Background: an optimization exercise with open tools, aiming at small area and a short achievable clock period. Do not read the settings as production practice.
At most, simulation tests tie the RTL to the original design; equivalence was not proved.
Some runs may be left out. An edit can pass the tests and still lose a function that they never use.
For runs 4 to 6 and 10 to 13, only the layout was checked, not whether the RTL still works.

File: run.sh
#!/bin/bash
# synth_recipe.tcl (not shown) runs the flow's synth.tcl, then flattens the netlist and writes it again
# the make line also repeats each setting of config.mk as NAME=value (left out here)
make -C /OpenROAD-flow-scripts/flow DESIGN_CONFIG=/design/flow/config.mk WORK_HOME=/design/flow/orfs CLKGATE_MAP_FILE= SYNTH_SCRIPT=/design/flow/synth_recipe.tcl finish
File: config.mk
export PLATFORM = sky130hd
export DESIGN_NAME = softmax
export DESIGN_NICKNAME = softmax
export VERILOG_FILES = /design/flow/design.v
export SDC_FILE = /design/flow/constraint.sdc
export NUM_CORES = 4
export LEC_CHECK = 0
export CAP_MARGIN = 20
export CORE_MARGIN = 2
export CORE_UTILIZATION = 65
export SLEW_MARGIN = 20
File: constraint.sdc
create_clock -name core_clock -period 33.0 [get_ports {clk}]
set_input_delay 6.6000 -clock core_clock [delete_from_list [all_inputs] [get_ports {clk}]]
set_output_delay 6.6000 -clock core_clock [all_outputs]
set_load 0.01 [all_outputs]
File: design.v
module fifo_mux_2_1(in0, in1, sel, out);
  parameter br = 1;
  parameter bw = 8;
  input [br*bw-1:0] in0;
  input [br*bw-1:0] in1; 
  input sel;
  output [br*bw-1:0] out;
  wire sbar; 
  wire [br*bw-1:0] w1, w2, out;
  genvar i;
  not G01 (sbar, sel);
  for (i=0; i < br*bw ; i=i+1) begin : gen
     and G0  (w1[i], in0[i], sbar);
     and G1  (w2[i], in1[i], sel);
     or  G2  (out[i], w1[i], w2[i]);
  end
 endmodule
module fifo_mux_8_1 (out, sel, in0, in1, in2, in3, in4, in5, in6, in7 );
  parameter bw = 4;
  parameter br = 1;
  input  [2:0 ] sel ;
  input  [br*bw-1:0] in0;
  input  [br*bw-1:0] in1;
  input  [br*bw-1:0] in2;
  input  [br*bw-1:0] in3;
  input  [br*bw-1:0] in4;
  input  [br*bw-1:0] in5;
  input  [br*bw-1:0] in6;
  input  [br*bw-1:0] in7;
  output [br*bw-1:0] out;
  wire   [br*bw-1:0] out_sub0_0, out_sub0_1, out_sub0_2, out_sub0_3 ;
  wire   [br*bw-1:0] out_sub1_0, out_sub1_1 ;
 fifo_mux_2_1 #(.bw(bw),.br(br)) fifo_mux_2_1a (.in0(in0), .in1(in1), .sel(sel[0]), .out(out_sub0_0));
 fifo_mux_2_1 #(.bw(bw),.br(br)) fifo_mux_2_1b (.in0(in2), .in1(in3), .sel(sel[0]), .out(out_sub0_1));
 fifo_mux_2_1 #(.bw(bw),.br(br)) fifo_mux_2_1c (.in0(in4), .in1(in5), .sel(sel[0]), .out(out_sub0_2));
 fifo_mux_2_1 #(.bw(bw),.br(br)) fifo_mux_2_1d (.in0(in6), .in1(in7), .sel(sel[0]), .out(out_sub0_3));
 fifo_mux_2_1 #(.bw(bw),.br(br)) fifo_mux_2_1e (.in0(out_sub0_0), .in1(out_sub0_1), .sel(sel[1]), .out(out_sub1_0));
 fifo_mux_2_1 #(.bw(bw),.br(br)) fifo_mux_2_1f (.in0(out_sub0_2), .in1(out_sub0_3), .sel(sel[1]), .out(out_sub1_1));
 fifo_mux_2_1 #(.bw(bw),.br(br)) fifo_mux_2_1g (.in0(out_sub1_0), .in1(out_sub1_1), .sel(sel[2]), .out(out));
endmodule
module fifo_depth8 (rd_clk, wr_clk, in, out, rd, wr, o_full, o_empty, reset);
  parameter br = 1;
  parameter bw = 4;
  parameter simd = 1;
  parameter lrf_depth = 1;
  input  rd_clk;
  input  wr_clk;
  input  rd;
  input  wr;
  input  reset;
  output o_full;
  output o_empty;
  input  [br*simd*bw-1:0] in;
  output [br*simd*bw-1:0] out;
  wire full, empty;
  reg [3:0] rd_ptr;
  reg [3:0] wr_ptr;
  reg [br*simd*bw-1:0] q0;
  reg [br*simd*bw-1:0] q1;
  reg [br*simd*bw-1:0] q2;
  reg [br*simd*bw-1:0] q3;
  reg [br*simd*bw-1:0] q4;
  reg [br*simd*bw-1:0] q5;
  reg [br*simd*bw-1:0] q6;
  reg [br*simd*bw-1:0] q7;
 assign empty = (wr_ptr == rd_ptr) ? 1'b1 : 1'b0 ;
 assign full  = ((wr_ptr[2:0] == rd_ptr[2:0]) && (wr_ptr[3] != rd_ptr[3])) ? 1'b1 : 1'b0;
 assign o_full  = full;
 assign o_empty = empty;
  fifo_mux_8_1 #(.bw(bw)) fifo_mux_16_1a (.in0(q0), .in1(q1), .in2(q2), .in3(q3), .in4(q4), .in5(q5), .in6(q6), .in7(q7),
                        	                        .sel(rd_ptr[2:0]), .out(out));
 always @ (posedge rd_clk) begin
   if (reset) begin
      rd_ptr <= 4'b0000;
   end
   else if ((rd == 1) && (empty == 0)) begin
      rd_ptr <= rd_ptr + 1;
   end
 end
 always @ (posedge wr_clk) begin
   if (reset) begin
      wr_ptr <= 4'b0000;
   end
   else begin 
      if ((wr == 1) && (full == 0)) begin
        wr_ptr <= wr_ptr + 1;
      end
      if (wr == 1) begin
        case (wr_ptr[2:0])
         3'b000   :    q0  <= in ;
         3'b001   :    q1  <= in ;
         3'b010   :    q2  <= in ;
         3'b011   :    q3  <= in ;
         3'b100   :    q4  <= in ;
         3'b101   :    q5  <= in ;
         3'b110   :    q6  <= in ;
         3'b111   :    q7  <= in ;
        endcase
      end
   end
 end
endmodule
module exp_lut (clk, wr, out, in, lut_in, reset);
parameter bw = 8;
output [bw-1:0] out ;
input  [bw-1:0] lut_in;
input  [bw/2-1:0] in;
input  clk;
input  wr;
input  reset;
reg	[bw-1:0] lut_q0;
reg	[bw-1:0] lut_q1;
reg	[bw-1:0] lut_q2;
reg	[bw-1:0] lut_q3;
reg	[bw-1:0] lut_q4;
reg	[bw-1:0] lut_q5;
reg	[bw-1:0] lut_q6;
reg	[bw-1:0] lut_q7;
reg	[bw-1:0] lut_q8;
reg	[bw-1:0] lut_q9;
reg	[bw-1:0] lut_q10;
reg	[bw-1:0] lut_q11;
reg	[bw-1:0] lut_q12;
reg	[bw-1:0] lut_q13;
reg	[bw-1:0] lut_q14;
reg	[bw-1:0] lut_q15;
assign out = (in == 0) ? lut_q0 : 
   (in == 1) ?	lut_q1	:
   (in == 2) ?	lut_q2	:
   (in == 3) ?	lut_q3	:
   (in == 4) ?	lut_q4	:
   (in == 5) ?	lut_q5	:
   (in == 6) ?	lut_q6	:
   (in == 7) ?	lut_q7	:
   (in == 8) ?	lut_q8	:
   (in == 9) ?	lut_q9	:
   (in == 10) ?	lut_q10	:
   (in == 11) ?	lut_q11	:
   (in == 12) ?	lut_q12	:
   (in == 13) ?	lut_q13	:
   (in == 14) ?	lut_q14	:
   	        lut_q15 ; 	
always @ (posedge clk) begin
 if (wr) begin
   lut_q0   <= lut_in;
   lut_q1   <= lut_q0	;
   lut_q2   <= lut_q1	;
   lut_q3   <= lut_q2	;
   lut_q4   <= lut_q3	;
   lut_q5   <= lut_q4	;
   lut_q6   <= lut_q5	;
   lut_q7   <= lut_q6	;
   lut_q8   <= lut_q7	;
   lut_q9   <= lut_q8	;
   lut_q10  <= lut_q9	;
   lut_q11  <= lut_q10	;
   lut_q12  <= lut_q11	;
   lut_q13  <= lut_q12	;
   lut_q14  <= lut_q13	;
   lut_q15  <= lut_q14	;
  end
end
endmodule
`timescale 1ns/1ps
module softmax (clk, out, in, lut_wr, execute, fetch, reset, mode);
parameter bw  = 8;
parameter col = 8;
input mode;
input  [col*bw-1:0] in;
input  clk;
input  execute;
input  [1:0] lut_wr;
input  reset, fetch;
output [col*bw-1:0] out;
reg  [63:0]  in_q;
reg  [1:0]   wr_q;
reg          mode_q, exe_q;
reg  [127:0] hi_t;
reg  [127:0] lo_t;
reg  [511:0] fq;           
reg  [13:0]  sum_q;
reg  [63:0]  out_q;
reg  [3:0]   cnt;          
reg  [2:0]   fcnt;         
reg          div_start;
reg  [111:0] rem_q;
reg  [47:0]  quo_q;
reg push_q, sen_q, sclr_q, busy_q, oen_q, dsel_q;
wire m0 = ~mode_q;
wire m1 = mode_q;
wire push_n = (m0 & exe_q & (cnt == 4'd0)) |
              (m1 & (cnt >= 4'd1) & (cnt <= 4'd8)) |
              (m1 & fetch & (fcnt == 3'd0));
wire sen_n  = (m0 & exe_q & (cnt == 4'd1)) |
              (m1 & (cnt >= 4'd2) & (cnt <= 4'd9));
wire sclr_n = (m0 & exe_q & (cnt == 4'd1)) |
              (m1 & (cnt == 4'd2));
wire busy_n = (m0 & exe_q & ((cnt == 4'd3) | (cnt == 4'd4) | (cnt == 4'd0))) |
              (m1 & fetch & (fcnt <= 3'd2));
wire oen_n  = (m0 & exe_q & div_start & (cnt == 4'd0)) |
              (m1 & fetch & (fcnt == 3'd2));
wire [63:0] e_vec;
reg  [10:0] tsum;
integer k;
always @(*) begin
   tsum = 11'd0;
   for (k = 0; k < 8; k = k + 1)
      tsum = tsum + fq[8*k +: 8];
end
wire sz = (sum_q == 14'd0);
wire [111:0] rem_n;
wire [47:0]  quo_n;
wire [63:0]  res;
genvar i;
for (i = 0; i < 8; i = i + 1) begin : lane
   wire [3:0] a = in_q[8*i+7 : 8*i+4];
   wire [3:0] b = in_q[8*i+3 : 8*i];
   wire [7:0] h = hi_t[8*a +: 8];
   wire [7:0] l = lo_t[8*b +: 8];
   wire [15:0] p = h * l;
   assign e_vec[8*i +: 8] = p[15:8];
   wire [7:0]  d  = dsel_q ? fq[448+8*i +: 8] : fq[8*i +: 8];
   wire [13:0] rs = busy_q ? rem_q[14*i +: 14] : {6'd0, d};
   wire [14:0] t1 = {rs, 1'b0};
   wire        q1 = (t1 >= {1'b0, sum_q});
   wire [13:0] r1 = q1 ? (t1 - {1'b0, sum_q}) : t1[13:0];
   wire [14:0] t2 = {r1, 1'b0};
   wire        q2 = (t2 >= {1'b0, sum_q});
   wire [13:0] r2 = q2 ? (t2 - {1'b0, sum_q}) : t2[13:0];
   wire        kill = ~busy_q & ({6'd0, d} == sum_q);
   assign rem_n[14*i +: 14] = kill ? 14'd0 : r2;
   assign quo_n[6*i +: 6]   = {quo_q[6*i +: 4], kill ? {sz, sz} : {q1, q2}};
   assign res[8*i +: 8]     = {quo_q[6*i +: 6], q1, q2};
end
assign out = out_q;
always @(posedge clk) begin
   in_q   <= in;
   wr_q   <= lut_wr;
   mode_q <= mode;
   dsel_q <= mode;
   if (wr_q[1]) hi_t <= {hi_t[63:0], in_q};
   if (wr_q[0]) lo_t <= {lo_t[63:0], in_q};
   if (push_q) fq <= {fq[447:0], e_vec};
   if (sen_q)  sum_q <= (sclr_q ? 14'd0 : sum_q) + {3'd0, tsum};
   rem_q <= rem_n;
   quo_q <= quo_n;
   if (oen_q) out_q <= res;
end
always @(posedge clk) begin
   if (reset) begin
      exe_q     <= 1'b0;
      cnt       <= 4'd0;
      fcnt      <= 3'd0;
      div_start <= 1'b0;
      push_q    <= 1'b0;
      sen_q     <= 1'b0;
      sclr_q    <= 1'b0;
      busy_q    <= 1'b0;
      oen_q     <= 1'b0;
   end
   else begin
      exe_q  <= execute;
      push_q <= push_n;
      sen_q  <= sen_n;
      sclr_q <= sclr_n;
      busy_q <= busy_n;
      oen_q  <= oen_n;
      if (m0) begin
         if (exe_q) begin
            cnt <= (cnt == 4'd4) ? 4'd0 : cnt + 4'd1;
            if (cnt == 4'd2) div_start <= 1'b1;
         end
      end
      else begin
         if (exe_q || cnt != 4'd0)
            cnt <= (cnt == 4'd12) ? 4'd0 : cnt + 4'd1;
      end
      if (!exe_q)
         div_start <= 1'b0;
      if (fetch)
         fcnt <= (fcnt == 3'd4) ? 3'd0 : fcnt + 3'd1;
      else
         fcnt <= 3'd0;
   end
end
endmodule
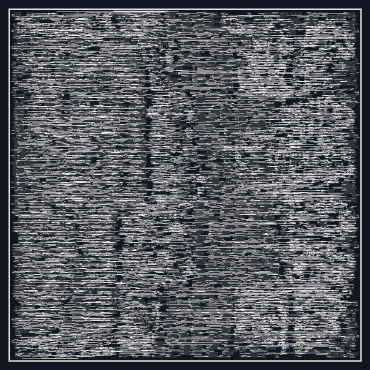
Run 1: M1 wires
(1 px per um) Cells faint in the background.
- longest straight run: 122 um
- share of all routed wire: 39%
- nets with wire on the layer: 6600
final WL: 197000 um
via count: 50800

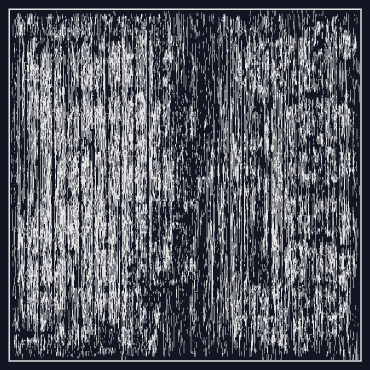
Run 1: M2 wires
(1 px per um)
- longest straight run: 248 um
- share of all routed wire: 46%
- nets with wire on the layer: 5914
- wire length on this layer: 90.7 mm
- main direction: vertical
routing usage on met2: 51.3%

==> results by group, run 1 <==
Finish
  • Core Util, Final: 71.0%
  • Max reg flops: 512
  • Signal buf overhead: 2.36%
  • Fin area: 84900 um2
  • Multi-input gates: 4135
  • Largest class: multi-input gates

Worst setup path
  • CP arrival: between 1.5 and 2 ns
  • Crit path depth: 1
  • Crit start category: flop
  • Reg2Reg Depth: 24
  • RR Endpoint: rem_q[99]
  • Required @ worst endpoint: 26.40 ns
  • Kind of critical path: reg2out
  • Worst Path Buf+Inv: 1

Detailed routing
  • Vias per inst: ~6.5
  • Antenna Nets Post-Route: 0

Global route
  • Most Crowded Layer GR: met2
  • Initial antenna violation count: 0
  • Vias in the first global route: 50400
  • First-pass GRT wire length: around 300000 um

Run status
  • Status: finished clean

Logic synthesis
  • Syn_nets: 6905
  • Post-synth cell types: 91
  • Register bit total from synthesis: 1087

Clock tree
  • Post-CTS Setup Bufs: 0
  • Clk sinks: 1087
  • CTS resizes: 0

Min path
  • Min-Delay Path Depth: 0

Timing
  • Pin slew with the least headroom to its limit: 1.20 ns
  • Hold_ws: 0.352 ns
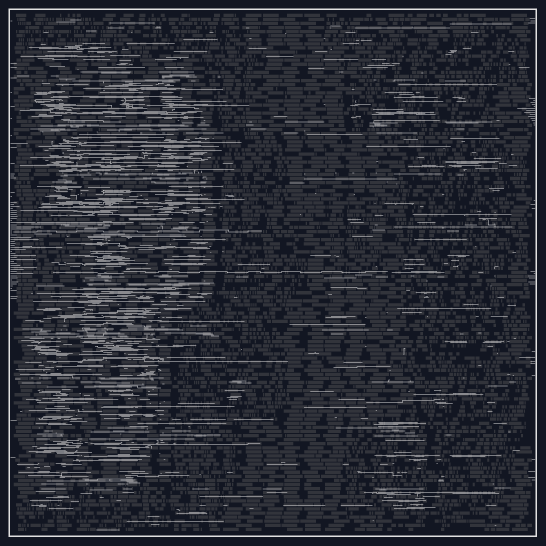
Run 1: signal wires on met3
(1.5 px per um) Cells faint in the background.
- main direction: horizontal
- share of all routed wire: 8.3%
met3 GRT Util: 5.88%

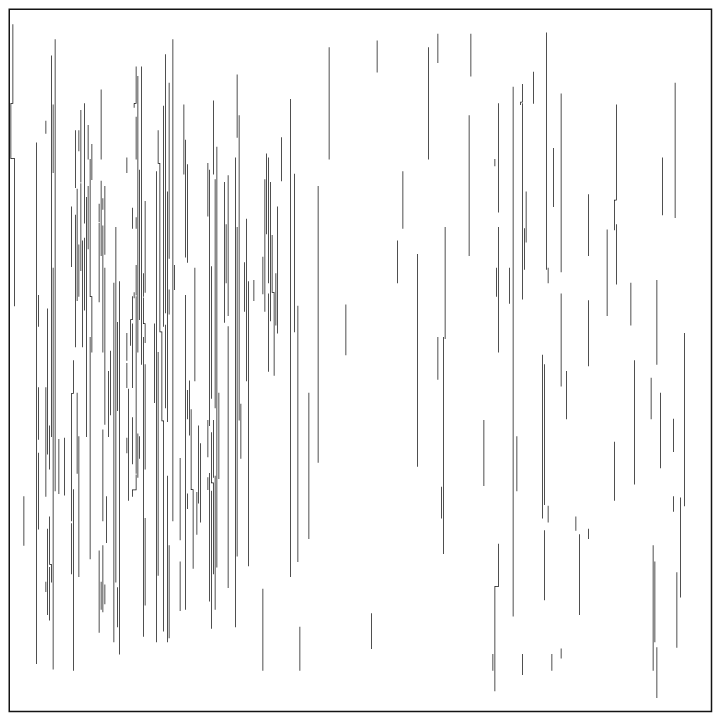
Run 1: signal wires on met4
(2 px per um)
- main direction: vertical
- longest straight run: 265 um
- share of all routed wire: 6.7%
- nets with wire on the layer: 134
- wire length on this layer: 13100 um

==> run 2, diff against run 1 <==
--- a/config.mk
+++ b/config.mk
@@ -7,5 +7,5 @@
 export LEC_CHECK = 0
 export CAP_MARGIN = 20
 export CORE_MARGIN = 2
-export CORE_UTILIZATION = 65
+export CORE_UTILIZATION = 40
 export SLEW_MARGIN = 20
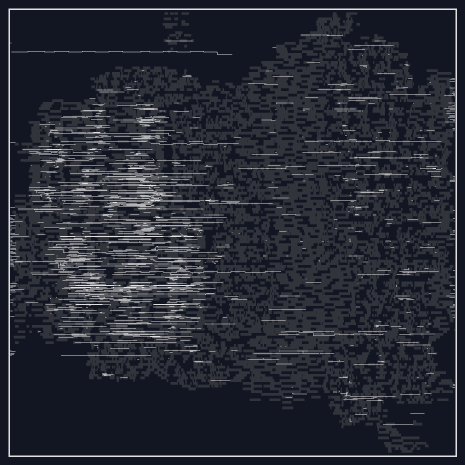
Run 2: signal wires on met3
(1 px per um) Cells faint in the background.
- longest straight run: 142 um
- nets with wire on the layer: 563
final WL: 206000 um
met3 GRT Util: 4.28%
via count: 50500

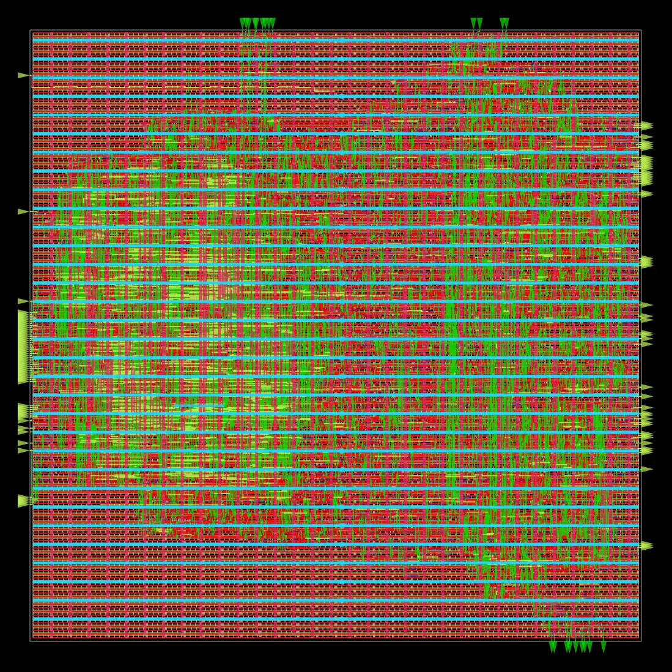
Run 2: final layout
final std cells w/o fill: 8756
chip width: 445 um

==> results by group, run 2 <==
Clock tree
  • Post-CTS Setup Bufs: 0
  • Number of H-tree levels: 3
  • Max clock buf depth: 3
  • Latest clock arrival within the worst-skew pair: about 0.81 ns
  • Clk sinks: 1087
  • TritonCTS clock tree: done

Worst setup path
  • RR Endpoint: rem_q[79]
  • Worst Path Buf+Inv: 1
  • CP arrival: 1.70 ns
  • Required @ worst endpoint: 26.40 ns
  • Kind of critical path: reg2out
  • Crit path depth: 1
  • Crit start category: flop
  • Worst Setup SP: out_q[2]

Logic synthesis
  • Syn_nets: 6905
  • Main combinational cell family by area after synthesis: multiplexers
  • Post-synth cell types: 91
  • Register bit total from synthesis: approximately 1100
  • Ranking of synthesized cells by area: edfxtp_1 (33%), mux4_2 (18%), fa_1 (8.8%), ha_1 (8.1%), dfxtp_1 (6.2%)

Min path
  • Min-Delay Path Depth: 0
  • Worst min path class: reg2reg

Detailed routing
  • Antenna Nets Post-Route: 0
  • Vias per inst: 5.76
  • # DRC: 0

Finish
  • Core Util, Final: about 44%
  • Sequential cell area share: between 30% and 40%
  • Multi-input gates: 4135
  • Max reg flops: 512
  • Largest class: multi-input gates
  • Biggest regs: fq x512, hi_t x128, lo_t x128
  • Area Overhead vs Synth: 10.7%
  • Signal buf overhead: 2.38%
  • Storage element area: about 30000 um2
  • Fin area: 86300 um2

Floorplan
  • Initial Util: roughly 40%
  • Row cnt: 162

Timing
  • Hold_ws: 0.347 ns
  • Pin slew with the least headroom to its limit: approximately 1.2 ns

Global route
  • Most Crowded Layer GR: met2
  • Initial antenna violation count: 5
  • First-pass GRT wire length: 314000 um
  • Vias in the first global route: ~51000
  • Routing usage on met2: 33.0%

Place
  • RePlAce Congestion: just under 0.9

Run status
  • Status: finished clean
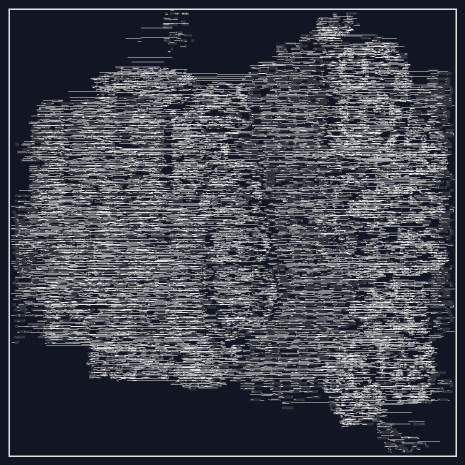
Run 2: M1 wires
(1 px per um) Cells faint in the background.
- wire length on this layer: 85.2 mm
- main direction: horizontal
- nets with wire on the layer: 6613
- longest straight run: 95.2 um
met1 Usage GRT: 27.3%

==> run 3, diff against run 2 <==
--- a/config.mk
+++ b/config.mk
@@ -7,5 +7,7 @@
 export LEC_CHECK = 0
 export CAP_MARGIN = 20
 export CORE_MARGIN = 2
-export CORE_UTILIZATION = 40
+export CORE_UTILIZATION = 65
+export CTS_CLUSTER_DIAMETER = 100
+export CTS_CLUSTER_SIZE = 30
 export SLEW_MARGIN = 20
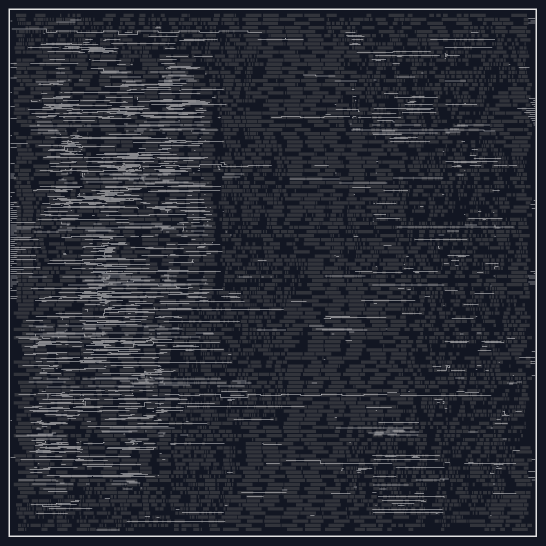
Run 3: signal wires on met3
(1.5 px per um) Cells faint in the background.
- main direction: horizontal
- nets with wire on the layer: 617
- longest straight run: 119 um
- share of all routed wire: 8.1%
met3 GRT Util: 5.41%
final WL: 194000 um

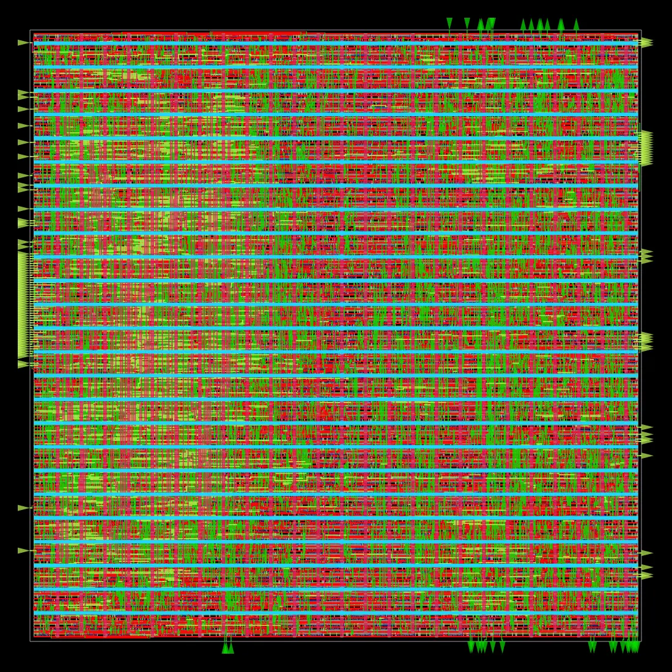
Run 3: final layout
chip width: 350 um
row cnt: 127
# IOs: 135
Core Util, Final: 69.2%
final std cells w/o fill: 7679

==> results by group, run 3 <==
Min path
  • Worst min path class: reg2reg

Clock tree
  • Post-CTS Setup Bufs: 0
  • Clk sinks: ~1100
  • TritonCTS clock tree: done
  • CTS resizes: 0

Logic synthesis
  • Ranking of synthesized cells by area: edfxtp_1 (33%), mux4_2 (18%), fa_1 (8.8%), ha_1 (8.1%), dfxtp_1 (6.2%)
  • Main combinational cell family by area after synthesis: multiplexers
  • Register bit total from synthesis: 1087
  • Post-synth cell types: 91
  • Syn_nets: about 6900

Worst setup path
  • Kind of critical path: reg2out
  • Crit path depth: 1
  • CP arrival: 1.60 ns
  • Reg2Reg Depth: 24
  • Worst Path Buf+Inv: 1
  • RR Endpoint: rem_q[99]
  • Crit start category: flop
  • Worst Setup SP: out_q[41]

Finish
  • Storage element area: 30300 um2
  • Fin area: ~83000 um2
  • Largest class: multi-input gates

Global route
  • Met1 Usage GRT: 42.8%
  • Routing usage on met2: 51.0%
  • Initial antenna violation count: 0
  • Vias in the first global route: a little under 50000

Floorplan
  • Initial Util: 65.2%

Run status
  • Status: finished clean

Place
  • RePlAce Congestion: 0.912

Timing
  • Pin slew with the least headroom to its limit: 1.14 ns

Detailed routing
  • # DRC: 0
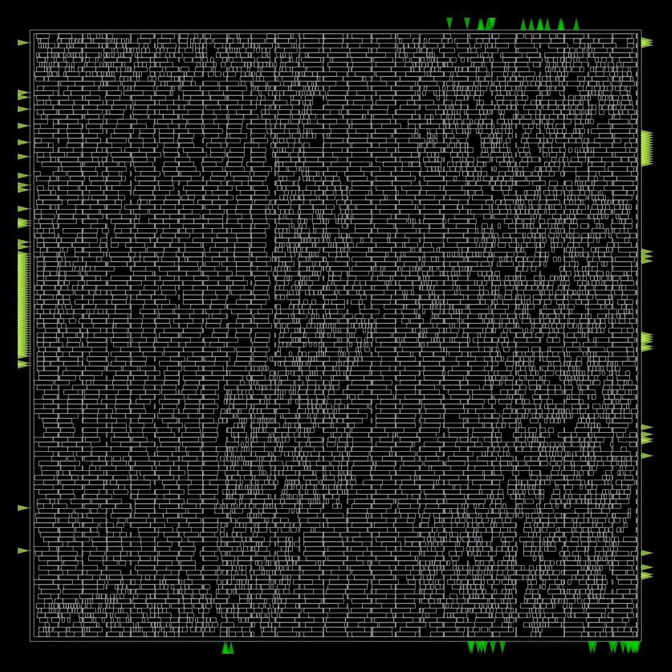
Run 3: cell placement
Tapcells: 1612
core area: 119000 um2
sequential cell count: 1087

==> run 4, diff against run 3 <==
--- a/design.v
+++ b/design.v
@@ -221,12 +221,12 @@
    assign e_vec[8*i +: 8] = p[15:8];
    wire [7:0]  d  = dsel_q ? fq[448+8*i +: 8] : fq[8*i +: 8];
    wire [13:0] rs = busy_q ? rem_q[14*i +: 14] : {6'd0, d};
-   wire [14:0] t1 = {rs, 1'b0};
-   wire        q1 = (t1 >= {1'b0, sum_q});
-   wire [13:0] r1 = q1 ? (t1 - {1'b0, sum_q}) : t1[13:0];
-   wire [14:0] t2 = {r1, 1'b0};
-   wire        q2 = (t2 >= {1'b0, sum_q});
-   wire [13:0] r2 = q2 ? (t2 - {1'b0, sum_q}) : t2[13:0];
+   wire [15:0] d1 = {1'b0, rs, 1'b0} - {2'b0, sum_q};
+   wire        q1 = ~d1[15];
+   wire [13:0] r1 = q1 ? d1[13:0] : {rs[12:0], 1'b0};
+   wire [15:0] d2 = {1'b0, r1, 1'b0} - {2'b0, sum_q};
+   wire        q2 = ~d2[15];
+   wire [13:0] r2 = q2 ? d2[13:0] : {r1[12:0], 1'b0};
    wire        kill = ~busy_q & ({6'd0, d} == sum_q);
    assign rem_n[14*i +: 14] = kill ? 14'd0 : r2;
    assign quo_n[6*i +: 6]   = {quo_q[6*i +: 4], kill ? {sz, sz} : {q1, q2}};
--- a/config.mk
+++ b/config.mk
@@ -8,6 +8,6 @@
 export CAP_MARGIN = 20
 export CORE_MARGIN = 2
 export CORE_UTILIZATION = 65
-export CTS_CLUSTER_DIAMETER = 100
-export CTS_CLUSTER_SIZE = 30
+export CTS_CLUSTER_DIAMETER = 60
+export CTS_CLUSTER_SIZE = 24
 export SLEW_MARGIN = 20
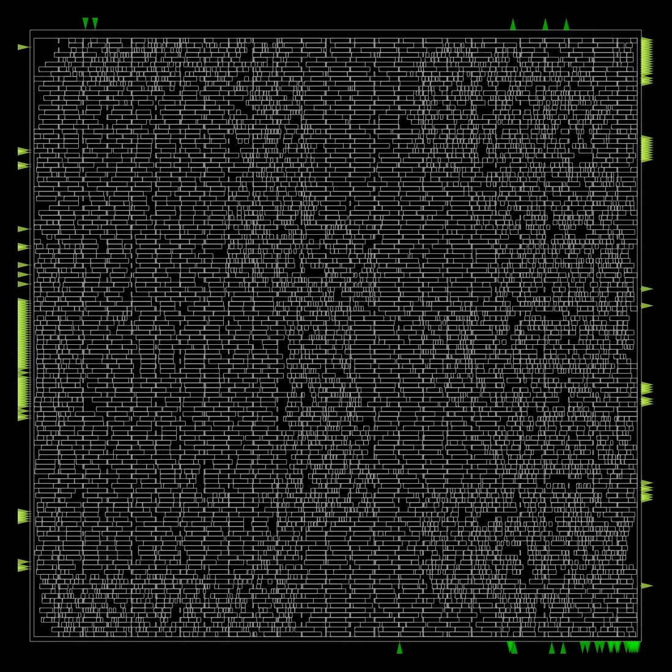
Run 4: cell placement
core area: 117000 um2
row cnt: 125
Fill cells: 7926
final std cells w/o fill: 7503

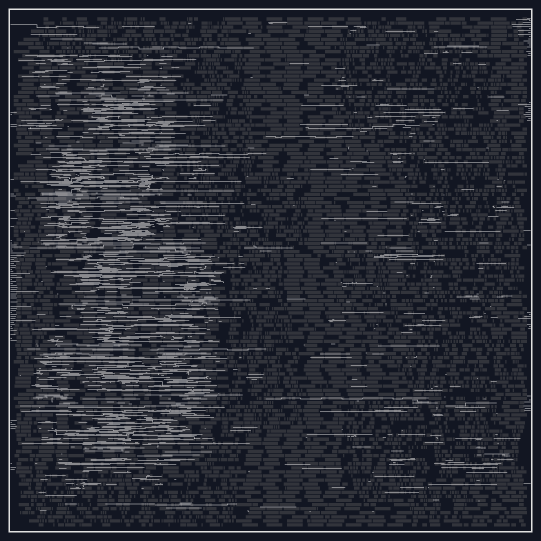
Run 4: signal wires on met3
(1.5 px per um) Cells faint in the background.
- nets with wire on the layer: 644
- longest straight run: 116 um
- main direction: horizontal
final WL: 192000 um
via count: 49200
met3 GRT Util: 6.43%

==> results by group, run 4 <==
Logic synthesis
  • Main combinational cell family by area after synthesis: multiplexers
  • Ranking of synthesized cells by area: edfxtp_1 (33%), mux4_2 (18%), fa_1 (9.0%), ha_1 (8.1%), dfxtp_1 (6.3%)
  • Post-synth cell types: 84
  • Register bit total from synthesis: approximately 1100
  • Syn_nets: 6702

Finish
  • Fin area: 83400 um2
  • Area Overhead vs Synth: 8.87%
  • Sequential cell area share: 36.3%
  • Multi-input gates: between 4000 and 5000
  • Max reg flops: slightly above 500
  • Sequential cell count: 1087
  • Share of post-route cells with drive strength above 1: 19.2%
  • Core Util, Final: 71.6%
  • Largest class: multi-input gates
  • Storage element area: between 30000 and 40000 um2
  • Most common cell after layout, fill and taps aside: edfxtp_1
  • Signal buf overhead: ~2.5%
  • Biggest regs: fq x512, hi_t x128, lo_t x128

Global route
  • Vias in the first global route: 49600
  • Most Crowded Layer GR: met2
  • First-pass GRT wire length: slightly below 300000 um
  • Initial antenna violation count: 1
  • Met1 Usage GRT: approximately 43%

Run status
  • Status: finished clean

Worst setup path
  • CP arrival: ~1.6 ns
  • Worst Setup SP: out_q[35]
  • Required @ worst endpoint: roughly 26 ns
  • Crit start category: flop
  • Worst Path Buf+Inv: 1
  • Reg2Reg Depth: 24
  • Kind of critical path: reg2out
  • RR Endpoint: rem_q[103]
  • Crit path depth: 1

Floorplan
  • Tapcells: 1524
  • Initial Util: 65.8%
  • Die Y: 347 um
  • Chip width: 347 um

Clock tree
  • CTS resizes: 0
  • Post-CTS Setup Bufs: 0
  • Number of H-tree levels: 3
  • Latest clock arrival within the worst-skew pair: 0.73 ns
  • Max clock buf depth: 3
  • Hold bufs inserted after CTS: 0
  • Root buf cell: clkbuf_16

Timing
  • Fmax: 122 MHz
  • Pin slew with the least headroom to its limit: 1.16 ns
  • RSZ-0062 raised after global routing: false

Min path
  • Worst min path class: reg2reg
  • Min-Delay Path Depth: 0

Detailed routing
  • # DRC: 0
  • Vias per inst: 6.55
  • DR pass1 iterations: 6

Place
  • RePlAce Congestion: 0.934
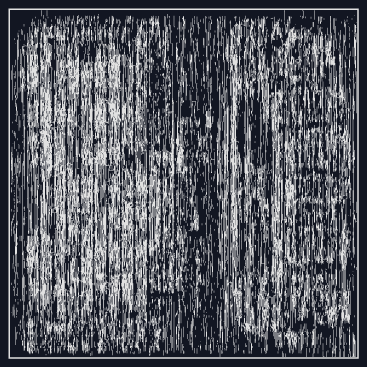
Run 4: M2 wires
(1 px per um)
- longest straight run: 198 um
- wire length on this layer: 88.1 mm
routing usage on met2: 50.4%

==> run 5, diff against run 4 <==
==> flow/run.sh (new file) <==
#!/bin/bash
# The standard layout, with stronger port buffers than the flow's default
# choice (a delay cell), so that the output ports are driven by a plain buffer.
set -euo pipefail
export BUFFER_PORTS_ARGS="-buffer_cell sky130_fd_sc_hd__buf_4"
bash standard.sh > standard.log 2>&1
==> standard.sh (new file) <==
#!/bin/bash
# synth_recipe.tcl (not shown) runs the flow's synth.tcl, then flattens the netlist and writes it again
# the make line also repeats each setting of config.mk as NAME=value (left out here)
make -C /OpenROAD-flow-scripts/flow DESIGN_CONFIG=/design/flow/config.mk WORK_HOME=/design/flow/orfs CLKGATE_MAP_FILE= SYNTH_SCRIPT=/design/flow/synth_recipe.tcl "${@:-finish}"
--- a/config.mk
+++ b/config.mk
@@ -8,6 +8,6 @@
 export CAP_MARGIN = 20
 export CORE_MARGIN = 2
 export CORE_UTILIZATION = 65
-export CTS_CLUSTER_DIAMETER = 60
+export CTS_CLUSTER_DIAMETER = 100
 export CTS_CLUSTER_SIZE = 24
 export SLEW_MARGIN = 20
removed: run.sh
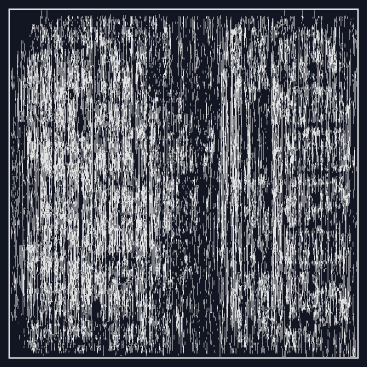
Run 5: M2 wires
(1 px per um)
- main direction: vertical
- share of all routed wire: 46%
- longest straight run: 135 um
final WL: 191000 um
via count: 48900
routing usage on met2: 50.6%

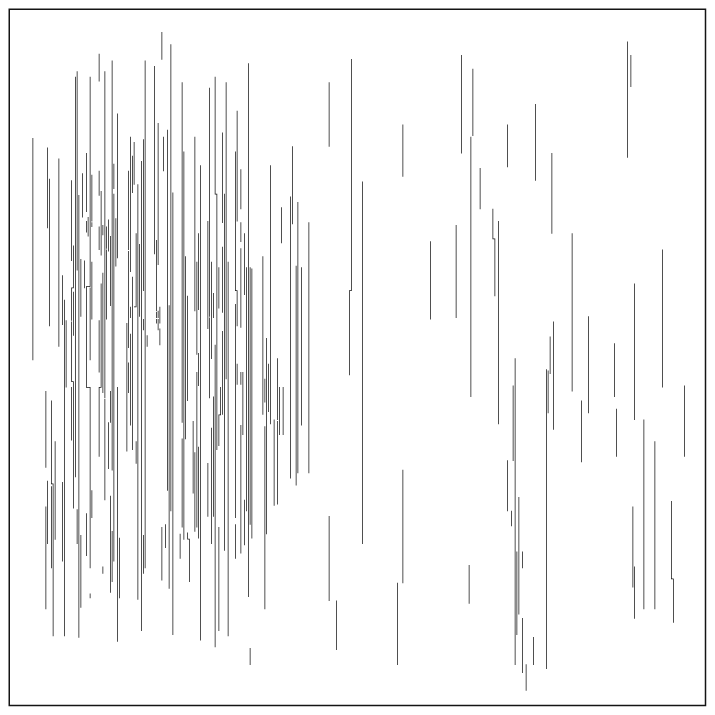
Run 5: signal wires on met4
(2 px per um)
- longest straight run: 267 um
- wire length on this layer: 13500 um

==> results by group, run 5 <==
Clock tree
  • Root buf cell: clkbuf_16
  • Latest clock arrival within the worst-skew pair: between 0.7 and 0.8 ns
  • TritonCTS clock tree: done
  • Hold bufs inserted after CTS: 0

Floorplan
  • # IOs: 135
  • Tapcells: 1524
  • Chip width: 347 um
  • Row cnt: about 130

Finish
  • Share of post-route cells with drive strength above 1: 20.0%
  • Area Overhead vs Synth: 6.09%
  • Multi-input gates: 4020
  • Max reg flops: between 500 and 600

Timing
  • Hold_ws: 0.347 ns

Global route
  • Met1 Usage GRT: 42.2%
  • Vias in the first global route: 49200
  • First-pass GRT wire length: 293000 um
  • Initial antenna violation count: 0

Logic synthesis
  • Main combinational cell family by area after synthesis: multiplexers
  • Post-synth cell types: 84
  • Register bit total from synthesis: between 1000 and 1500

Worst setup path
  • CP arrival: 1.30 ns
  • Kind of critical path: reg2out
  • Crit path depth: 1
  • Worst Path Buf+Inv: 1

Run status
  • Status: finished clean

Place
  • RePlAce Congestion: 0.932

Detailed routing
  • Vias per inst: 6.58
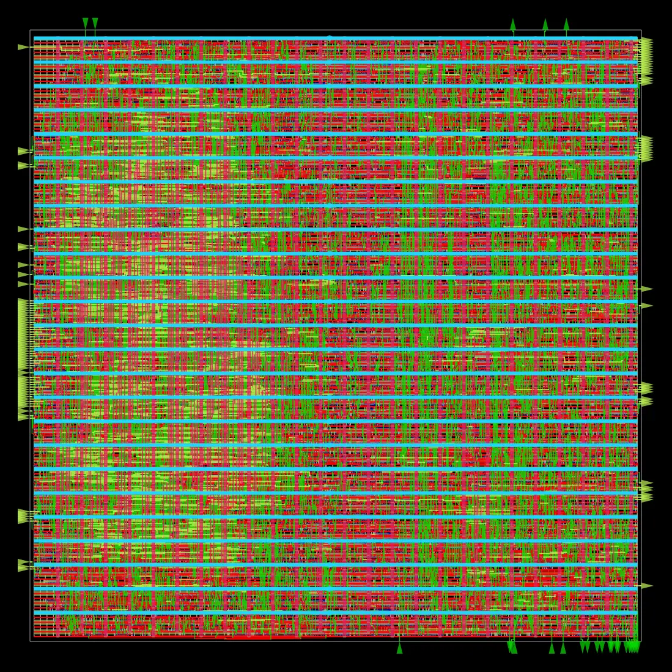
Run 5: final layout
Core Util, Final: 69.8%
die area: 121000 um2
Die Y: 347 um

==> run 6, diff against run 5 <==
--- a/design.v
+++ b/design.v
@@ -211,14 +211,31 @@
 wire [111:0] rem_n;
 wire [47:0]  quo_n;
 wire [63:0]  res;
-genvar i;
+genvar i, j, c;
 for (i = 0; i < 8; i = i + 1) begin : lane
    wire [3:0] a = in_q[8*i+7 : 8*i+4];
    wire [3:0] b = in_q[8*i+3 : 8*i];
    wire [7:0] h = hi_t[8*a +: 8];
    wire [7:0] l = lo_t[8*b +: 8];
-   wire [15:0] p = h * l;
-   assign e_vec[8*i +: 8] = p[15:8];
+   wire [7:0] ps [0:7];     
+   wire [7:0] pc [0:7];     
+   assign ps[0] = h & {8{l[0]}};
+   assign pc[0] = 8'd0;
+   for (j = 1; j < 8; j = j + 1) begin : row
+      for (c = 0; c < 8; c = c + 1) begin : col
+         wire x = h[c] & l[j];
+         wire y = (c < 7) ? ps[j-1][c+1] : 1'b0;
+         wire z = pc[j-1][c];
+         assign ps[j][c] = x ^ y ^ z;
+         assign pc[j][c] = (x & y) | (z & (x ^ y));
+      end
+   end
+   wire [7:0] fs, fc;
+   for (c = 0; c < 8; c = c + 1) begin : fin
+      assign fs[c] = (c < 7) ? ps[7][c+1] : 1'b0;
+      assign fc[c] = pc[7][c];
+   end
+   assign e_vec[8*i +: 8] = fs + fc;
    wire [7:0]  d  = dsel_q ? fq[448+8*i +: 8] : fq[8*i +: 8];
    wire [13:0] rs = busy_q ? rem_q[14*i +: 14] : {6'd0, d};
    wire [15:0] d1 = {1'b0, rs, 1'b0} - {2'b0, sum_q};
==> run.sh (new file) <==
#!/bin/bash
# synth_recipe.tcl (not shown) runs the flow's synth.tcl, then flattens the netlist and writes it again
# the make line also repeats each setting of config.mk as NAME=value (left out here)
make -C /OpenROAD-flow-scripts/flow DESIGN_CONFIG=/design/flow/config.mk WORK_HOME=/design/flow/orfs CLKGATE_MAP_FILE= SYNTH_SCRIPT=/design/flow/synth_recipe.tcl finish
removed: flow/run.sh
removed: standard.sh
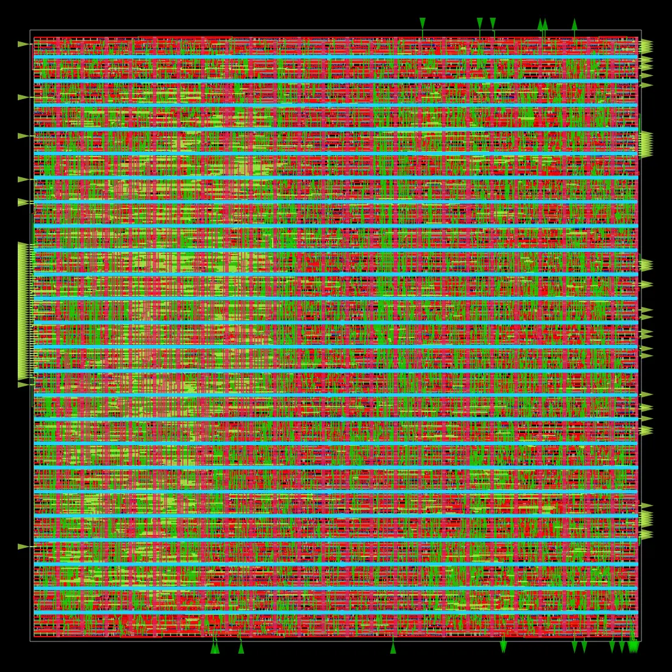
Run 6: final layout
die area: 118000 um2
final std cells w/o fill: 7217

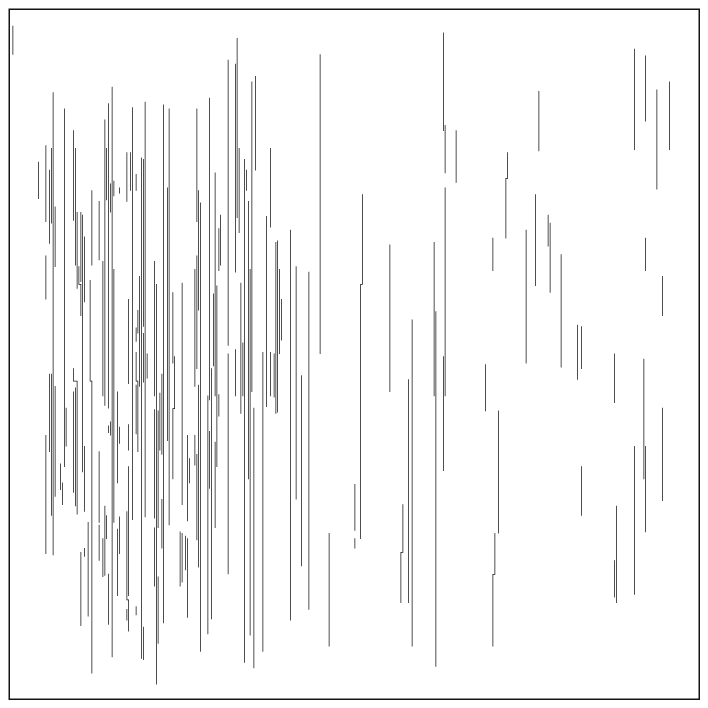
Run 6: signal wires on met4
(2 px per um)
- longest straight run: 285 um
- share of all routed wire: 6.5%
- main direction: vertical
- wire length on this layer: 12000 um
- nets with wire on the layer: 118
via count: 47400
final WL: 185000 um

==> results by group, run 6 <==
Worst setup path
  • Crit path depth: 1
  • Reg2Reg Depth: 22
  • RR Endpoint: fq[63]
  • Kind of critical path: reg2out
  • Worst Setup SP: out_q[24]

Global route
  • Met1 Usage GRT: 42.3%
  • First-pass GRT wire length: 285000 um
  • Vias in the first global route: roughly 47000
  • Most Crowded Layer GR: met2
  • Initial antenna violation count: 1
  • Routing usage on met2: 51.1%

Floorplan
  • Initial Util: 65.7%
  • Chip width: 344 um
  • Die Y: about 340 um

Detailed routing
  • Antenna Nets Post-Route: 0
  • # DRC: 0
  • DR pass1 iterations: 8
  • Vias per inst: ~6.6

Finish
  • Max reg flops: slightly above 500
  • Sequential cell count: between 1000 and 1500
  • Storage element area: 30300 um2
  • Fill cells: 7983
  • Share of post-route cells with drive strength above 1: 19.1%
  • Fin area: between 80000 and 90000 um2
  • Biggest regs: fq x512, hi_t x128, lo_t x128

Timing
  • Fmax: 122 MHz
  • RSZ-0062 raised after global routing: false

Run status
  • Status: finished clean

Logic synthesis
  • Main combinational cell family by area after synthesis: multiplexers
  • Syn_nets: roughly 6400

Clock tree
  • Clk sinks: approximately 1100
  • Latest clock arrival within the worst-skew pair: a little over 0.7 ns
  • Root buf cell: clkbuf_16
  • TritonCTS clock tree: done

Min path
  • Worst min path class: reg2reg
  • Min-Delay Path Depth: 0
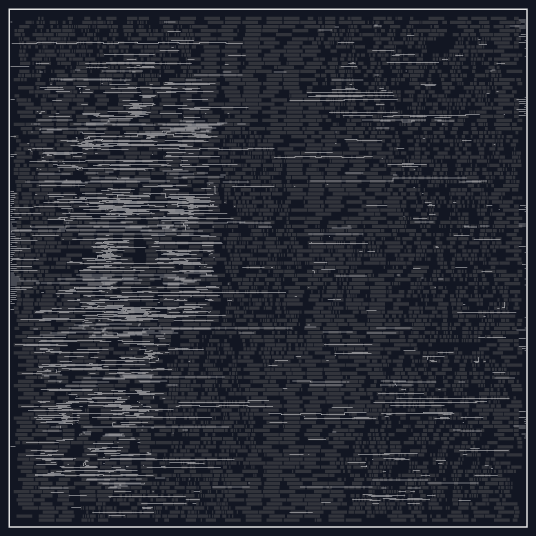
Run 6: signal wires on met3
(1.5 px per um) Cells faint in the background.
- nets with wire on the layer: 589
- main direction: horizontal
- wire length on this layer: 15000 um
- longest straight run: 125 um
- share of all routed wire: 8.1%
met3 GRT Util: 5.84%

==> run 7, diff against run 6 <==
--- a/design.v
+++ b/design.v
@@ -185,7 +185,9 @@
 reg          div_start;
 reg  [111:0] rem_q;
 reg  [47:0]  quo_q;
-reg push_q, sen_q, sclr_q, busy_q, oen_q, dsel_q;
+reg push_q, sen_q, sclr_q, oen_q;
+reg busy_a, busy_na, busy_b, busy_nb;
+reg dsel_a, dsel_na;
 wire m0 = ~mode_q;
 wire m1 = mode_q;
 wire push_n = (m0 & exe_q & (cnt == 4'd0)) |
@@ -236,15 +238,18 @@
       assign fc[c] = pc[7][c];
    end
    assign e_vec[8*i +: 8] = fs + fc;
-   wire [7:0]  d  = dsel_q ? fq[448+8*i +: 8] : fq[8*i +: 8];
-   wire [13:0] rs = busy_q ? rem_q[14*i +: 14] : {6'd0, d};
+   wire        dsel = (i < 4) ? dsel_a : ~dsel_na;
+   wire        busy = (i < 2) ? busy_a : (i < 4) ? ~busy_na :
+                      (i < 6) ? busy_b : ~busy_nb;
+   wire [7:0]  d  = dsel ? fq[448+8*i +: 8] : fq[8*i +: 8];
+   wire [13:0] rs = busy ? rem_q[14*i +: 14] : {6'd0, d};
    wire [15:0] d1 = {1'b0, rs, 1'b0} - {2'b0, sum_q};
    wire        q1 = ~d1[15];
    wire [13:0] r1 = q1 ? d1[13:0] : {rs[12:0], 1'b0};
    wire [15:0] d2 = {1'b0, r1, 1'b0} - {2'b0, sum_q};
    wire        q2 = ~d2[15];
    wire [13:0] r2 = q2 ? d2[13:0] : {r1[12:0], 1'b0};
-   wire        kill = ~busy_q & ({6'd0, d} == sum_q);
+   wire        kill = ~busy & ({6'd0, d} == sum_q);
    assign rem_n[14*i +: 14] = kill ? 14'd0 : r2;
    assign quo_n[6*i +: 6]   = {quo_q[6*i +: 4], kill ? {sz, sz} : {q1, q2}};
    assign res[8*i +: 8]     = {quo_q[6*i +: 6], q1, q2};
@@ -254,7 +259,10 @@
    in_q   <= in;
    wr_q   <= lut_wr;
    mode_q <= mode;
-   dsel_q <= mode;
+   dsel_a  <= mode;
+   dsel_na <= ~mode;
+   busy_b  <= busy_n;
+   busy_nb <= ~busy_n;
    if (wr_q[1]) hi_t <= {hi_t[63:0], in_q};
    if (wr_q[0]) lo_t <= {lo_t[63:0], in_q};
    if (push_q) fq <= {fq[447:0], e_vec};
@@ -272,7 +280,8 @@
       push_q    <= 1'b0;
       sen_q     <= 1'b0;
       sclr_q    <= 1'b0;
-      busy_q    <= 1'b0;
+      busy_a    <= 1'b0;
+      busy_na   <= 1'b1;
       oen_q     <= 1'b0;
    end
    else begin
@@ -280,7 +289,8 @@
       push_q <= push_n;
       sen_q  <= sen_n;
       sclr_q <= sclr_n;
-      busy_q <= busy_n;
+      busy_a  <= busy_n;
+      busy_na <= ~busy_n;
       oen_q  <= oen_n;
       if (m0) begin
          if (exe_q) begin
==> flow/run.sh (new file) <==
#!/bin/bash
# The standard layout, with stronger port buffers than the flow's default
# choice (a delay cell), so that the output ports are driven by a plain buffer.
set -euo pipefail
export BUFFER_PORTS_ARGS="-buffer_cell sky130_fd_sc_hd__buf_4"
bash standard.sh > standard.log 2>&1
==> standard.sh (new file) <==
#!/bin/bash
# synth_recipe.tcl (not shown) runs the flow's synth.tcl, then flattens the netlist and writes it again
# the make line also repeats each setting of config.mk as NAME=value (left out here)
make -C /OpenROAD-flow-scripts/flow DESIGN_CONFIG=/design/flow/config.mk WORK_HOME=/design/flow/orfs CLKGATE_MAP_FILE= SYNTH_SCRIPT=/design/flow/synth_recipe.tcl "${@:-finish}"
removed: run.sh
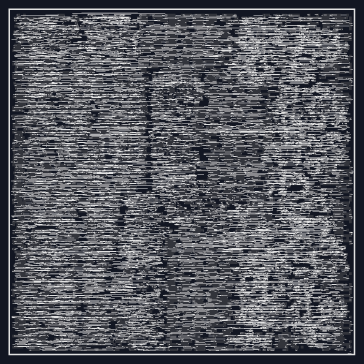
Run 7: M1 wires
(1 px per um) Cells faint in the background.
- wire length on this layer: 71.2 mm
- nets with wire on the layer: 6143
- longest straight run: 92.9 um
- share of all routed wire: 38%
met1 Usage GRT: 42.1%
final WL: 189000 um
via count: 47300

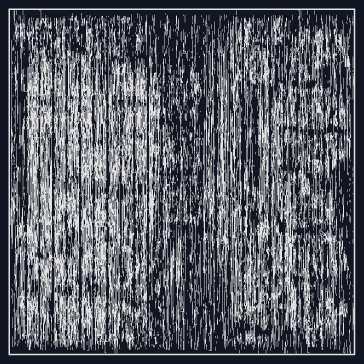
Run 7: M2 wires
(1 px per um)
- wire length on this layer: 91.2 mm
- main direction: vertical
- share of all routed wire: 48%
routing usage on met2: 53.3%

==> results by group, run 7 <==
Finish
  • Core Util, Final: between 60% and 70%
  • Fill cells: 8021
  • Largest class: multi-input gates
  • Final std cells w/o fill: slightly above 7000
  • Most common cell after layout, fill and taps aside: edfxtp_1
  • Storage element area: 30300 um2
  • Sequential cell count: 1091
  • Fin area: 79600 um2

Place
  • RePlAce Congestion: roughly 0.9

Floorplan
  • Chip width: around 340 um
  • # IOs: 135
  • Die area: between 100000 and 150000 um2
  • Tapcells: 1512

Detailed routing
  • Vias per inst: about 6.5
  • # DRC: 0
  • DR pass1 iterations: 5

Min path
  • Worst min path class: reg2reg

Worst setup path
  • Required @ worst endpoint: around 33 ns
  • Worst Setup SP: in_q[56]
  • RR Endpoint: fq[62]
  • Crit path depth: 22
  • Worst Path Buf+Inv: 1

Run status
  • Status: finished clean

Global route
  • Most Crowded Layer GR: met2
  • First-pass GRT wire length: 287000 um
  • Initial antenna violation count: 0

Clock tree
  • Clk sinks: 1091

Logic synthesis
  • Post-synth cell types: 88
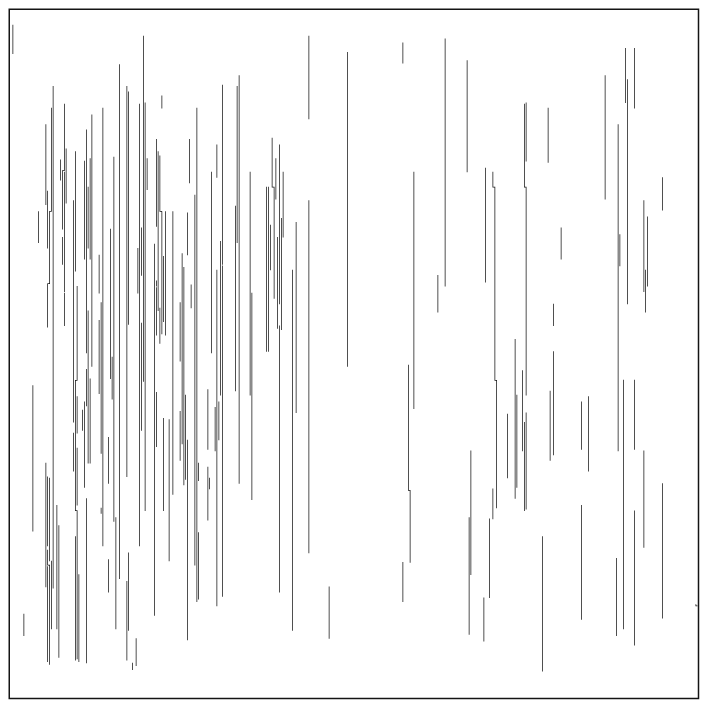
Run 7: signal wires on met4
(2 px per um)
- longest straight run: 257 um
- share of all routed wire: 6.0%
- nets with wire on the layer: 112
- wire length on this layer: 11400 um

==> run 8, diff against run 7 <==
--- a/config.mk
+++ b/config.mk
@@ -5,9 +5,9 @@
 export SDC_FILE = /design/flow/constraint.sdc
 export NUM_CORES = 4
 export LEC_CHECK = 0
-export CAP_MARGIN = 20
+export CAP_MARGIN = 40
 export CORE_MARGIN = 2
 export CORE_UTILIZATION = 65
 export CTS_CLUSTER_DIAMETER = 100
 export CTS_CLUSTER_SIZE = 24
-export SLEW_MARGIN = 20
+export SLEW_MARGIN = 60
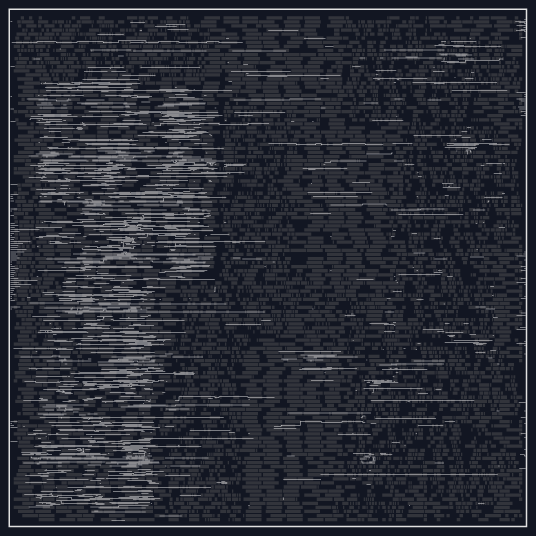
Run 8: signal wires on met3
(1.5 px per um) Cells faint in the background.
- wire length on this layer: 15800 um
- nets with wire on the layer: 615
- main direction: horizontal
- share of all routed wire: 8.3%
- longest straight run: 133 um
via count: 47600
final WL: 190000 um
met3 GRT Util: 5.94%

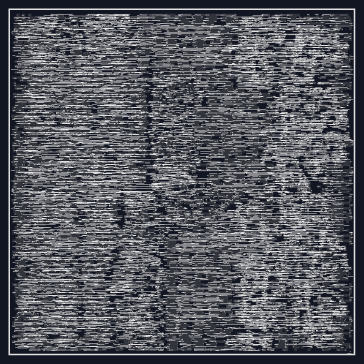
Run 8: M1 wires
(1 px per um) Cells faint in the background.
- wire length on this layer: 71.2 mm
- main direction: horizontal
- share of all routed wire: 38%
met1 Usage GRT: 42.3%

==> results by group, run 8 <==
Floorplan
  • Core area: 115000 um2
  • Initial Util: 65.6%
  • # IOs: 135

Clock tree
  • TritonCTS clock tree: done
  • Post-CTS Setup Bufs: 0
  • CTS resizes: 0
  • Max clock buf depth: 3
  • Number of H-tree levels: 2
  • Root buf cell: clkbuf_16
  • Latest clock arrival within the worst-skew pair: 0.72 ns
  • Hold bufs inserted after CTS: 0

Worst setup path
  • Reg2Reg Depth: 21
  • Kind of critical path: reg2out
  • CP arrival: 1.27 ns
  • Worst Path Buf+Inv: 1
  • Required @ worst endpoint: between 20 and 30 ns
  • Crit start category: flop
  • RR Endpoint: fq[62]
  • Worst Setup SP: out_q[18]

Detailed routing
  • DR pass1 iterations: 5
  • Vias per inst: 6.57
  • # DRC: 0

Finish
  • Largest class: multi-input gates
  • Sequential cell area share: 37.9%
  • Fill cells: about 8000
  • Area Overhead vs Synth: 6.85%
  • Sequential cell count: between 1000 and 1500
  • Most common cell after layout, fill and taps aside: edfxtp_1
  • Max reg flops: 512
  • Storage element area: 30400 um2
  • Biggest regs: fq x512, hi_t x128, lo_t x128

Place
  • RePlAce Congestion: 0.926

Timing
  • Hold_ws: 0.351 ns
  • Pin slew with the least headroom to its limit: 0.624 ns
  • RSZ-0062 raised after global routing: false

Logic synthesis
  • Syn_nets: 6402
  • Ranking of synthesized cells by area: edfxtp_1 (34%), mux4_2 (19%), fa_1 (9.6%), dfxtp_1 (6.5%), ha_1 (6.4%)

Global route
  • Vias in the first global route: between 40000 and 50000
  • First-pass GRT wire length: 288000 um
  • Routing usage on met2: 52.9%
  • Most Crowded Layer GR: met2
  • Initial antenna violation count: 0

Min path
  • Min-Delay Path Depth: 0

Run status
  • Status: finished clean
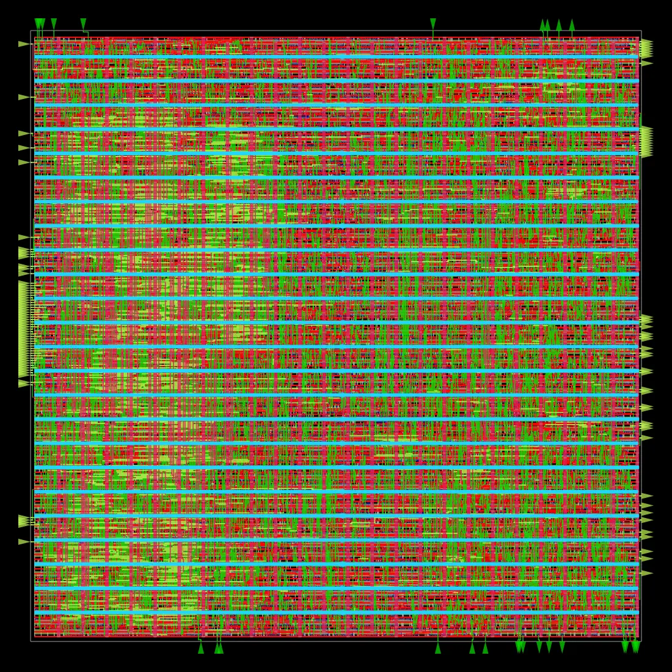
Run 8: final layout
die area: 118000 um2
Die Y: 344 um
fin area: 80200 um2
chip width: 344 um
Core Util, Final: 70.1%

==> run 9, diff against run 8 <==
--- a/config.mk
+++ b/config.mk
@@ -7,7 +7,7 @@
 export LEC_CHECK = 0
 export CAP_MARGIN = 40
 export CORE_MARGIN = 2
-export CORE_UTILIZATION = 65
+export CORE_UTILIZATION = 80
 export CTS_CLUSTER_DIAMETER = 100
 export CTS_CLUSTER_SIZE = 24
 export SLEW_MARGIN = 60
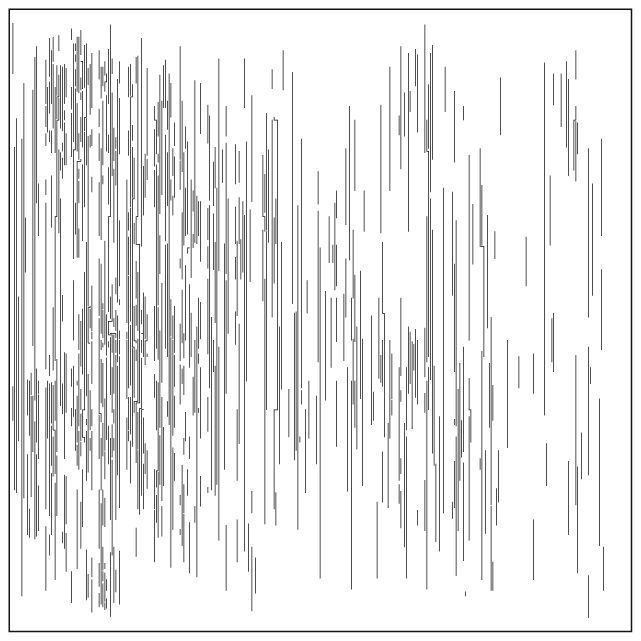
Run 9: signal wires on met4
(2 px per um)
- main direction: vertical
- share of all routed wire: 9.9%
- longest straight run: 229 um
- nets with wire on the layer: 370
final WL: 214000 um
via count: 52100

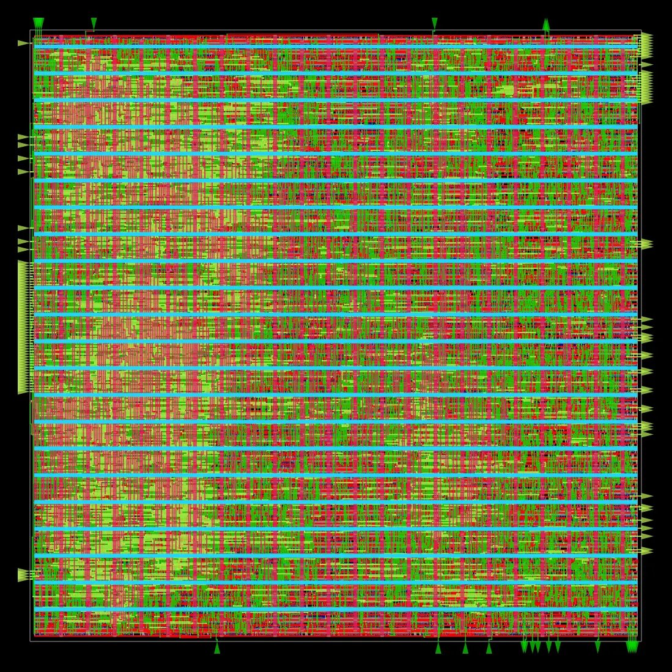
Run 9: final layout
Die Y: 310 um
die area: 96300 um2
final std cells w/o fill: 6980
chip width: 310 um
row cnt: 112

==> results by group, run 9 <==
Run status
  • Status: finished clean

Finish
  • Most common cell after layout, fill and taps aside: edfxtp_1
  • Signal buf overhead: 2.83%
  • Fin area: 79800 um2
  • Area Overhead vs Synth: 6.29%
  • Sequential cell area share: 38.1%
  • Share of post-route cells with drive strength above 1: 21.1%
  • Largest class: multi-input gates
  • Storage element area: 30400 um2
  • Max reg flops: 512

Logic synthesis
  • Main combinational cell family by area after synthesis: multiplexers
  • Ranking of synthesized cells by area: edfxtp_1 (34%), mux4_2 (19%), fa_1 (9.6%), dfxtp_1 (6.5%), ha_1 (6.4%)
  • Syn_nets: 6402
  • Post-synth cell types: 88

Global route
  • First-pass GRT wire length: between 300000 and 400000 um
  • Vias in the first global route: roughly 53000
  • Initial antenna violation count: 5
  • Routing usage on met2: 70.5%
  • Met3 GRT Util: 14.3%
  • Met1 Usage GRT: 52.8%

Floorplan
  • # IOs: 135

Detailed routing
  • # DRC: 0
  • Antenna Nets Post-Route: 0
  • Vias per inst: 7.46
  • DR pass1 iterations: 8

Clock tree
  • Max clock buf depth: 3
  • Number of H-tree levels: 2
  • CTS resizes: 0
  • Post-CTS Setup Bufs: 0
  • TritonCTS clock tree: done
  • Root buf cell: clkbuf_16
  • Latest clock arrival within the worst-skew pair: 0.75 ns
  • Clk sinks: roughly 1100

Min path
  • Worst min path class: reg2reg

Worst setup path
  • Crit path depth: 25
  • Required @ worst endpoint: 33.48 ns
  • Worst Setup SP: in_q[20]
  • RR Endpoint: fq[22]
  • Reg2Reg Depth: 25

Timing
  • Pin slew with the least headroom to its limit: 0.605 ns
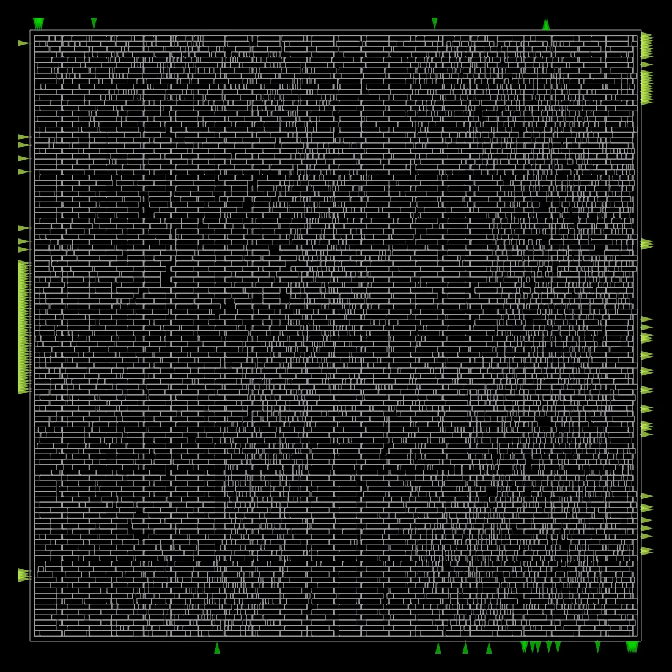
Run 9: cell placement
Tapcells: 1254
core area: 93200 um2
Fill cells: 4217
sequential cell count: 1091
Core Util, Final: 85.6%

==> run 10, diff against run 9 <==
--- a/design.v
+++ b/design.v
@@ -213,31 +213,14 @@
 wire [111:0] rem_n;
 wire [47:0]  quo_n;
 wire [63:0]  res;
-genvar i, j, c;
+genvar i;
 for (i = 0; i < 8; i = i + 1) begin : lane
    wire [3:0] a = in_q[8*i+7 : 8*i+4];
    wire [3:0] b = in_q[8*i+3 : 8*i];
    wire [7:0] h = hi_t[8*a +: 8];
    wire [7:0] l = lo_t[8*b +: 8];
-   wire [7:0] ps [0:7];     
-   wire [7:0] pc [0:7];     
-   assign ps[0] = h & {8{l[0]}};
-   assign pc[0] = 8'd0;
-   for (j = 1; j < 8; j = j + 1) begin : row
-      for (c = 0; c < 8; c = c + 1) begin : col
-         wire x = h[c] & l[j];
-         wire y = (c < 7) ? ps[j-1][c+1] : 1'b0;
-         wire z = pc[j-1][c];
-         assign ps[j][c] = x ^ y ^ z;
-         assign pc[j][c] = (x & y) | (z & (x ^ y));
-      end
-   end
-   wire [7:0] fs, fc;
-   for (c = 0; c < 8; c = c + 1) begin : fin
-      assign fs[c] = (c < 7) ? ps[7][c+1] : 1'b0;
-      assign fc[c] = pc[7][c];
-   end
-   assign e_vec[8*i +: 8] = fs + fc;
+   wire [15:0] p = h * l;
+   assign e_vec[8*i +: 8] = p[15:8];
    wire        dsel = (i < 4) ? dsel_a : ~dsel_na;
    wire        busy = (i < 2) ? busy_a : (i < 4) ? ~busy_na :
                       (i < 6) ? busy_b : ~busy_nb;
==> config.mk (replaced) <==
export PLATFORM = sky130hd
export DESIGN_NAME = softmax
export DESIGN_NICKNAME = softmax
export VERILOG_FILES = /design/flow/design.v
export SDC_FILE = /design/flow/constraint.sdc
export NUM_CORES = 4
export LEC_CHECK = 0
export CAP_MARGIN = 20
export CORE_MARGIN = 2
export CORE_UTILIZATION = 65
export CTS_CLUSTER_DIAMETER = 100
export CTS_CLUSTER_SIZE = 24
export SLEW_MARGIN = 20
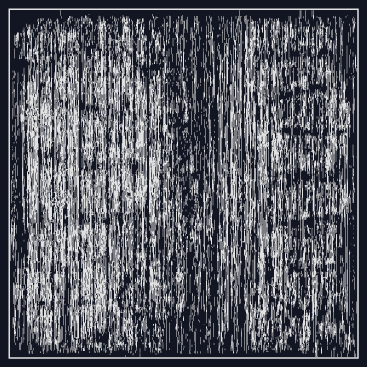
Run 10: M2 wires
(1 px per um)
- nets with wire on the layer: 5733
- wire length on this layer: 89.2 mm
- share of all routed wire: 47%
- longest straight run: 178 um
- main direction: vertical
final WL: 191000 um
via count: 48700
routing usage on met2: 51.6%

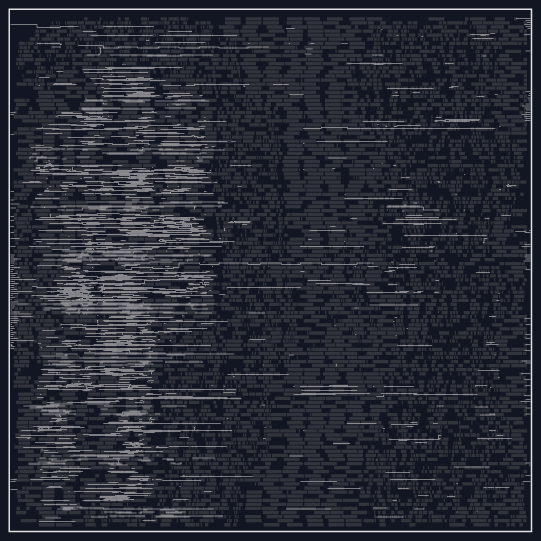
Run 10: signal wires on met3
(1.5 px per um) Cells faint in the background.
- main direction: horizontal
- longest straight run: 107 um
met3 GRT Util: 5.75%

==> results by group, run 10 <==
Run status
  • Status: finished clean

Detailed routing
  • Antenna Nets Post-Route: 0
  • # DRC: 0

Logic synthesis
  • Main combinational cell family by area after synthesis: multiplexers
  • Syn_nets: 6715
  • Ranking of synthesized cells by area: edfxtp_1 (33%), mux4_2 (19%), fa_1 (9.0%), ha_1 (8.1%), dfxtp_1 (6.4%)
  • Post-synth cell types: 82

Worst setup path
  • Kind of critical path: reg2out
  • Crit path depth: 1
  • Reg2Reg Depth: 22
  • Worst Path Buf+Inv: 1
  • Required @ worst endpoint: about 26 ns
  • Worst Setup SP: out_q[35]
  • Crit start category: flop

Timing
  • Fmax: approximately 130 MHz
  • Pin slew with the least headroom to its limit: between 1 and 1.5 ns
  • Hold_ws: 0.348 ns
  • RSZ-0062 raised after global routing: false

Clock tree
  • Latest clock arrival within the worst-skew pair: 0.74 ns
  • Clk sinks: 1091
  • Hold bufs inserted after CTS: 0
  • Number of H-tree levels: 2

Min path
  • Min-Delay Path Depth: 0

Finish
  • Biggest regs: fq x512, hi_t x128, lo_t x128
  • Fin area: 81200 um2
  • Sequential cell count: around 1100
  • Final std cells w/o fill: 7448
  • Most common cell after layout, fill and taps aside: edfxtp_1
  • Storage element area: 30300 um2
  • Largest class: multi-input gates
  • Fill cells: slightly above 8000
  • Multi-input gates: 4012
  • Signal buf overhead: 2.14%
  • Area Overhead vs Synth: 6.00%

Floorplan
  • Initial Util: 65.7%
  • Die area: 121000 um2
  • Die Y: between 300 and 400 um
  • Core area: around 120000 um2

Global route
  • Initial antenna violation count: 2
  • Most Crowded Layer GR: met2
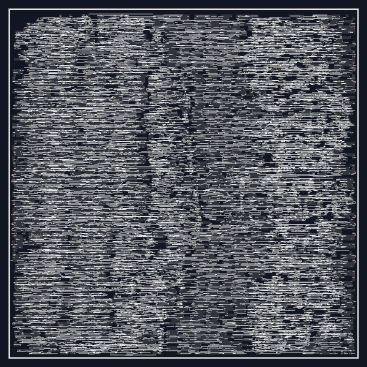
Run 10: M1 wires
(1 px per um) Cells faint in the background.
- main direction: horizontal
- longest straight run: 64.4 um
- nets with wire on the layer: 6367
- share of all routed wire: 38%
- wire length on this layer: 72.8 mm
met1 Usage GRT: 41.8%

==> run 11, diff against run 10 <==
--- a/design.v
+++ b/design.v
@@ -179,6 +179,7 @@
 reg  [127:0] lo_t;
 reg  [511:0] fq;           
 reg  [13:0]  sum_q;
+reg          any_q, many_q;    
 reg  [63:0]  out_q;
 reg  [3:0]   cnt;          
 reg  [2:0]   fcnt;         
@@ -209,18 +210,49 @@
    for (k = 0; k < 8; k = k + 1)
       tsum = tsum + fq[8*k +: 8];
 end
-wire sz = (sum_q == 14'd0);
+wire [7:0] nzl;
+genvar n;
+for (n = 0; n < 8; n = n + 1) begin : nz
+   assign nzl[n] = |fq[8*n +: 8];
+end
+reg c2;
+integer m, u;
+always @(*) begin
+   c2 = 1'b0;
+   for (m = 0; m < 8; m = m + 1)
+      for (u = m + 1; u < 8; u = u + 1)
+         c2 = c2 | (nzl[m] & nzl[u]);
+end
+wire c1 = |nzl;
+wire one = any_q & ~many_q;     
 wire [111:0] rem_n;
 wire [47:0]  quo_n;
 wire [63:0]  res;
-genvar i;
+genvar i, j, c;
 for (i = 0; i < 8; i = i + 1) begin : lane
    wire [3:0] a = in_q[8*i+7 : 8*i+4];
    wire [3:0] b = in_q[8*i+3 : 8*i];
    wire [7:0] h = hi_t[8*a +: 8];
    wire [7:0] l = lo_t[8*b +: 8];
-   wire [15:0] p = h * l;
-   assign e_vec[8*i +: 8] = p[15:8];
+   wire [7:0] ps [0:7];     
+   wire [7:0] pc [0:7];     
+   assign ps[0] = h & {8{l[0]}};
+   assign pc[0] = 8'd0;
+   for (j = 1; j < 8; j = j + 1) begin : row
+      for (c = 0; c < 8; c = c + 1) begin : col
+         wire x = h[c] & l[j];
+         wire y = (c < 7) ? ps[j-1][c+1] : 1'b0;
+         wire z = pc[j-1][c];
+         assign ps[j][c] = x ^ y ^ z;
+         assign pc[j][c] = (x & y) | (z & (x ^ y));
+      end
+   end
+   wire [7:0] fs, fc;
+   for (c = 0; c < 8; c = c + 1) begin : fin
+      assign fs[c] = (c < 7) ? ps[7][c+1] : 1'b0;
+      assign fc[c] = pc[7][c];
+   end
+   assign e_vec[8*i +: 8] = fs + fc;
    wire        dsel = (i < 4) ? dsel_a : ~dsel_na;
    wire        busy = (i < 2) ? busy_a : (i < 4) ? ~busy_na :
                       (i < 6) ? busy_b : ~busy_nb;
@@ -232,9 +264,9 @@
    wire [15:0] d2 = {1'b0, r1, 1'b0} - {2'b0, sum_q};
    wire        q2 = ~d2[15];
    wire [13:0] r2 = q2 ? d2[13:0] : {r1[12:0], 1'b0};
-   wire        kill = ~busy & ({6'd0, d} == sum_q);
+   wire        kill = ~busy & one;
    assign rem_n[14*i +: 14] = kill ? 14'd0 : r2;
-   assign quo_n[6*i +: 6]   = {quo_q[6*i +: 4], kill ? {sz, sz} : {q1, q2}};
+   assign quo_n[6*i +: 6]   = {quo_q[6*i +: 4], kill ? 2'b00 : {q1, q2}};
    assign res[8*i +: 8]     = {quo_q[6*i +: 6], q1, q2};
 end
 assign out = out_q;
@@ -249,7 +281,11 @@
    if (wr_q[1]) hi_t <= {hi_t[63:0], in_q};
    if (wr_q[0]) lo_t <= {lo_t[63:0], in_q};
    if (push_q) fq <= {fq[447:0], e_vec};
-   if (sen_q)  sum_q <= (sclr_q ? 14'd0 : sum_q) + {3'd0, tsum};
+   if (sen_q) begin
+      sum_q  <= (sclr_q ? 14'd0 : sum_q) + {3'd0, tsum};
+      any_q  <= (~sclr_q & any_q) | c1;
+      many_q <= (~sclr_q & (many_q | (any_q & c1))) | c2;
+   end
    rem_q <= rem_n;
    quo_q <= quo_n;
    if (oen_q) out_q <= res;
--- a/config.mk
+++ b/config.mk
@@ -5,9 +5,9 @@
 export SDC_FILE = /design/flow/constraint.sdc
 export NUM_CORES = 4
 export LEC_CHECK = 0
-export CAP_MARGIN = 20
+export CAP_MARGIN = 40
 export CORE_MARGIN = 2
 export CORE_UTILIZATION = 65
 export CTS_CLUSTER_DIAMETER = 100
 export CTS_CLUSTER_SIZE = 24
-export SLEW_MARGIN = 20
+export SLEW_MARGIN = 60
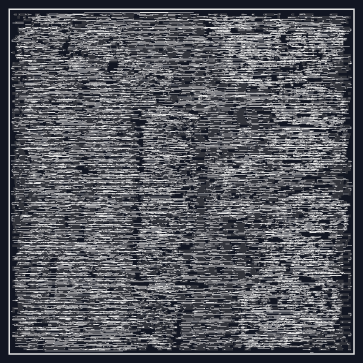
Run 11: M1 wires
(1 px per um) Cells faint in the background.
- share of all routed wire: 37%
- longest straight run: 78.2 um
- wire length on this layer: 70.3 mm
via count: 48400
met1 Usage GRT: 42.9%
final WL: 190000 um

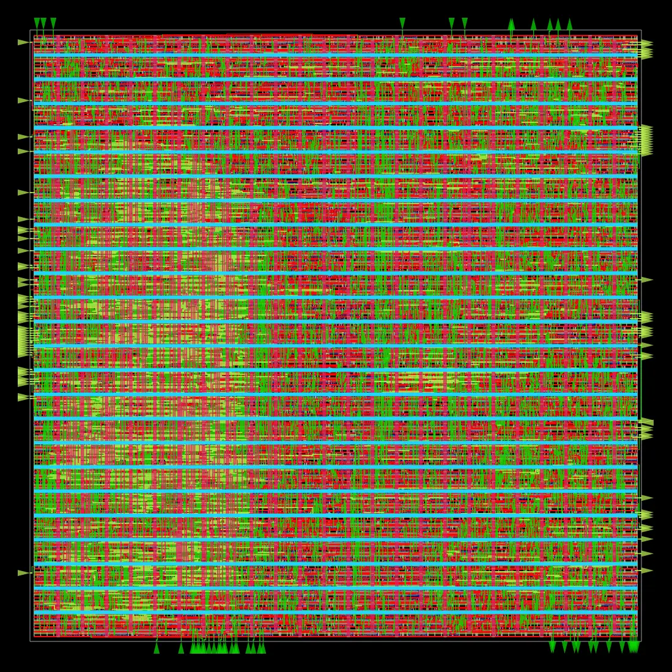
Run 11: final layout
Core Util, Final: 70.1%
Die Y: 343 um
final std cells w/o fill: 7301
chip width: 343 um

==> results by group, run 11 <==
Finish
  • Fin area: 80000 um2
  • Sequential cell area share: 38.0%
  • Signal buf overhead: about 2.8%

Global route
  • Vias in the first global route: just under 50000
  • First-pass GRT wire length: 290000 um
  • Routing usage on met2: 51.4%
  • Met3 GRT Util: 6.40%

Floorplan
  • Core area: between 100000 and 150000 um2
  • Row cnt: 124
  • Die area: 118000 um2
  • Initial Util: 65.5%

Worst setup path
  • Required @ worst endpoint: 26.40 ns
  • Crit start category: flop
  • Worst Setup SP: out_q[52]
  • RR Endpoint: fq[63]

Clock tree
  • Hold bufs inserted after CTS: 0
  • CTS resizes: 0
  • Max clock buf depth: 3

Logic synthesis
  • Syn_nets: 6452
  • Ranking of synthesized cells by area: edfxtp_1 (34%), mux4_2 (19%), fa_1 (9.6%), dfxtp_1 (6.6%), ha_1 (6.4%)
  • Register bit total from synthesis: 1093

Detailed routing
  • # DRC: 0
  • Antenna Nets Post-Route: 0

Run status
  • Status: finished clean

Min path
  • Worst min path class: reg2reg

Timing
  • Hold_ws: 0.350 ns
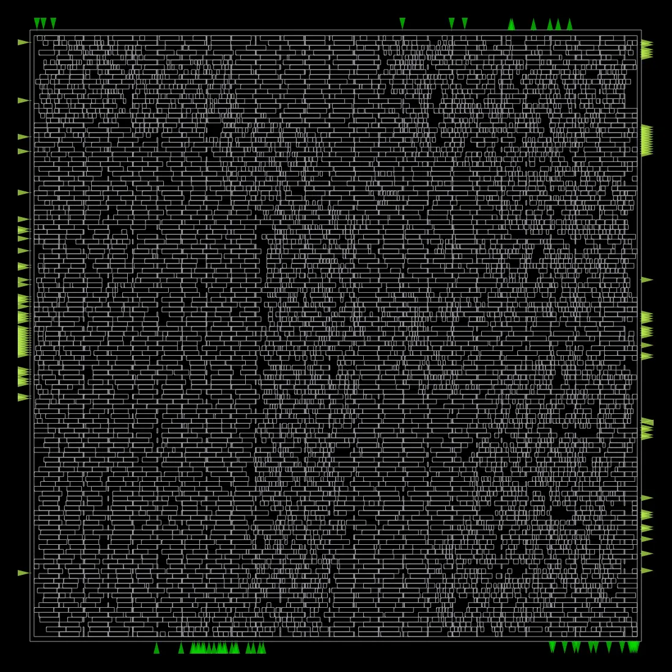
Run 11: cell placement
Tapcells: 1512
sequential cell count: 1093

==> run 12, diff against run 11 <==
--- a/config.mk
+++ b/config.mk
@@ -10,4 +10,4 @@
 export CORE_UTILIZATION = 65
 export CTS_CLUSTER_DIAMETER = 100
 export CTS_CLUSTER_SIZE = 24
-export SLEW_MARGIN = 60
+export SLEW_MARGIN = 40
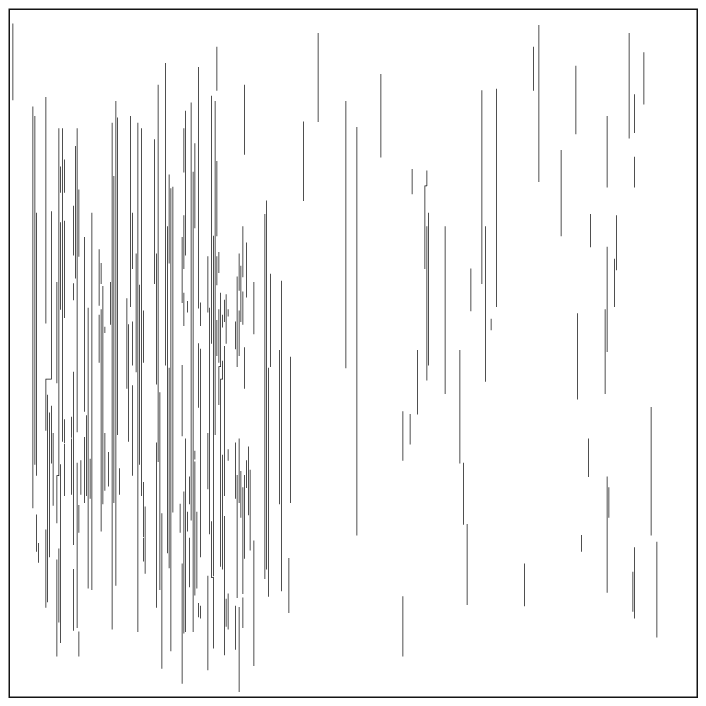
Run 12: signal wires on met4
(2 px per um)
- wire length on this layer: 12900 um
- longest straight run: 254 um
final WL: 189000 um
via count: 48500

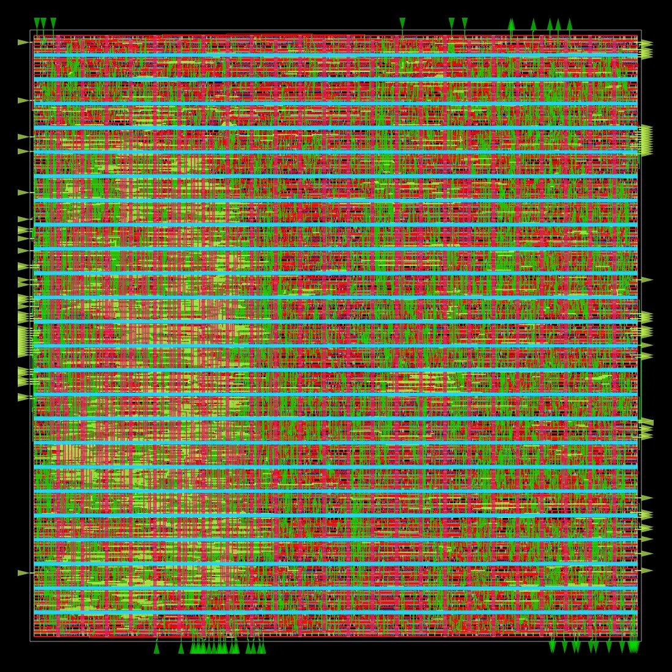
Run 12: final layout
Core Util, Final: 69.7%
row cnt: 124
final std cells w/o fill: 7285
die area: 118000 um2
fin area: 79500 um2

==> results by group, run 12 <==
Run status
  • Status: finished clean

Finish
  • Largest class: multi-input gates
  • Signal buf overhead: 2.38%
  • Sequential cell area share: 38.2%
  • Area Overhead vs Synth: 6.35%
  • Share of post-route cells with drive strength above 1: between 10% and 20%
  • Storage element area: 30400 um2
  • Biggest regs: fq x512, hi_t x128, lo_t x128
  • Fill cells: 7961
  • Multi-input gates: around 3900
  • Most common cell after layout, fill and taps aside: edfxtp_1
  • Sequential cell count: 1093

Logic synthesis
  • Ranking of synthesized cells by area: edfxtp_1 (34%), mux4_2 (19%), fa_1 (9.6%), dfxtp_1 (6.6%), ha_1 (6.4%)
  • Post-synth cell types: 90
  • Main combinational cell family by area after synthesis: multiplexers
  • Syn_nets: 6452

Detailed routing
  • DR pass1 iterations: 6
  • Vias per inst: 6.65
  • Antenna Nets Post-Route: 0

Clock tree
  • Post-CTS Setup Bufs: 0
  • Latest clock arrival within the worst-skew pair: 0.73 ns
  • TritonCTS clock tree: done
  • Hold bufs inserted after CTS: 0
  • CTS resizes: 0
  • Clk sinks: 1093
  • Max clock buf depth: 3
  • Root buf cell: clkbuf_16

Worst setup path
  • Worst Setup SP: out_q[5]
  • Crit path depth: 1
  • Kind of critical path: reg2out
  • Crit start category: flop
  • RR Endpoint: fq[63]
  • Worst Path Buf+Inv: 1
  • Reg2Reg Depth: 23
  • Required @ worst endpoint: 26.40 ns

Timing
  • Final setup vio count: 0
  • Hold_ws: 0.354 ns
  • Fmax: roughly 130 MHz
  • RSZ-0062 raised after global routing: false

Global route
  • Routing usage on met2: 51.6%
  • Most Crowded Layer GR: met2
  • Met1 Usage GRT: a little over two fifths
  • First-pass GRT wire length: roughly 290000 um
  • Initial antenna violation count: 3

Floorplan
  • Die Y: around 340 um
  • Tapcells: about 1500
  • Core area: 114000 um2

Min path
  • Min-Delay Path Depth: 0
  • Worst min path class: reg2reg
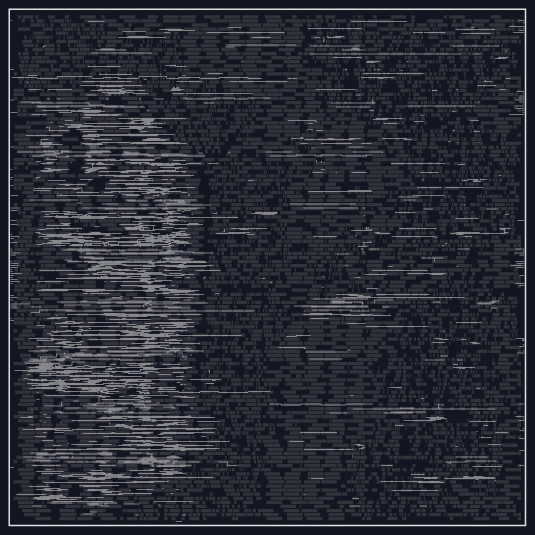
Run 12: signal wires on met3
(1.5 px per um) Cells faint in the background.
- nets with wire on the layer: 653
- main direction: horizontal
- longest straight run: 127 um
met3 GRT Util: 5.72%

==> run 13, diff against run 12 <==
--- a/config.mk
+++ b/config.mk
@@ -5,9 +5,9 @@
 export SDC_FILE = /design/flow/constraint.sdc
 export NUM_CORES = 4
 export LEC_CHECK = 0
-export CAP_MARGIN = 40
+export CAP_MARGIN = 60
 export CORE_MARGIN = 2
 export CORE_UTILIZATION = 65
 export CTS_CLUSTER_DIAMETER = 100
 export CTS_CLUSTER_SIZE = 24
-export SLEW_MARGIN = 40
+export SLEW_MARGIN = 80
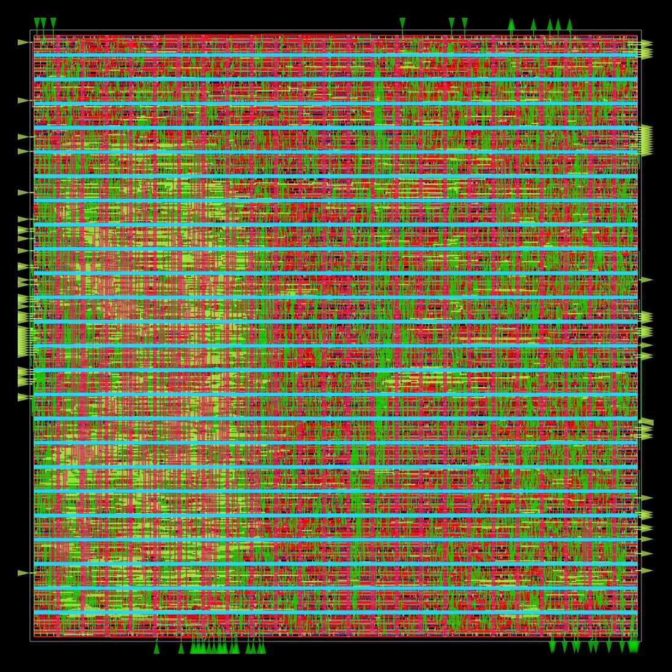
Run 13: final layout
fin area: 85300 um2
Core Util, Final: 74.7%
final WL: 198000 um

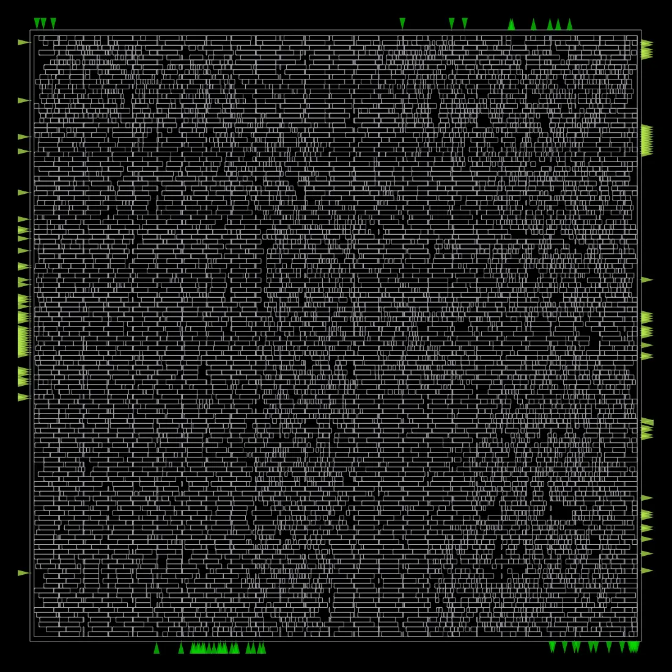
Run 13: cell placement
core area: 114000 um2
sequential cell area share: 35.7%

==> results by group, run 13 <==
Run status
  • Status: finished clean

Finish
  • Final std cells w/o fill: 7691
  • Storage element area: 30500 um2
  • Share of post-route cells with drive strength above 1: 26.9%
  • Signal buf overhead: around 7.4%
  • Max reg flops: between 500 and 600
  • Multi-input gates: between 3000 and 4000
  • Biggest regs: fq x512, hi_t x128, lo_t x128
  • Fill cells: 7338

Global route
  • Vias in the first global route: 49900
  • Met3 GRT Util: ~6.4%
  • Most Crowded Layer GR: met2
  • First-pass GRT wire length: roughly 300000 um
  • Met1 Usage GRT: 44.1%

Floorplan
  • Tapcells: 1512
  • Die area: roughly 120000 um2
  • Die Y: ~340 um
  • # IOs: 135

Clock tree
  • TritonCTS clock tree: done
  • Root buf cell: clkbuf_16
  • Number of H-tree levels: 2
  • Hold bufs inserted after CTS: 0
  • Clk sinks: between 1000 and 1500

Min path
  • Min-Delay Path Depth: 0
  • Worst min path class: reg2reg

Place
  • RePlAce Congestion: 0.954

Worst setup path
  • RR Endpoint: fq[14]
  • Required @ worst endpoint: 26.40 ns
  • Reg2Reg Depth: 24
  • Crit path depth: 1
  • Crit start category: flop

Logic synthesis
  • Ranking of synthesized cells by area: edfxtp_1 (34%), mux4_2 (19%), fa_1 (9.6%), dfxtp_1 (6.6%), ha_1 (6.4%)
  • Syn_nets: around 6500

Timing
  • Fmax: 127 MHz
  • RSZ-0062 raised after global routing: false
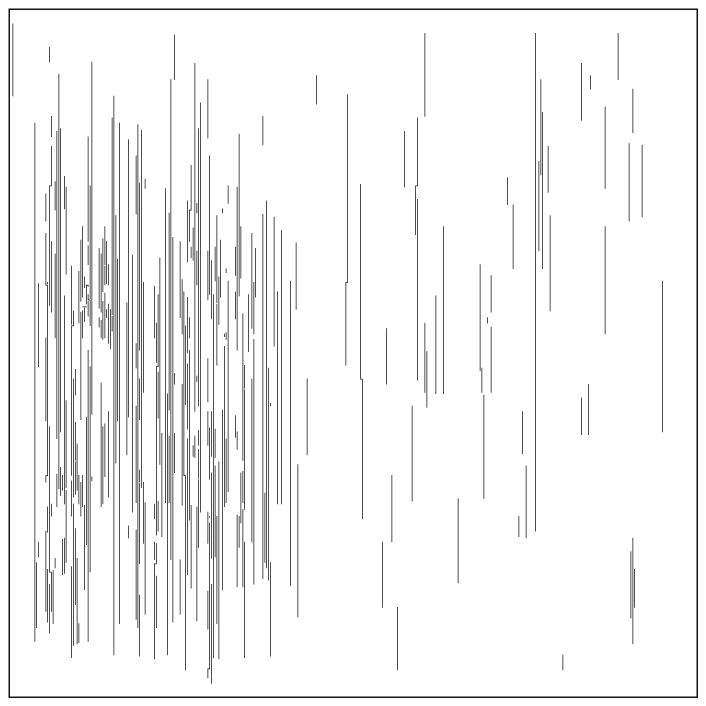
Run 13: signal wires on met4
(2 px per um)
- main direction: vertical
- wire length on this layer: 14000 um
- share of all routed wire: 7.1%
- longest straight run: 280 um
- nets with wire on the layer: 194
via count: 50700

==> run 14, diff against run 13 <==
--- a/design.v
+++ b/design.v
@@ -264,10 +264,9 @@
    wire [15:0] d2 = {1'b0, r1, 1'b0} - {2'b0, sum_q};
    wire        q2 = ~d2[15];
    wire [13:0] r2 = q2 ? d2[13:0] : {r1[12:0], 1'b0};
-   wire        kill = ~busy & one;
-   assign rem_n[14*i +: 14] = kill ? 14'd0 : r2;
-   assign quo_n[6*i +: 6]   = {quo_q[6*i +: 4], kill ? 2'b00 : {q1, q2}};
-   assign res[8*i +: 8]     = {quo_q[6*i +: 6], q1, q2};
+   assign rem_n[14*i +: 14] = r2;
+   assign quo_n[6*i +: 6]   = {quo_q[6*i +: 4], q1, q2};
+   assign res[8*i +: 8]     = {quo_q[6*i +: 6], q1, q2} & {8{~one}};
 end
 assign out = out_q;
 always @(posedge clk) begin
--- a/config.mk
+++ b/config.mk
@@ -5,9 +5,9 @@
 export SDC_FILE = /design/flow/constraint.sdc
 export NUM_CORES = 4
 export LEC_CHECK = 0
-export CAP_MARGIN = 60
+export CAP_MARGIN = 40
 export CORE_MARGIN = 2
 export CORE_UTILIZATION = 65
 export CTS_CLUSTER_DIAMETER = 100
 export CTS_CLUSTER_SIZE = 24
-export SLEW_MARGIN = 80
+export SLEW_MARGIN = 60
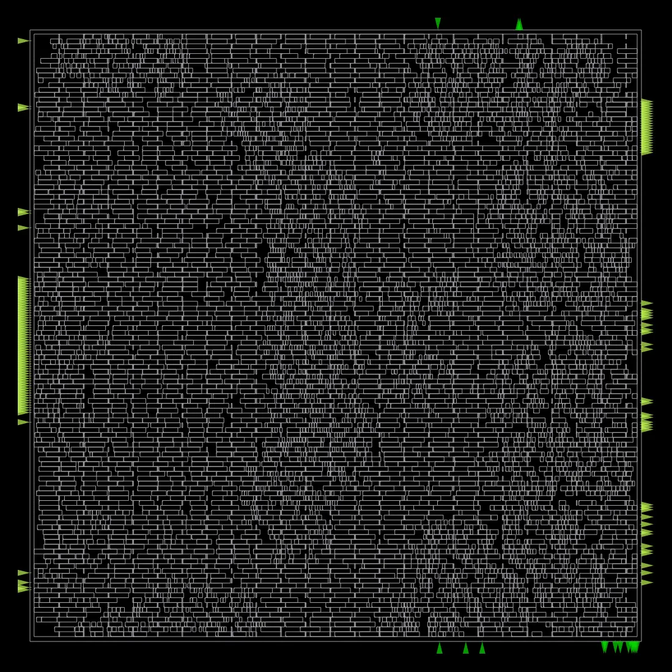
Run 14: cell placement
core area: 114000 um2
sequential cell area share: 38.2%
final std cells w/o fill: 7307

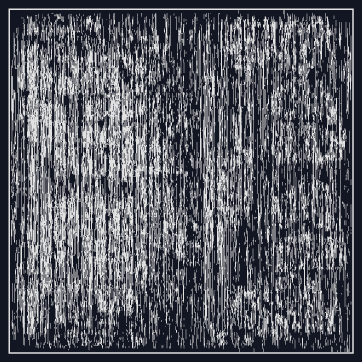
Run 14: M2 wires
(1 px per um)
- share of all routed wire: 46%
- longest straight run: 169 um
- main direction: vertical
- wire length on this layer: 86.8 mm
routing usage on met2: 51.4%
final WL: 187000 um

==> results by group, run 14 <==
Run status
  • Status: finished clean

Detailed routing
  • DR pass1 iterations: 7
  • Vias per inst: 6.53
  • Antenna Nets Post-Route: 0

Floorplan
  • Chip width: 342 um
  • Row cnt: 124
  • # IOs: 135
  • Tapcells: 1512
  • Die Y: 342 um

Finish
  • Biggest regs: fq x512, hi_t x128, lo_t x128
  • Signal buf overhead: 2.80%
  • Storage element area: slightly above 30000 um2
  • Max reg flops: 512
  • Fill cells: 7940
  • Core Util, Final: between 60% and 70%
  • Share of post-route cells with drive strength above 1: 20.0%

Timing
  • Fmax: 127 MHz
  • Hold_ws: approximately 0.35 ns
  • RSZ-0062 raised after global routing: false

Worst setup path
  • Required @ worst endpoint: roughly 26 ns
  • Worst Path Buf+Inv: 1
  • Kind of critical path: reg2out
  • RR Endpoint: fq[62]
  • Crit start category: flop
  • CP arrival: 1.28 ns
  • Reg2Reg Depth: 22

Global route
  • Initial antenna violation count: 1
  • First-pass GRT wire length: 287000 um
  • Most Crowded Layer GR: met2
  • Vias in the first global route: 47400
  • Met1 Usage GRT: 43.5%

Clock tree
  • CTS resizes: 0
  • TritonCTS clock tree: done
  • Clk sinks: 1093
  • Max clock buf depth: 3
  • Number of H-tree levels: 2

Logic synthesis
  • Main combinational cell family by area after synthesis: multiplexers
  • Post-synth cell types: 86
  • Register bit total from synthesis: 1093

Min path
  • Min-Delay Path Depth: 0
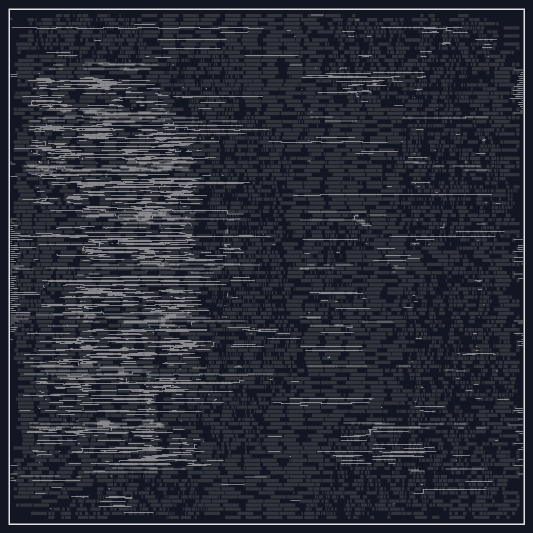
Run 14: signal wires on met3
(1.5 px per um) Cells faint in the background.
- main direction: horizontal
- wire length on this layer: 16600 um
- nets with wire on the layer: 653
- share of all routed wire: 8.9%
met3 GRT Util: 5.90%
via count: 47700

==> run 15, diff against run 14 <==
--- a/config.mk
+++ b/config.mk
@@ -10,4 +10,4 @@
 export CORE_UTILIZATION = 65
 export CTS_CLUSTER_DIAMETER = 100
 export CTS_CLUSTER_SIZE = 24
-export SLEW_MARGIN = 60
+export SLEW_MARGIN = 40
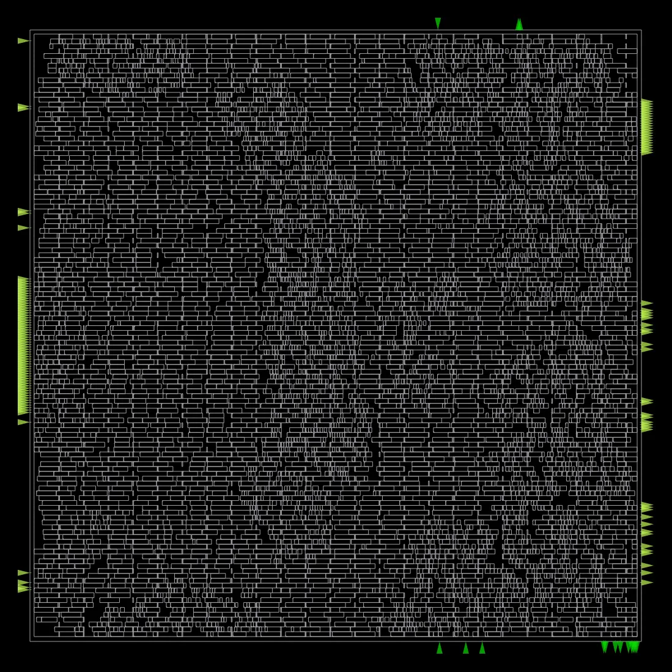
Run 15: cell placement
sequential cell area share: 38.5%
final std cells w/o fill: 7283

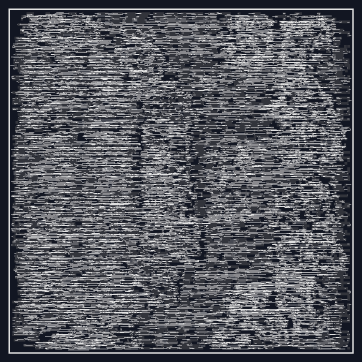
Run 15: M1 wires
(1 px per um) Cells faint in the background.
- nets with wire on the layer: 6233
- share of all routed wire: 38%
- wire length on this layer: 70.9 mm
final WL: 187000 um
met1 Usage GRT: 43.4%

==> results by group, run 15 <==
Run status
  • Status: finished clean

Worst setup path
  • Crit start category: flop
  • RR Endpoint: fq[30]
  • Crit path depth: 1
  • Required @ worst endpoint: 26.40 ns
  • Reg2Reg Depth: 26
  • CP arrival: ~1.3 ns

Clock tree
  • Clk sinks: 1093
  • Post-CTS Setup Bufs: 0
  • Root buf cell: clkbuf_16
  • Latest clock arrival within the worst-skew pair: 0.74 ns
  • Hold bufs inserted after CTS: 0
  • CTS resizes: 0
  • Max clock buf depth: 3

Finish
  • Share of post-route cells with drive strength above 1: 19.4%
  • Max reg flops: 512
  • Area Overhead vs Synth: 6.24%
  • Largest class: multi-input gates
  • Fill cells: 7954
  • Fin area: 79000 um2
  • Biggest regs: fq x512, hi_t x128, lo_t x128

Global route
  • Vias in the first global route: 47200
  • Most Crowded Layer GR: met2
  • Met3 GRT Util: 5.14%

Timing
  • Hold_ws: 0.349 ns
  • RSZ-0062 raised after global routing: false
  • Final setup vio count: 0

Logic synthesis
  • Ranking of synthesized cells by area: edfxtp_1 (34%), mux4_2 (19%), fa_1 (9.7%), dfxtp_1 (6.6%), ha_1 (6.4%)
  • Syn_nets: 6458
  • Post-synth cell types: 86

Floorplan
  • Die area: roughly 120000 um2
  • Die Y: 342 um
  • Initial Util: 65.3%
  • Core area: 114000 um2
  • Row cnt: 124
  • Tapcells: 1512

Detailed routing
  • Antenna Nets Post-Route: 0
  • # DRC: 0
  • DR pass1 iterations: 6
  • Vias per inst: 6.56
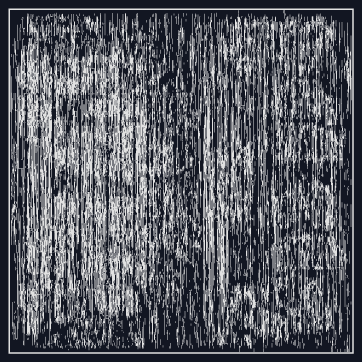
Run 15: M2 wires
(1 px per um)
- wire length on this layer: 87.3 mm
- longest straight run: 150 um
- nets with wire on the layer: 5514
- main direction: vertical
via count: 47800
routing usage on met2: 51.9%

==> run 16, diff against run 15 <==
--- a/config.mk
+++ b/config.mk
@@ -5,7 +5,7 @@
 export SDC_FILE = /design/flow/constraint.sdc
 export NUM_CORES = 4
 export LEC_CHECK = 0
-export CAP_MARGIN = 40
+export CAP_MARGIN = 20
 export CORE_MARGIN = 2
 export CORE_UTILIZATION = 65
 export CTS_CLUSTER_DIAMETER = 100
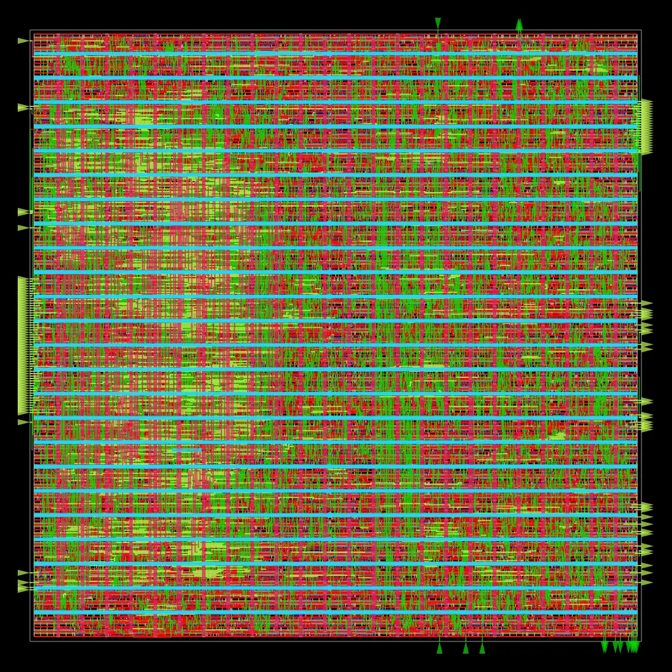
Run 16: final layout
Die Y: 342 um
chip width: 342 um

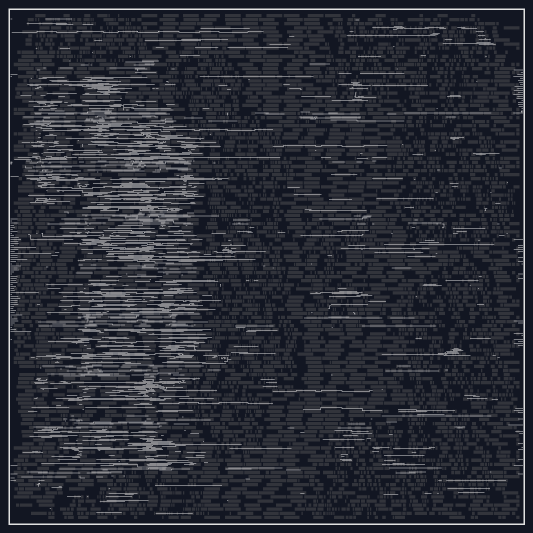
Run 16: signal wires on met3
(1.5 px per um) Cells faint in the background.
- share of all routed wire: 8.9%
- main direction: horizontal
met3 GRT Util: 5.14%

==> results by group, run 16 <==
Finish
  • Max reg flops: 512
  • Multi-input gates: 3841
  • Signal buf overhead: 2.19%
  • Sequential cell area share: between 30% and 40%
  • Biggest regs: fq x512, hi_t x128, lo_t x128
  • Largest class: multi-input gates
  • Core Util, Final: 69.4%
  • Most common cell after layout, fill and taps aside: edfxtp_1
  • Fin area: 79000 um2
  • Storage element area: just over 30000 um2
  • Final std cells w/o fill: 7283

Logic synthesis
  • Register bit total from synthesis: around 1100
  • Post-synth cell types: 86
  • Main combinational cell family by area after synthesis: multiplexers
  • Ranking of synthesized cells by area: edfxtp_1 (34%), mux4_2 (19%), fa_1 (9.7%), dfxtp_1 (6.6%), ha_1 (6.4%)

Place
  • RePlAce Congestion: around 0.95

Detailed routing
  • Final WL: 187000 um
  • Vias per inst: 6.56
  • DR pass1 iterations: 6
  • Via count: 47800
  • Antenna Nets Post-Route: 0

Global route
  • Most Crowded Layer GR: met2
  • Routing usage on met2: 51.9%
  • First-pass GRT wire length: 286000 um
  • Met1 Usage GRT: 43.4%
  • Vias in the first global route: 47200
  • Initial antenna violation count: 2

Worst setup path
  • Kind of critical path: reg2out
  • Required @ worst endpoint: 26.40 ns
  • Reg2Reg Depth: 26
  • Crit path depth: 1
  • Crit start category: flop
  • RR Endpoint: fq[30]

Floorplan
  • # IOs: 135
  • Row cnt: ~120
  • Initial Util: 65.3%

Clock tree
  • Clk sinks: 1093
  • TritonCTS clock tree: done
  • Root buf cell: clkbuf_16
  • CTS resizes: 0
  • Max clock buf depth: 3
  • Number of H-tree levels: 2

Timing
  • Hold_ws: 0.349 ns
  • RSZ-0062 raised after global routing: false
  • Pin slew with the least headroom to its limit: roughly 0.98 ns

Min path
  • Min-Delay Path Depth: 0

Run status
  • Status: finished clean
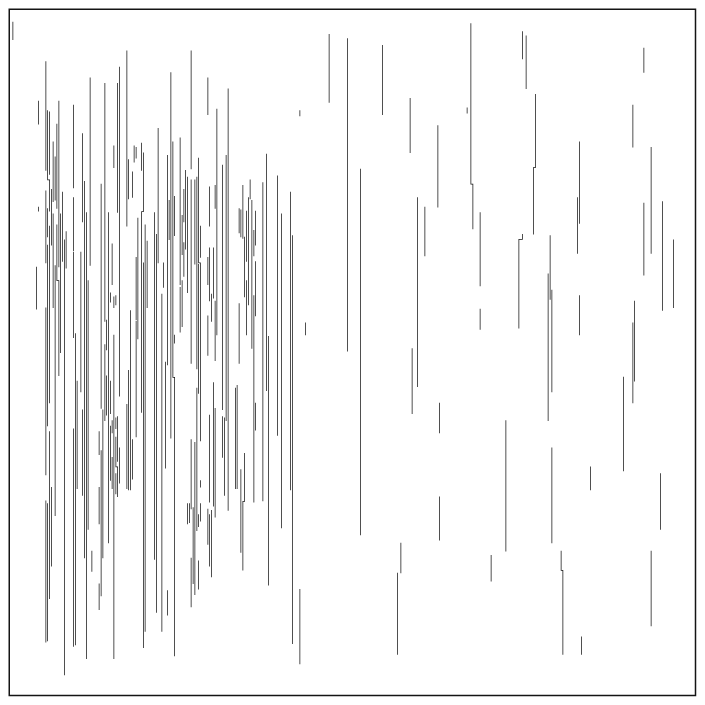
Run 16: signal wires on met4
(2 px per um)
- wire length on this layer: 12100 um
- share of all routed wire: 6.5%
- main direction: vertical

==> run 17, diff against run 16 <==
--- a/config.mk
+++ b/config.mk
@@ -5,9 +5,9 @@
 export SDC_FILE = /design/flow/constraint.sdc
 export NUM_CORES = 4
 export LEC_CHECK = 0
-export CAP_MARGIN = 20
+export CAP_MARGIN = 40
 export CORE_MARGIN = 2
-export CORE_UTILIZATION = 65
+export CORE_UTILIZATION = 72
 export CTS_CLUSTER_DIAMETER = 100
 export CTS_CLUSTER_SIZE = 24
 export SLEW_MARGIN = 40
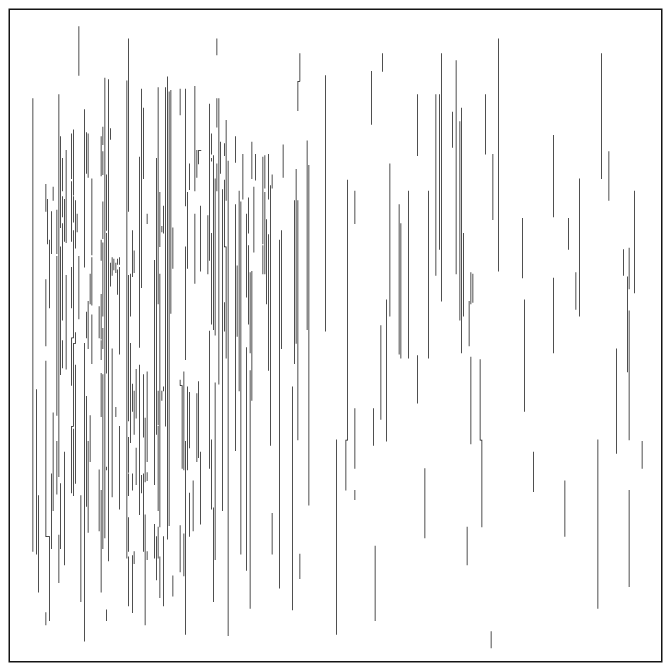
Run 17: signal wires on met4
(2 px per um)
- share of all routed wire: 7.3%
- wire length on this layer: 13700 um
via count: 48600
final WL: 189000 um

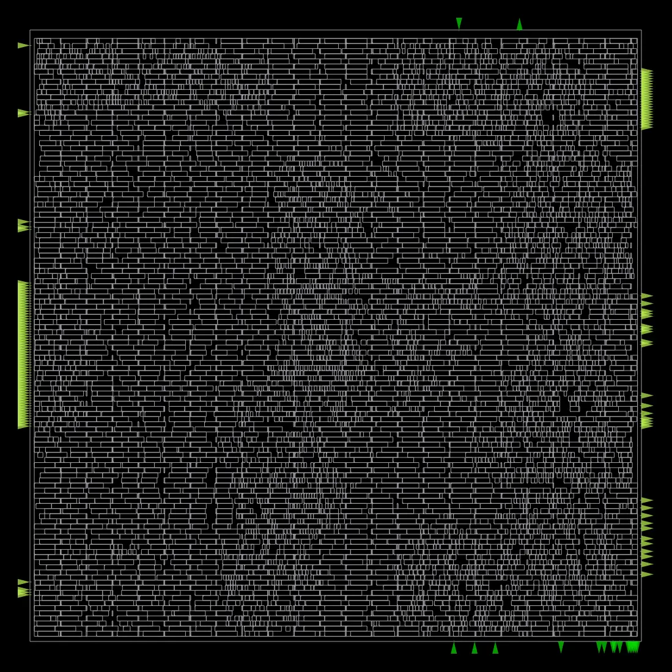
Run 17: cell placement
row cnt: 117
Tapcells: 1368
sequential cell area share: 38.6%

==> results by group, run 17 <==
Run status
  • Status: finished clean

Global route
  • Most Crowded Layer GR: met2
  • Routing usage on met2: 57.7%
  • First-pass GRT wire length: 288000 um
  • Met1 Usage GRT: 45.5%
  • Initial antenna violation count: 2
  • Vias in the first global route: 49000
  • Met3 GRT Util: just over 8%

Timing
  • RSZ-0062 raised after global routing: false
  • Hold_ws: 0.341 ns
  • Fmax: 127 MHz
  • Final setup vio count: 0

Finish
  • Most common cell after layout, fill and taps aside: edfxtp_1
  • Area Overhead vs Synth: 5.93%
  • Storage element area: between 30000 and 40000 um2
  • Max reg flops: just over 500
  • Signal buf overhead: 2.24%
  • Largest class: multi-input gates
  • Sequential cell count: 1093
  • Fill cells: 6230
  • Multi-input gates: between 3000 and 4000
  • Share of post-route cells with drive strength above 1: 19.4%
  • Fin area: approximately 79000 um2
  • Biggest regs: fq x512, hi_t x128, lo_t x128

Logic synthesis
  • Register bit total from synthesis: around 1100
  • Main combinational cell family by area after synthesis: multiplexers
  • Post-synth cell types: 86
  • Ranking of synthesized cells by area: edfxtp_1 (34%), mux4_2 (19%), fa_1 (9.7%), dfxtp_1 (6.6%), ha_1 (6.4%)

Detailed routing
  • DR pass1 iterations: 6
  • # DRC: 0
  • Vias per inst: 6.81
  • Antenna Nets Post-Route: 0

Worst setup path
  • Crit path depth: 1
  • Crit start category: flop
  • Reg2Reg Depth: 25
  • Worst Setup SP: out_q[10]
  • CP arrival: 1.25 ns
  • Worst Path Buf+Inv: 1
  • Required @ worst endpoint: 26.40 ns

Clock tree
  • TritonCTS clock tree: done
  • Latest clock arrival within the worst-skew pair: 0.73 ns
  • CTS resizes: 0
  • Clk sinks: 1093
  • Hold bufs inserted after CTS: 0
  • Max clock buf depth: 3

Floorplan
  • Core area: 102000 um2
  • Die area: 106000 um2
  • Initial Util: 72.8%

Place
  • RePlAce Congestion: 0.954

Min path
  • Min-Delay Path Depth: 0
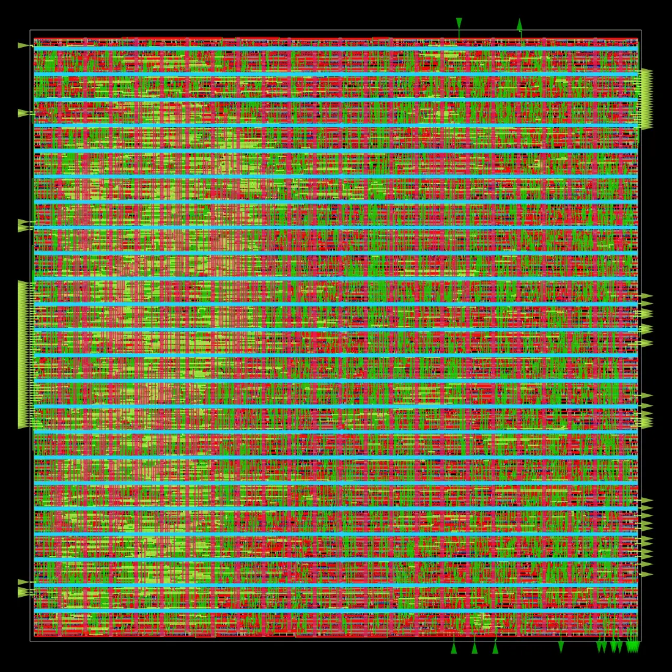
Run 17: final layout
chip width: 325 um
Core Util, Final: 77.1%

==> run 18, diff against run 17 <==
--- a/config.mk
+++ b/config.mk
@@ -9,5 +9,5 @@
 export CORE_MARGIN = 2
 export CORE_UTILIZATION = 72
 export CTS_CLUSTER_DIAMETER = 100
-export CTS_CLUSTER_SIZE = 24
+export CTS_CLUSTER_SIZE = 16
 export SLEW_MARGIN = 40
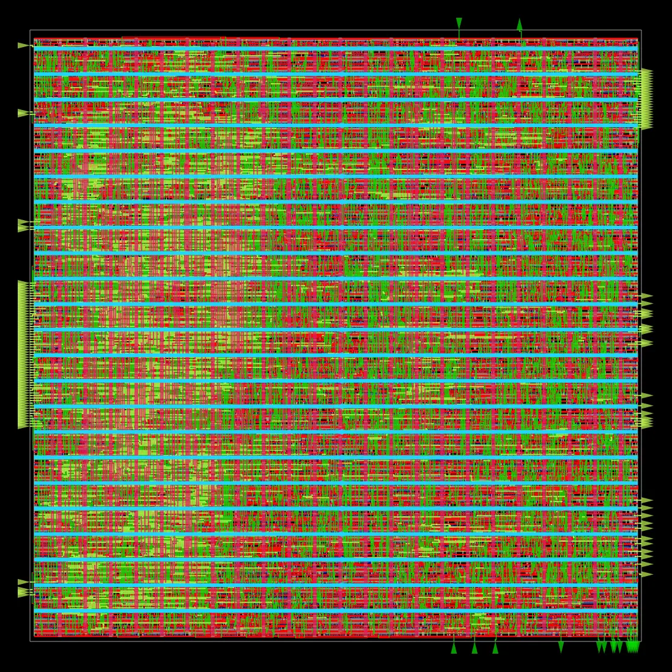
Run 18: final layout
Die Y: 325 um
final std cells w/o fill: 7178
die area: 106000 um2
final WL: 191000 um

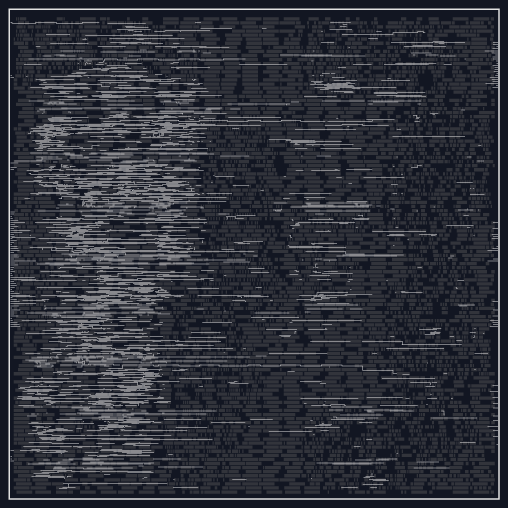
Run 18: signal wires on met3
(1.5 px per um) Cells faint in the background.
- share of all routed wire: 10%
- nets with wire on the layer: 725
- main direction: horizontal
- longest straight run: 116 um
met3 GRT Util: 8.31%
via count: 48800

==> results by group, run 18 <==
Finish
  • Largest class: multi-input gates
  • Sequential cell count: approximately 1100
  • Area Overhead vs Synth: 6.85%
  • Storage element area: 30400 um2
  • Biggest regs: fq x512, hi_t x128, lo_t x128
  • Core Util, Final: 77.8%
  • Fill cells: between 6000 and 7000
  • Share of post-route cells with drive strength above 1: 19.6%
  • Fin area: slightly below 80000 um2
  • Max reg flops: 512
  • Most common cell after layout, fill and taps aside: edfxtp_1

Timing
  • Fmax: 128 MHz
  • RSZ-0062 raised after global routing: false
  • Pin slew with the least headroom to its limit: 0.954 ns
  • Hold_ws: 0.344 ns
  • Final setup vio count: 0

Worst setup path
  • Reg2Reg Depth: 26
  • Required @ worst endpoint: 26.40 ns
  • RR Endpoint: fq[38]
  • Kind of critical path: reg2out
  • Worst Path Buf+Inv: 1
  • CP arrival: approximately 1.2 ns
  • Crit path depth: 1

Floorplan
  • Initial Util: 72.8%
  • Chip width: 325 um
  • # IOs: approximately 140
  • Row cnt: approximately 120
  • Core area: about 100000 um2

Global route
  • Initial antenna violation count: 2
  • First-pass GRT wire length: ~300000 um
  • Vias in the first global route: around 50000
  • Routing usage on met2: 57.8%

Min path
  • Min-Delay Path Depth: 0
  • Worst min path class: reg2reg

Logic synthesis
  • Post-synth cell types: between 80 and 90
  • Ranking of synthesized cells by area: edfxtp_1 (34%), mux4_2 (19%), fa_1 (9.7%), dfxtp_1 (6.6%), ha_1 (6.4%)
  • Syn_nets: 6458
  • Main combinational cell family by area after synthesis: multiplexers
  • Register bit total from synthesis: 1093

Run status
  • Status: finished clean

Clock tree
  • Root buf cell: clkbuf_16
  • Clk sinks: 1093
  • Number of H-tree levels: 3
  • Post-CTS Setup Bufs: 0
  • Max clock buf depth: 3
  • Hold bufs inserted after CTS: 0
  • TritonCTS clock tree: done

Detailed routing
  • DR pass1 iterations: 7
  • Antenna Nets Post-Route: 0

Place
  • Placed Cells: 7039
  • RePlAce Congestion: around 0.95
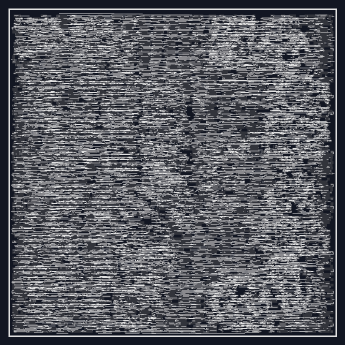
Run 18: M1 wires
(1 px per um) Cells faint in the background.
- longest straight run: 55.2 um
- nets with wire on the layer: 6263
- share of all routed wire: 35%
- wire length on this layer: 66.9 mm
met1 Usage GRT: 46.2%

==> run 19, diff against run 18 <==
--- a/config.mk
+++ b/config.mk
@@ -8,6 +8,6 @@
 export CAP_MARGIN = 40
 export CORE_MARGIN = 2
 export CORE_UTILIZATION = 72
-export CTS_CLUSTER_DIAMETER = 100
-export CTS_CLUSTER_SIZE = 16
+export CTS_CLUSTER_DIAMETER = 60
+export CTS_CLUSTER_SIZE = 30
 export SLEW_MARGIN = 40
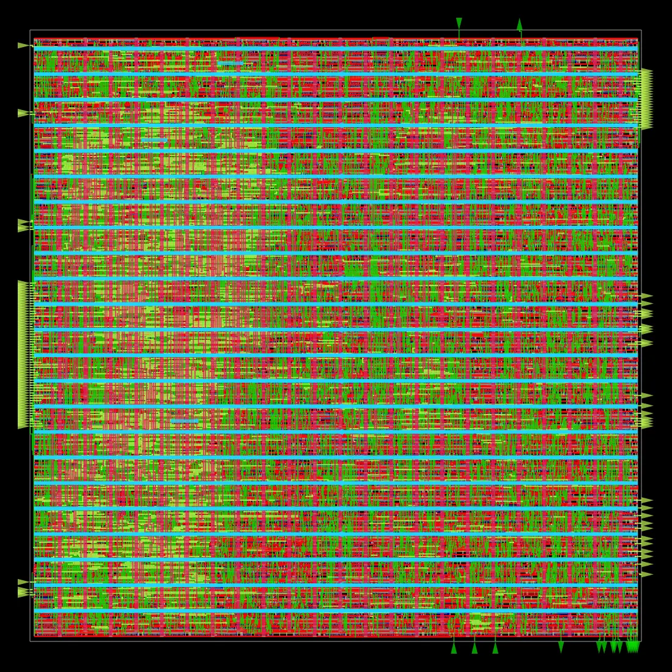
Run 19: final layout
final WL: 192000 um
Core Util, Final: 78.8%
fin area: 80600 um2
final std cells w/o fill: 7206

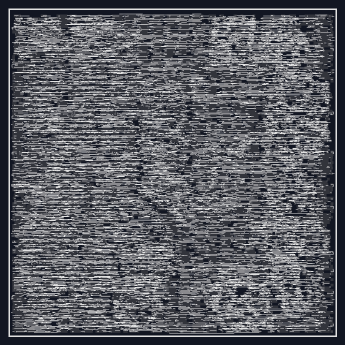
Run 19: M1 wires
(1 px per um) Cells faint in the background.
- wire length on this layer: 67.8 mm
- longest straight run: 64.9 um
met1 Usage GRT: 46.0%
via count: 49100

==> results by group, run 19 <==
Finish
  • Fill cells: 5963
  • Max reg flops: 512
  • Sequential cell area share: around 38%
  • Most common cell after layout, fill and taps aside: edfxtp_1
  • Multi-input gates: 3841
  • Sequential cell count: 1093
  • Storage element area: 30400 um2
  • Signal buf overhead: 2.20%
  • Share of post-route cells with drive strength above 1: 20.8%
  • Area Overhead vs Synth: 8.28%
  • Largest class: multi-input gates

Global route
  • Met3 GRT Util: roughly 8.5%
  • First-pass GRT wire length: 293000 um
  • Vias in the first global route: 49700
  • Routing usage on met2: 58.7%
  • Most Crowded Layer GR: met2

Timing
  • Final setup vio count: 0
  • Pin slew with the least headroom to its limit: about 0.87 ns
  • Hold_ws: around 0.34 ns
  • Fmax: 127 MHz

Worst setup path
  • CP arrival: 1.25 ns
  • RR Endpoint: fq[38]
  • Crit path depth: 1
  • Crit start category: flop
  • Kind of critical path: reg2out
  • Worst Path Buf+Inv: 1

Detailed routing
  • Antenna Nets Post-Route: 0
  • Vias per inst: slightly below 7

Min path
  • Worst min path class: reg2reg

Floorplan
  • Die Y: 325 um
  • Row cnt: 117
  • Tapcells: 1368
  • Initial Util: 72.8%
  • Die area: 106000 um2
  • # IOs: 135

Clock tree
  • Hold bufs inserted after CTS: 0
  • TritonCTS clock tree: done
  • Root buf cell: clkbuf_16
  • CTS resizes: 0
  • Post-CTS Setup Bufs: 0
  • Latest clock arrival within the worst-skew pair: 0.72 ns
  • Clk sinks: 1093

Place
  • RePlAce Congestion: around 0.95
  • Placed Cells: 7039

Logic synthesis
  • Register bit total from synthesis: 1093
  • Main combinational cell family by area after synthesis: multiplexers
  • Post-synth cell types: 86
  • Syn_nets: roughly 6500
  • Ranking of synthesized cells by area: edfxtp_1 (34%), mux4_2 (19%), fa_1 (9.7%), dfxtp_1 (6.6%), ha_1 (6.4%)

Run status
  • Status: finished clean
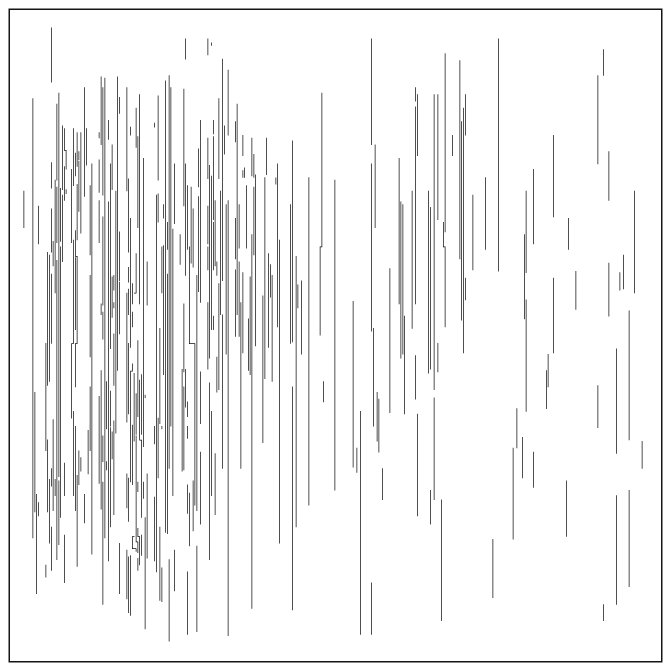
Run 19: signal wires on met4
(2 px per um)
- nets with wire on the layer: 196
- main direction: vertical
- share of all routed wire: 7.6%
- longest straight run: 230 um

==> port drivers added, routing unchanged <==
In the flow no input, the clock included, has a driving cell. The finished layouts below were timed again as built, in two steps. Step 1, drivers: a clkbuf_16 drives clk and a buf_2 each remaining input, both assumed. Step 2 adds t to the input delays and takes it off the output delays; t is the mean of the earliest and latest rising clock arrival at the registers after step 1. Input paths then give back, and output paths get back, about the clock's delay inside the block. Slacks: ideal / step 1 / step 2; pairs: ideal / step 1.
| run | t (ns) | slack for setup (ns) | worst setup path at the end | latest minus earliest clock arrival (ns) | worst slew at a driven data input, ns |
|---|---|---|---|---|---|
| run 1 | 0.809 | 24.774 / 24.695 / 25.137 | input to register | 0.057 / 0.058 | 0.04 |
| run 2 | 0.855 | 24.699 / 24.620 / 25.167 | input to register | 0.075 / 0.075 | 0.05 |
| run 3 | 0.768 | 24.797 / 24.715 / 25.179 | input to register | 0.069 / 0.068 | 0.05 |
| run 4 | 0.795 | 24.773 / 24.693 / 25.209 | input to register | 0.032 / 0.032 | 0.05 |
| run 5 | 0.790 | 25.102 / 25.019 / 25.252 | register to register | 0.053 / 0.053 | 0.04 |
| run 6 | 0.770 | 24.796 / 24.716 / 25.086 | input to register | 0.033 / 0.033 | 0.06 |
| run 7 | 0.784 | 24.939 / 24.939 / 24.939 | register to register | 0.037 / 0.038 | 0.06 |
| run 8 | 0.782 | 25.134 / 25.055 / 25.474 | register to register | 0.033 / 0.033 | 0.06 |
| run 9 | 0.806 | 24.937 / 24.937 / 24.937 | register to register | 0.046 / 0.047 | 0.06 |
| run 10 | 0.793 | 25.131 / 25.054 / 25.391 | input to register | 0.049 / 0.049 | 0.04 |
| run 11 | 0.794 | 25.126 / 25.046 / 25.517 | register to register | 0.044 / 0.045 | 0.06 |
| run 12 | 0.794 | 25.107 / 25.029 / 25.418 | register to register | 0.031 / 0.031 | 0.07 |
| run 13 | 0.795 | 25.115 / 25.035 / 25.605 | input to register | 0.046 / 0.046 | 0.06 |
| run 14 | 0.783 | 25.121 / 25.045 / 25.480 | register to register | 0.042 / 0.042 | 0.07 |
| run 15 | 0.798 | 25.128 / 25.047 / 25.505 | register to register | 0.044 / 0.044 | 0.06 |
| run 16 | 0.798 | 25.128 / 25.047 / 25.505 | register to register | 0.044 / 0.044 | 0.06 |
| run 17 | 0.788 | 25.150 / 25.069 / 25.274 | register to register | 0.038 / 0.038 | 0.05 |
| run 18 | 0.774 | 25.159 / 25.077 / 25.331 | register to register | 0.054 / 0.053 | 0.05 |
| run 19 | 0.776 | 25.151 / 25.070 / 25.341 | register to register | 0.056 / 0.055 | 0.05 |
After both steps every run listed still meets setup and hold.
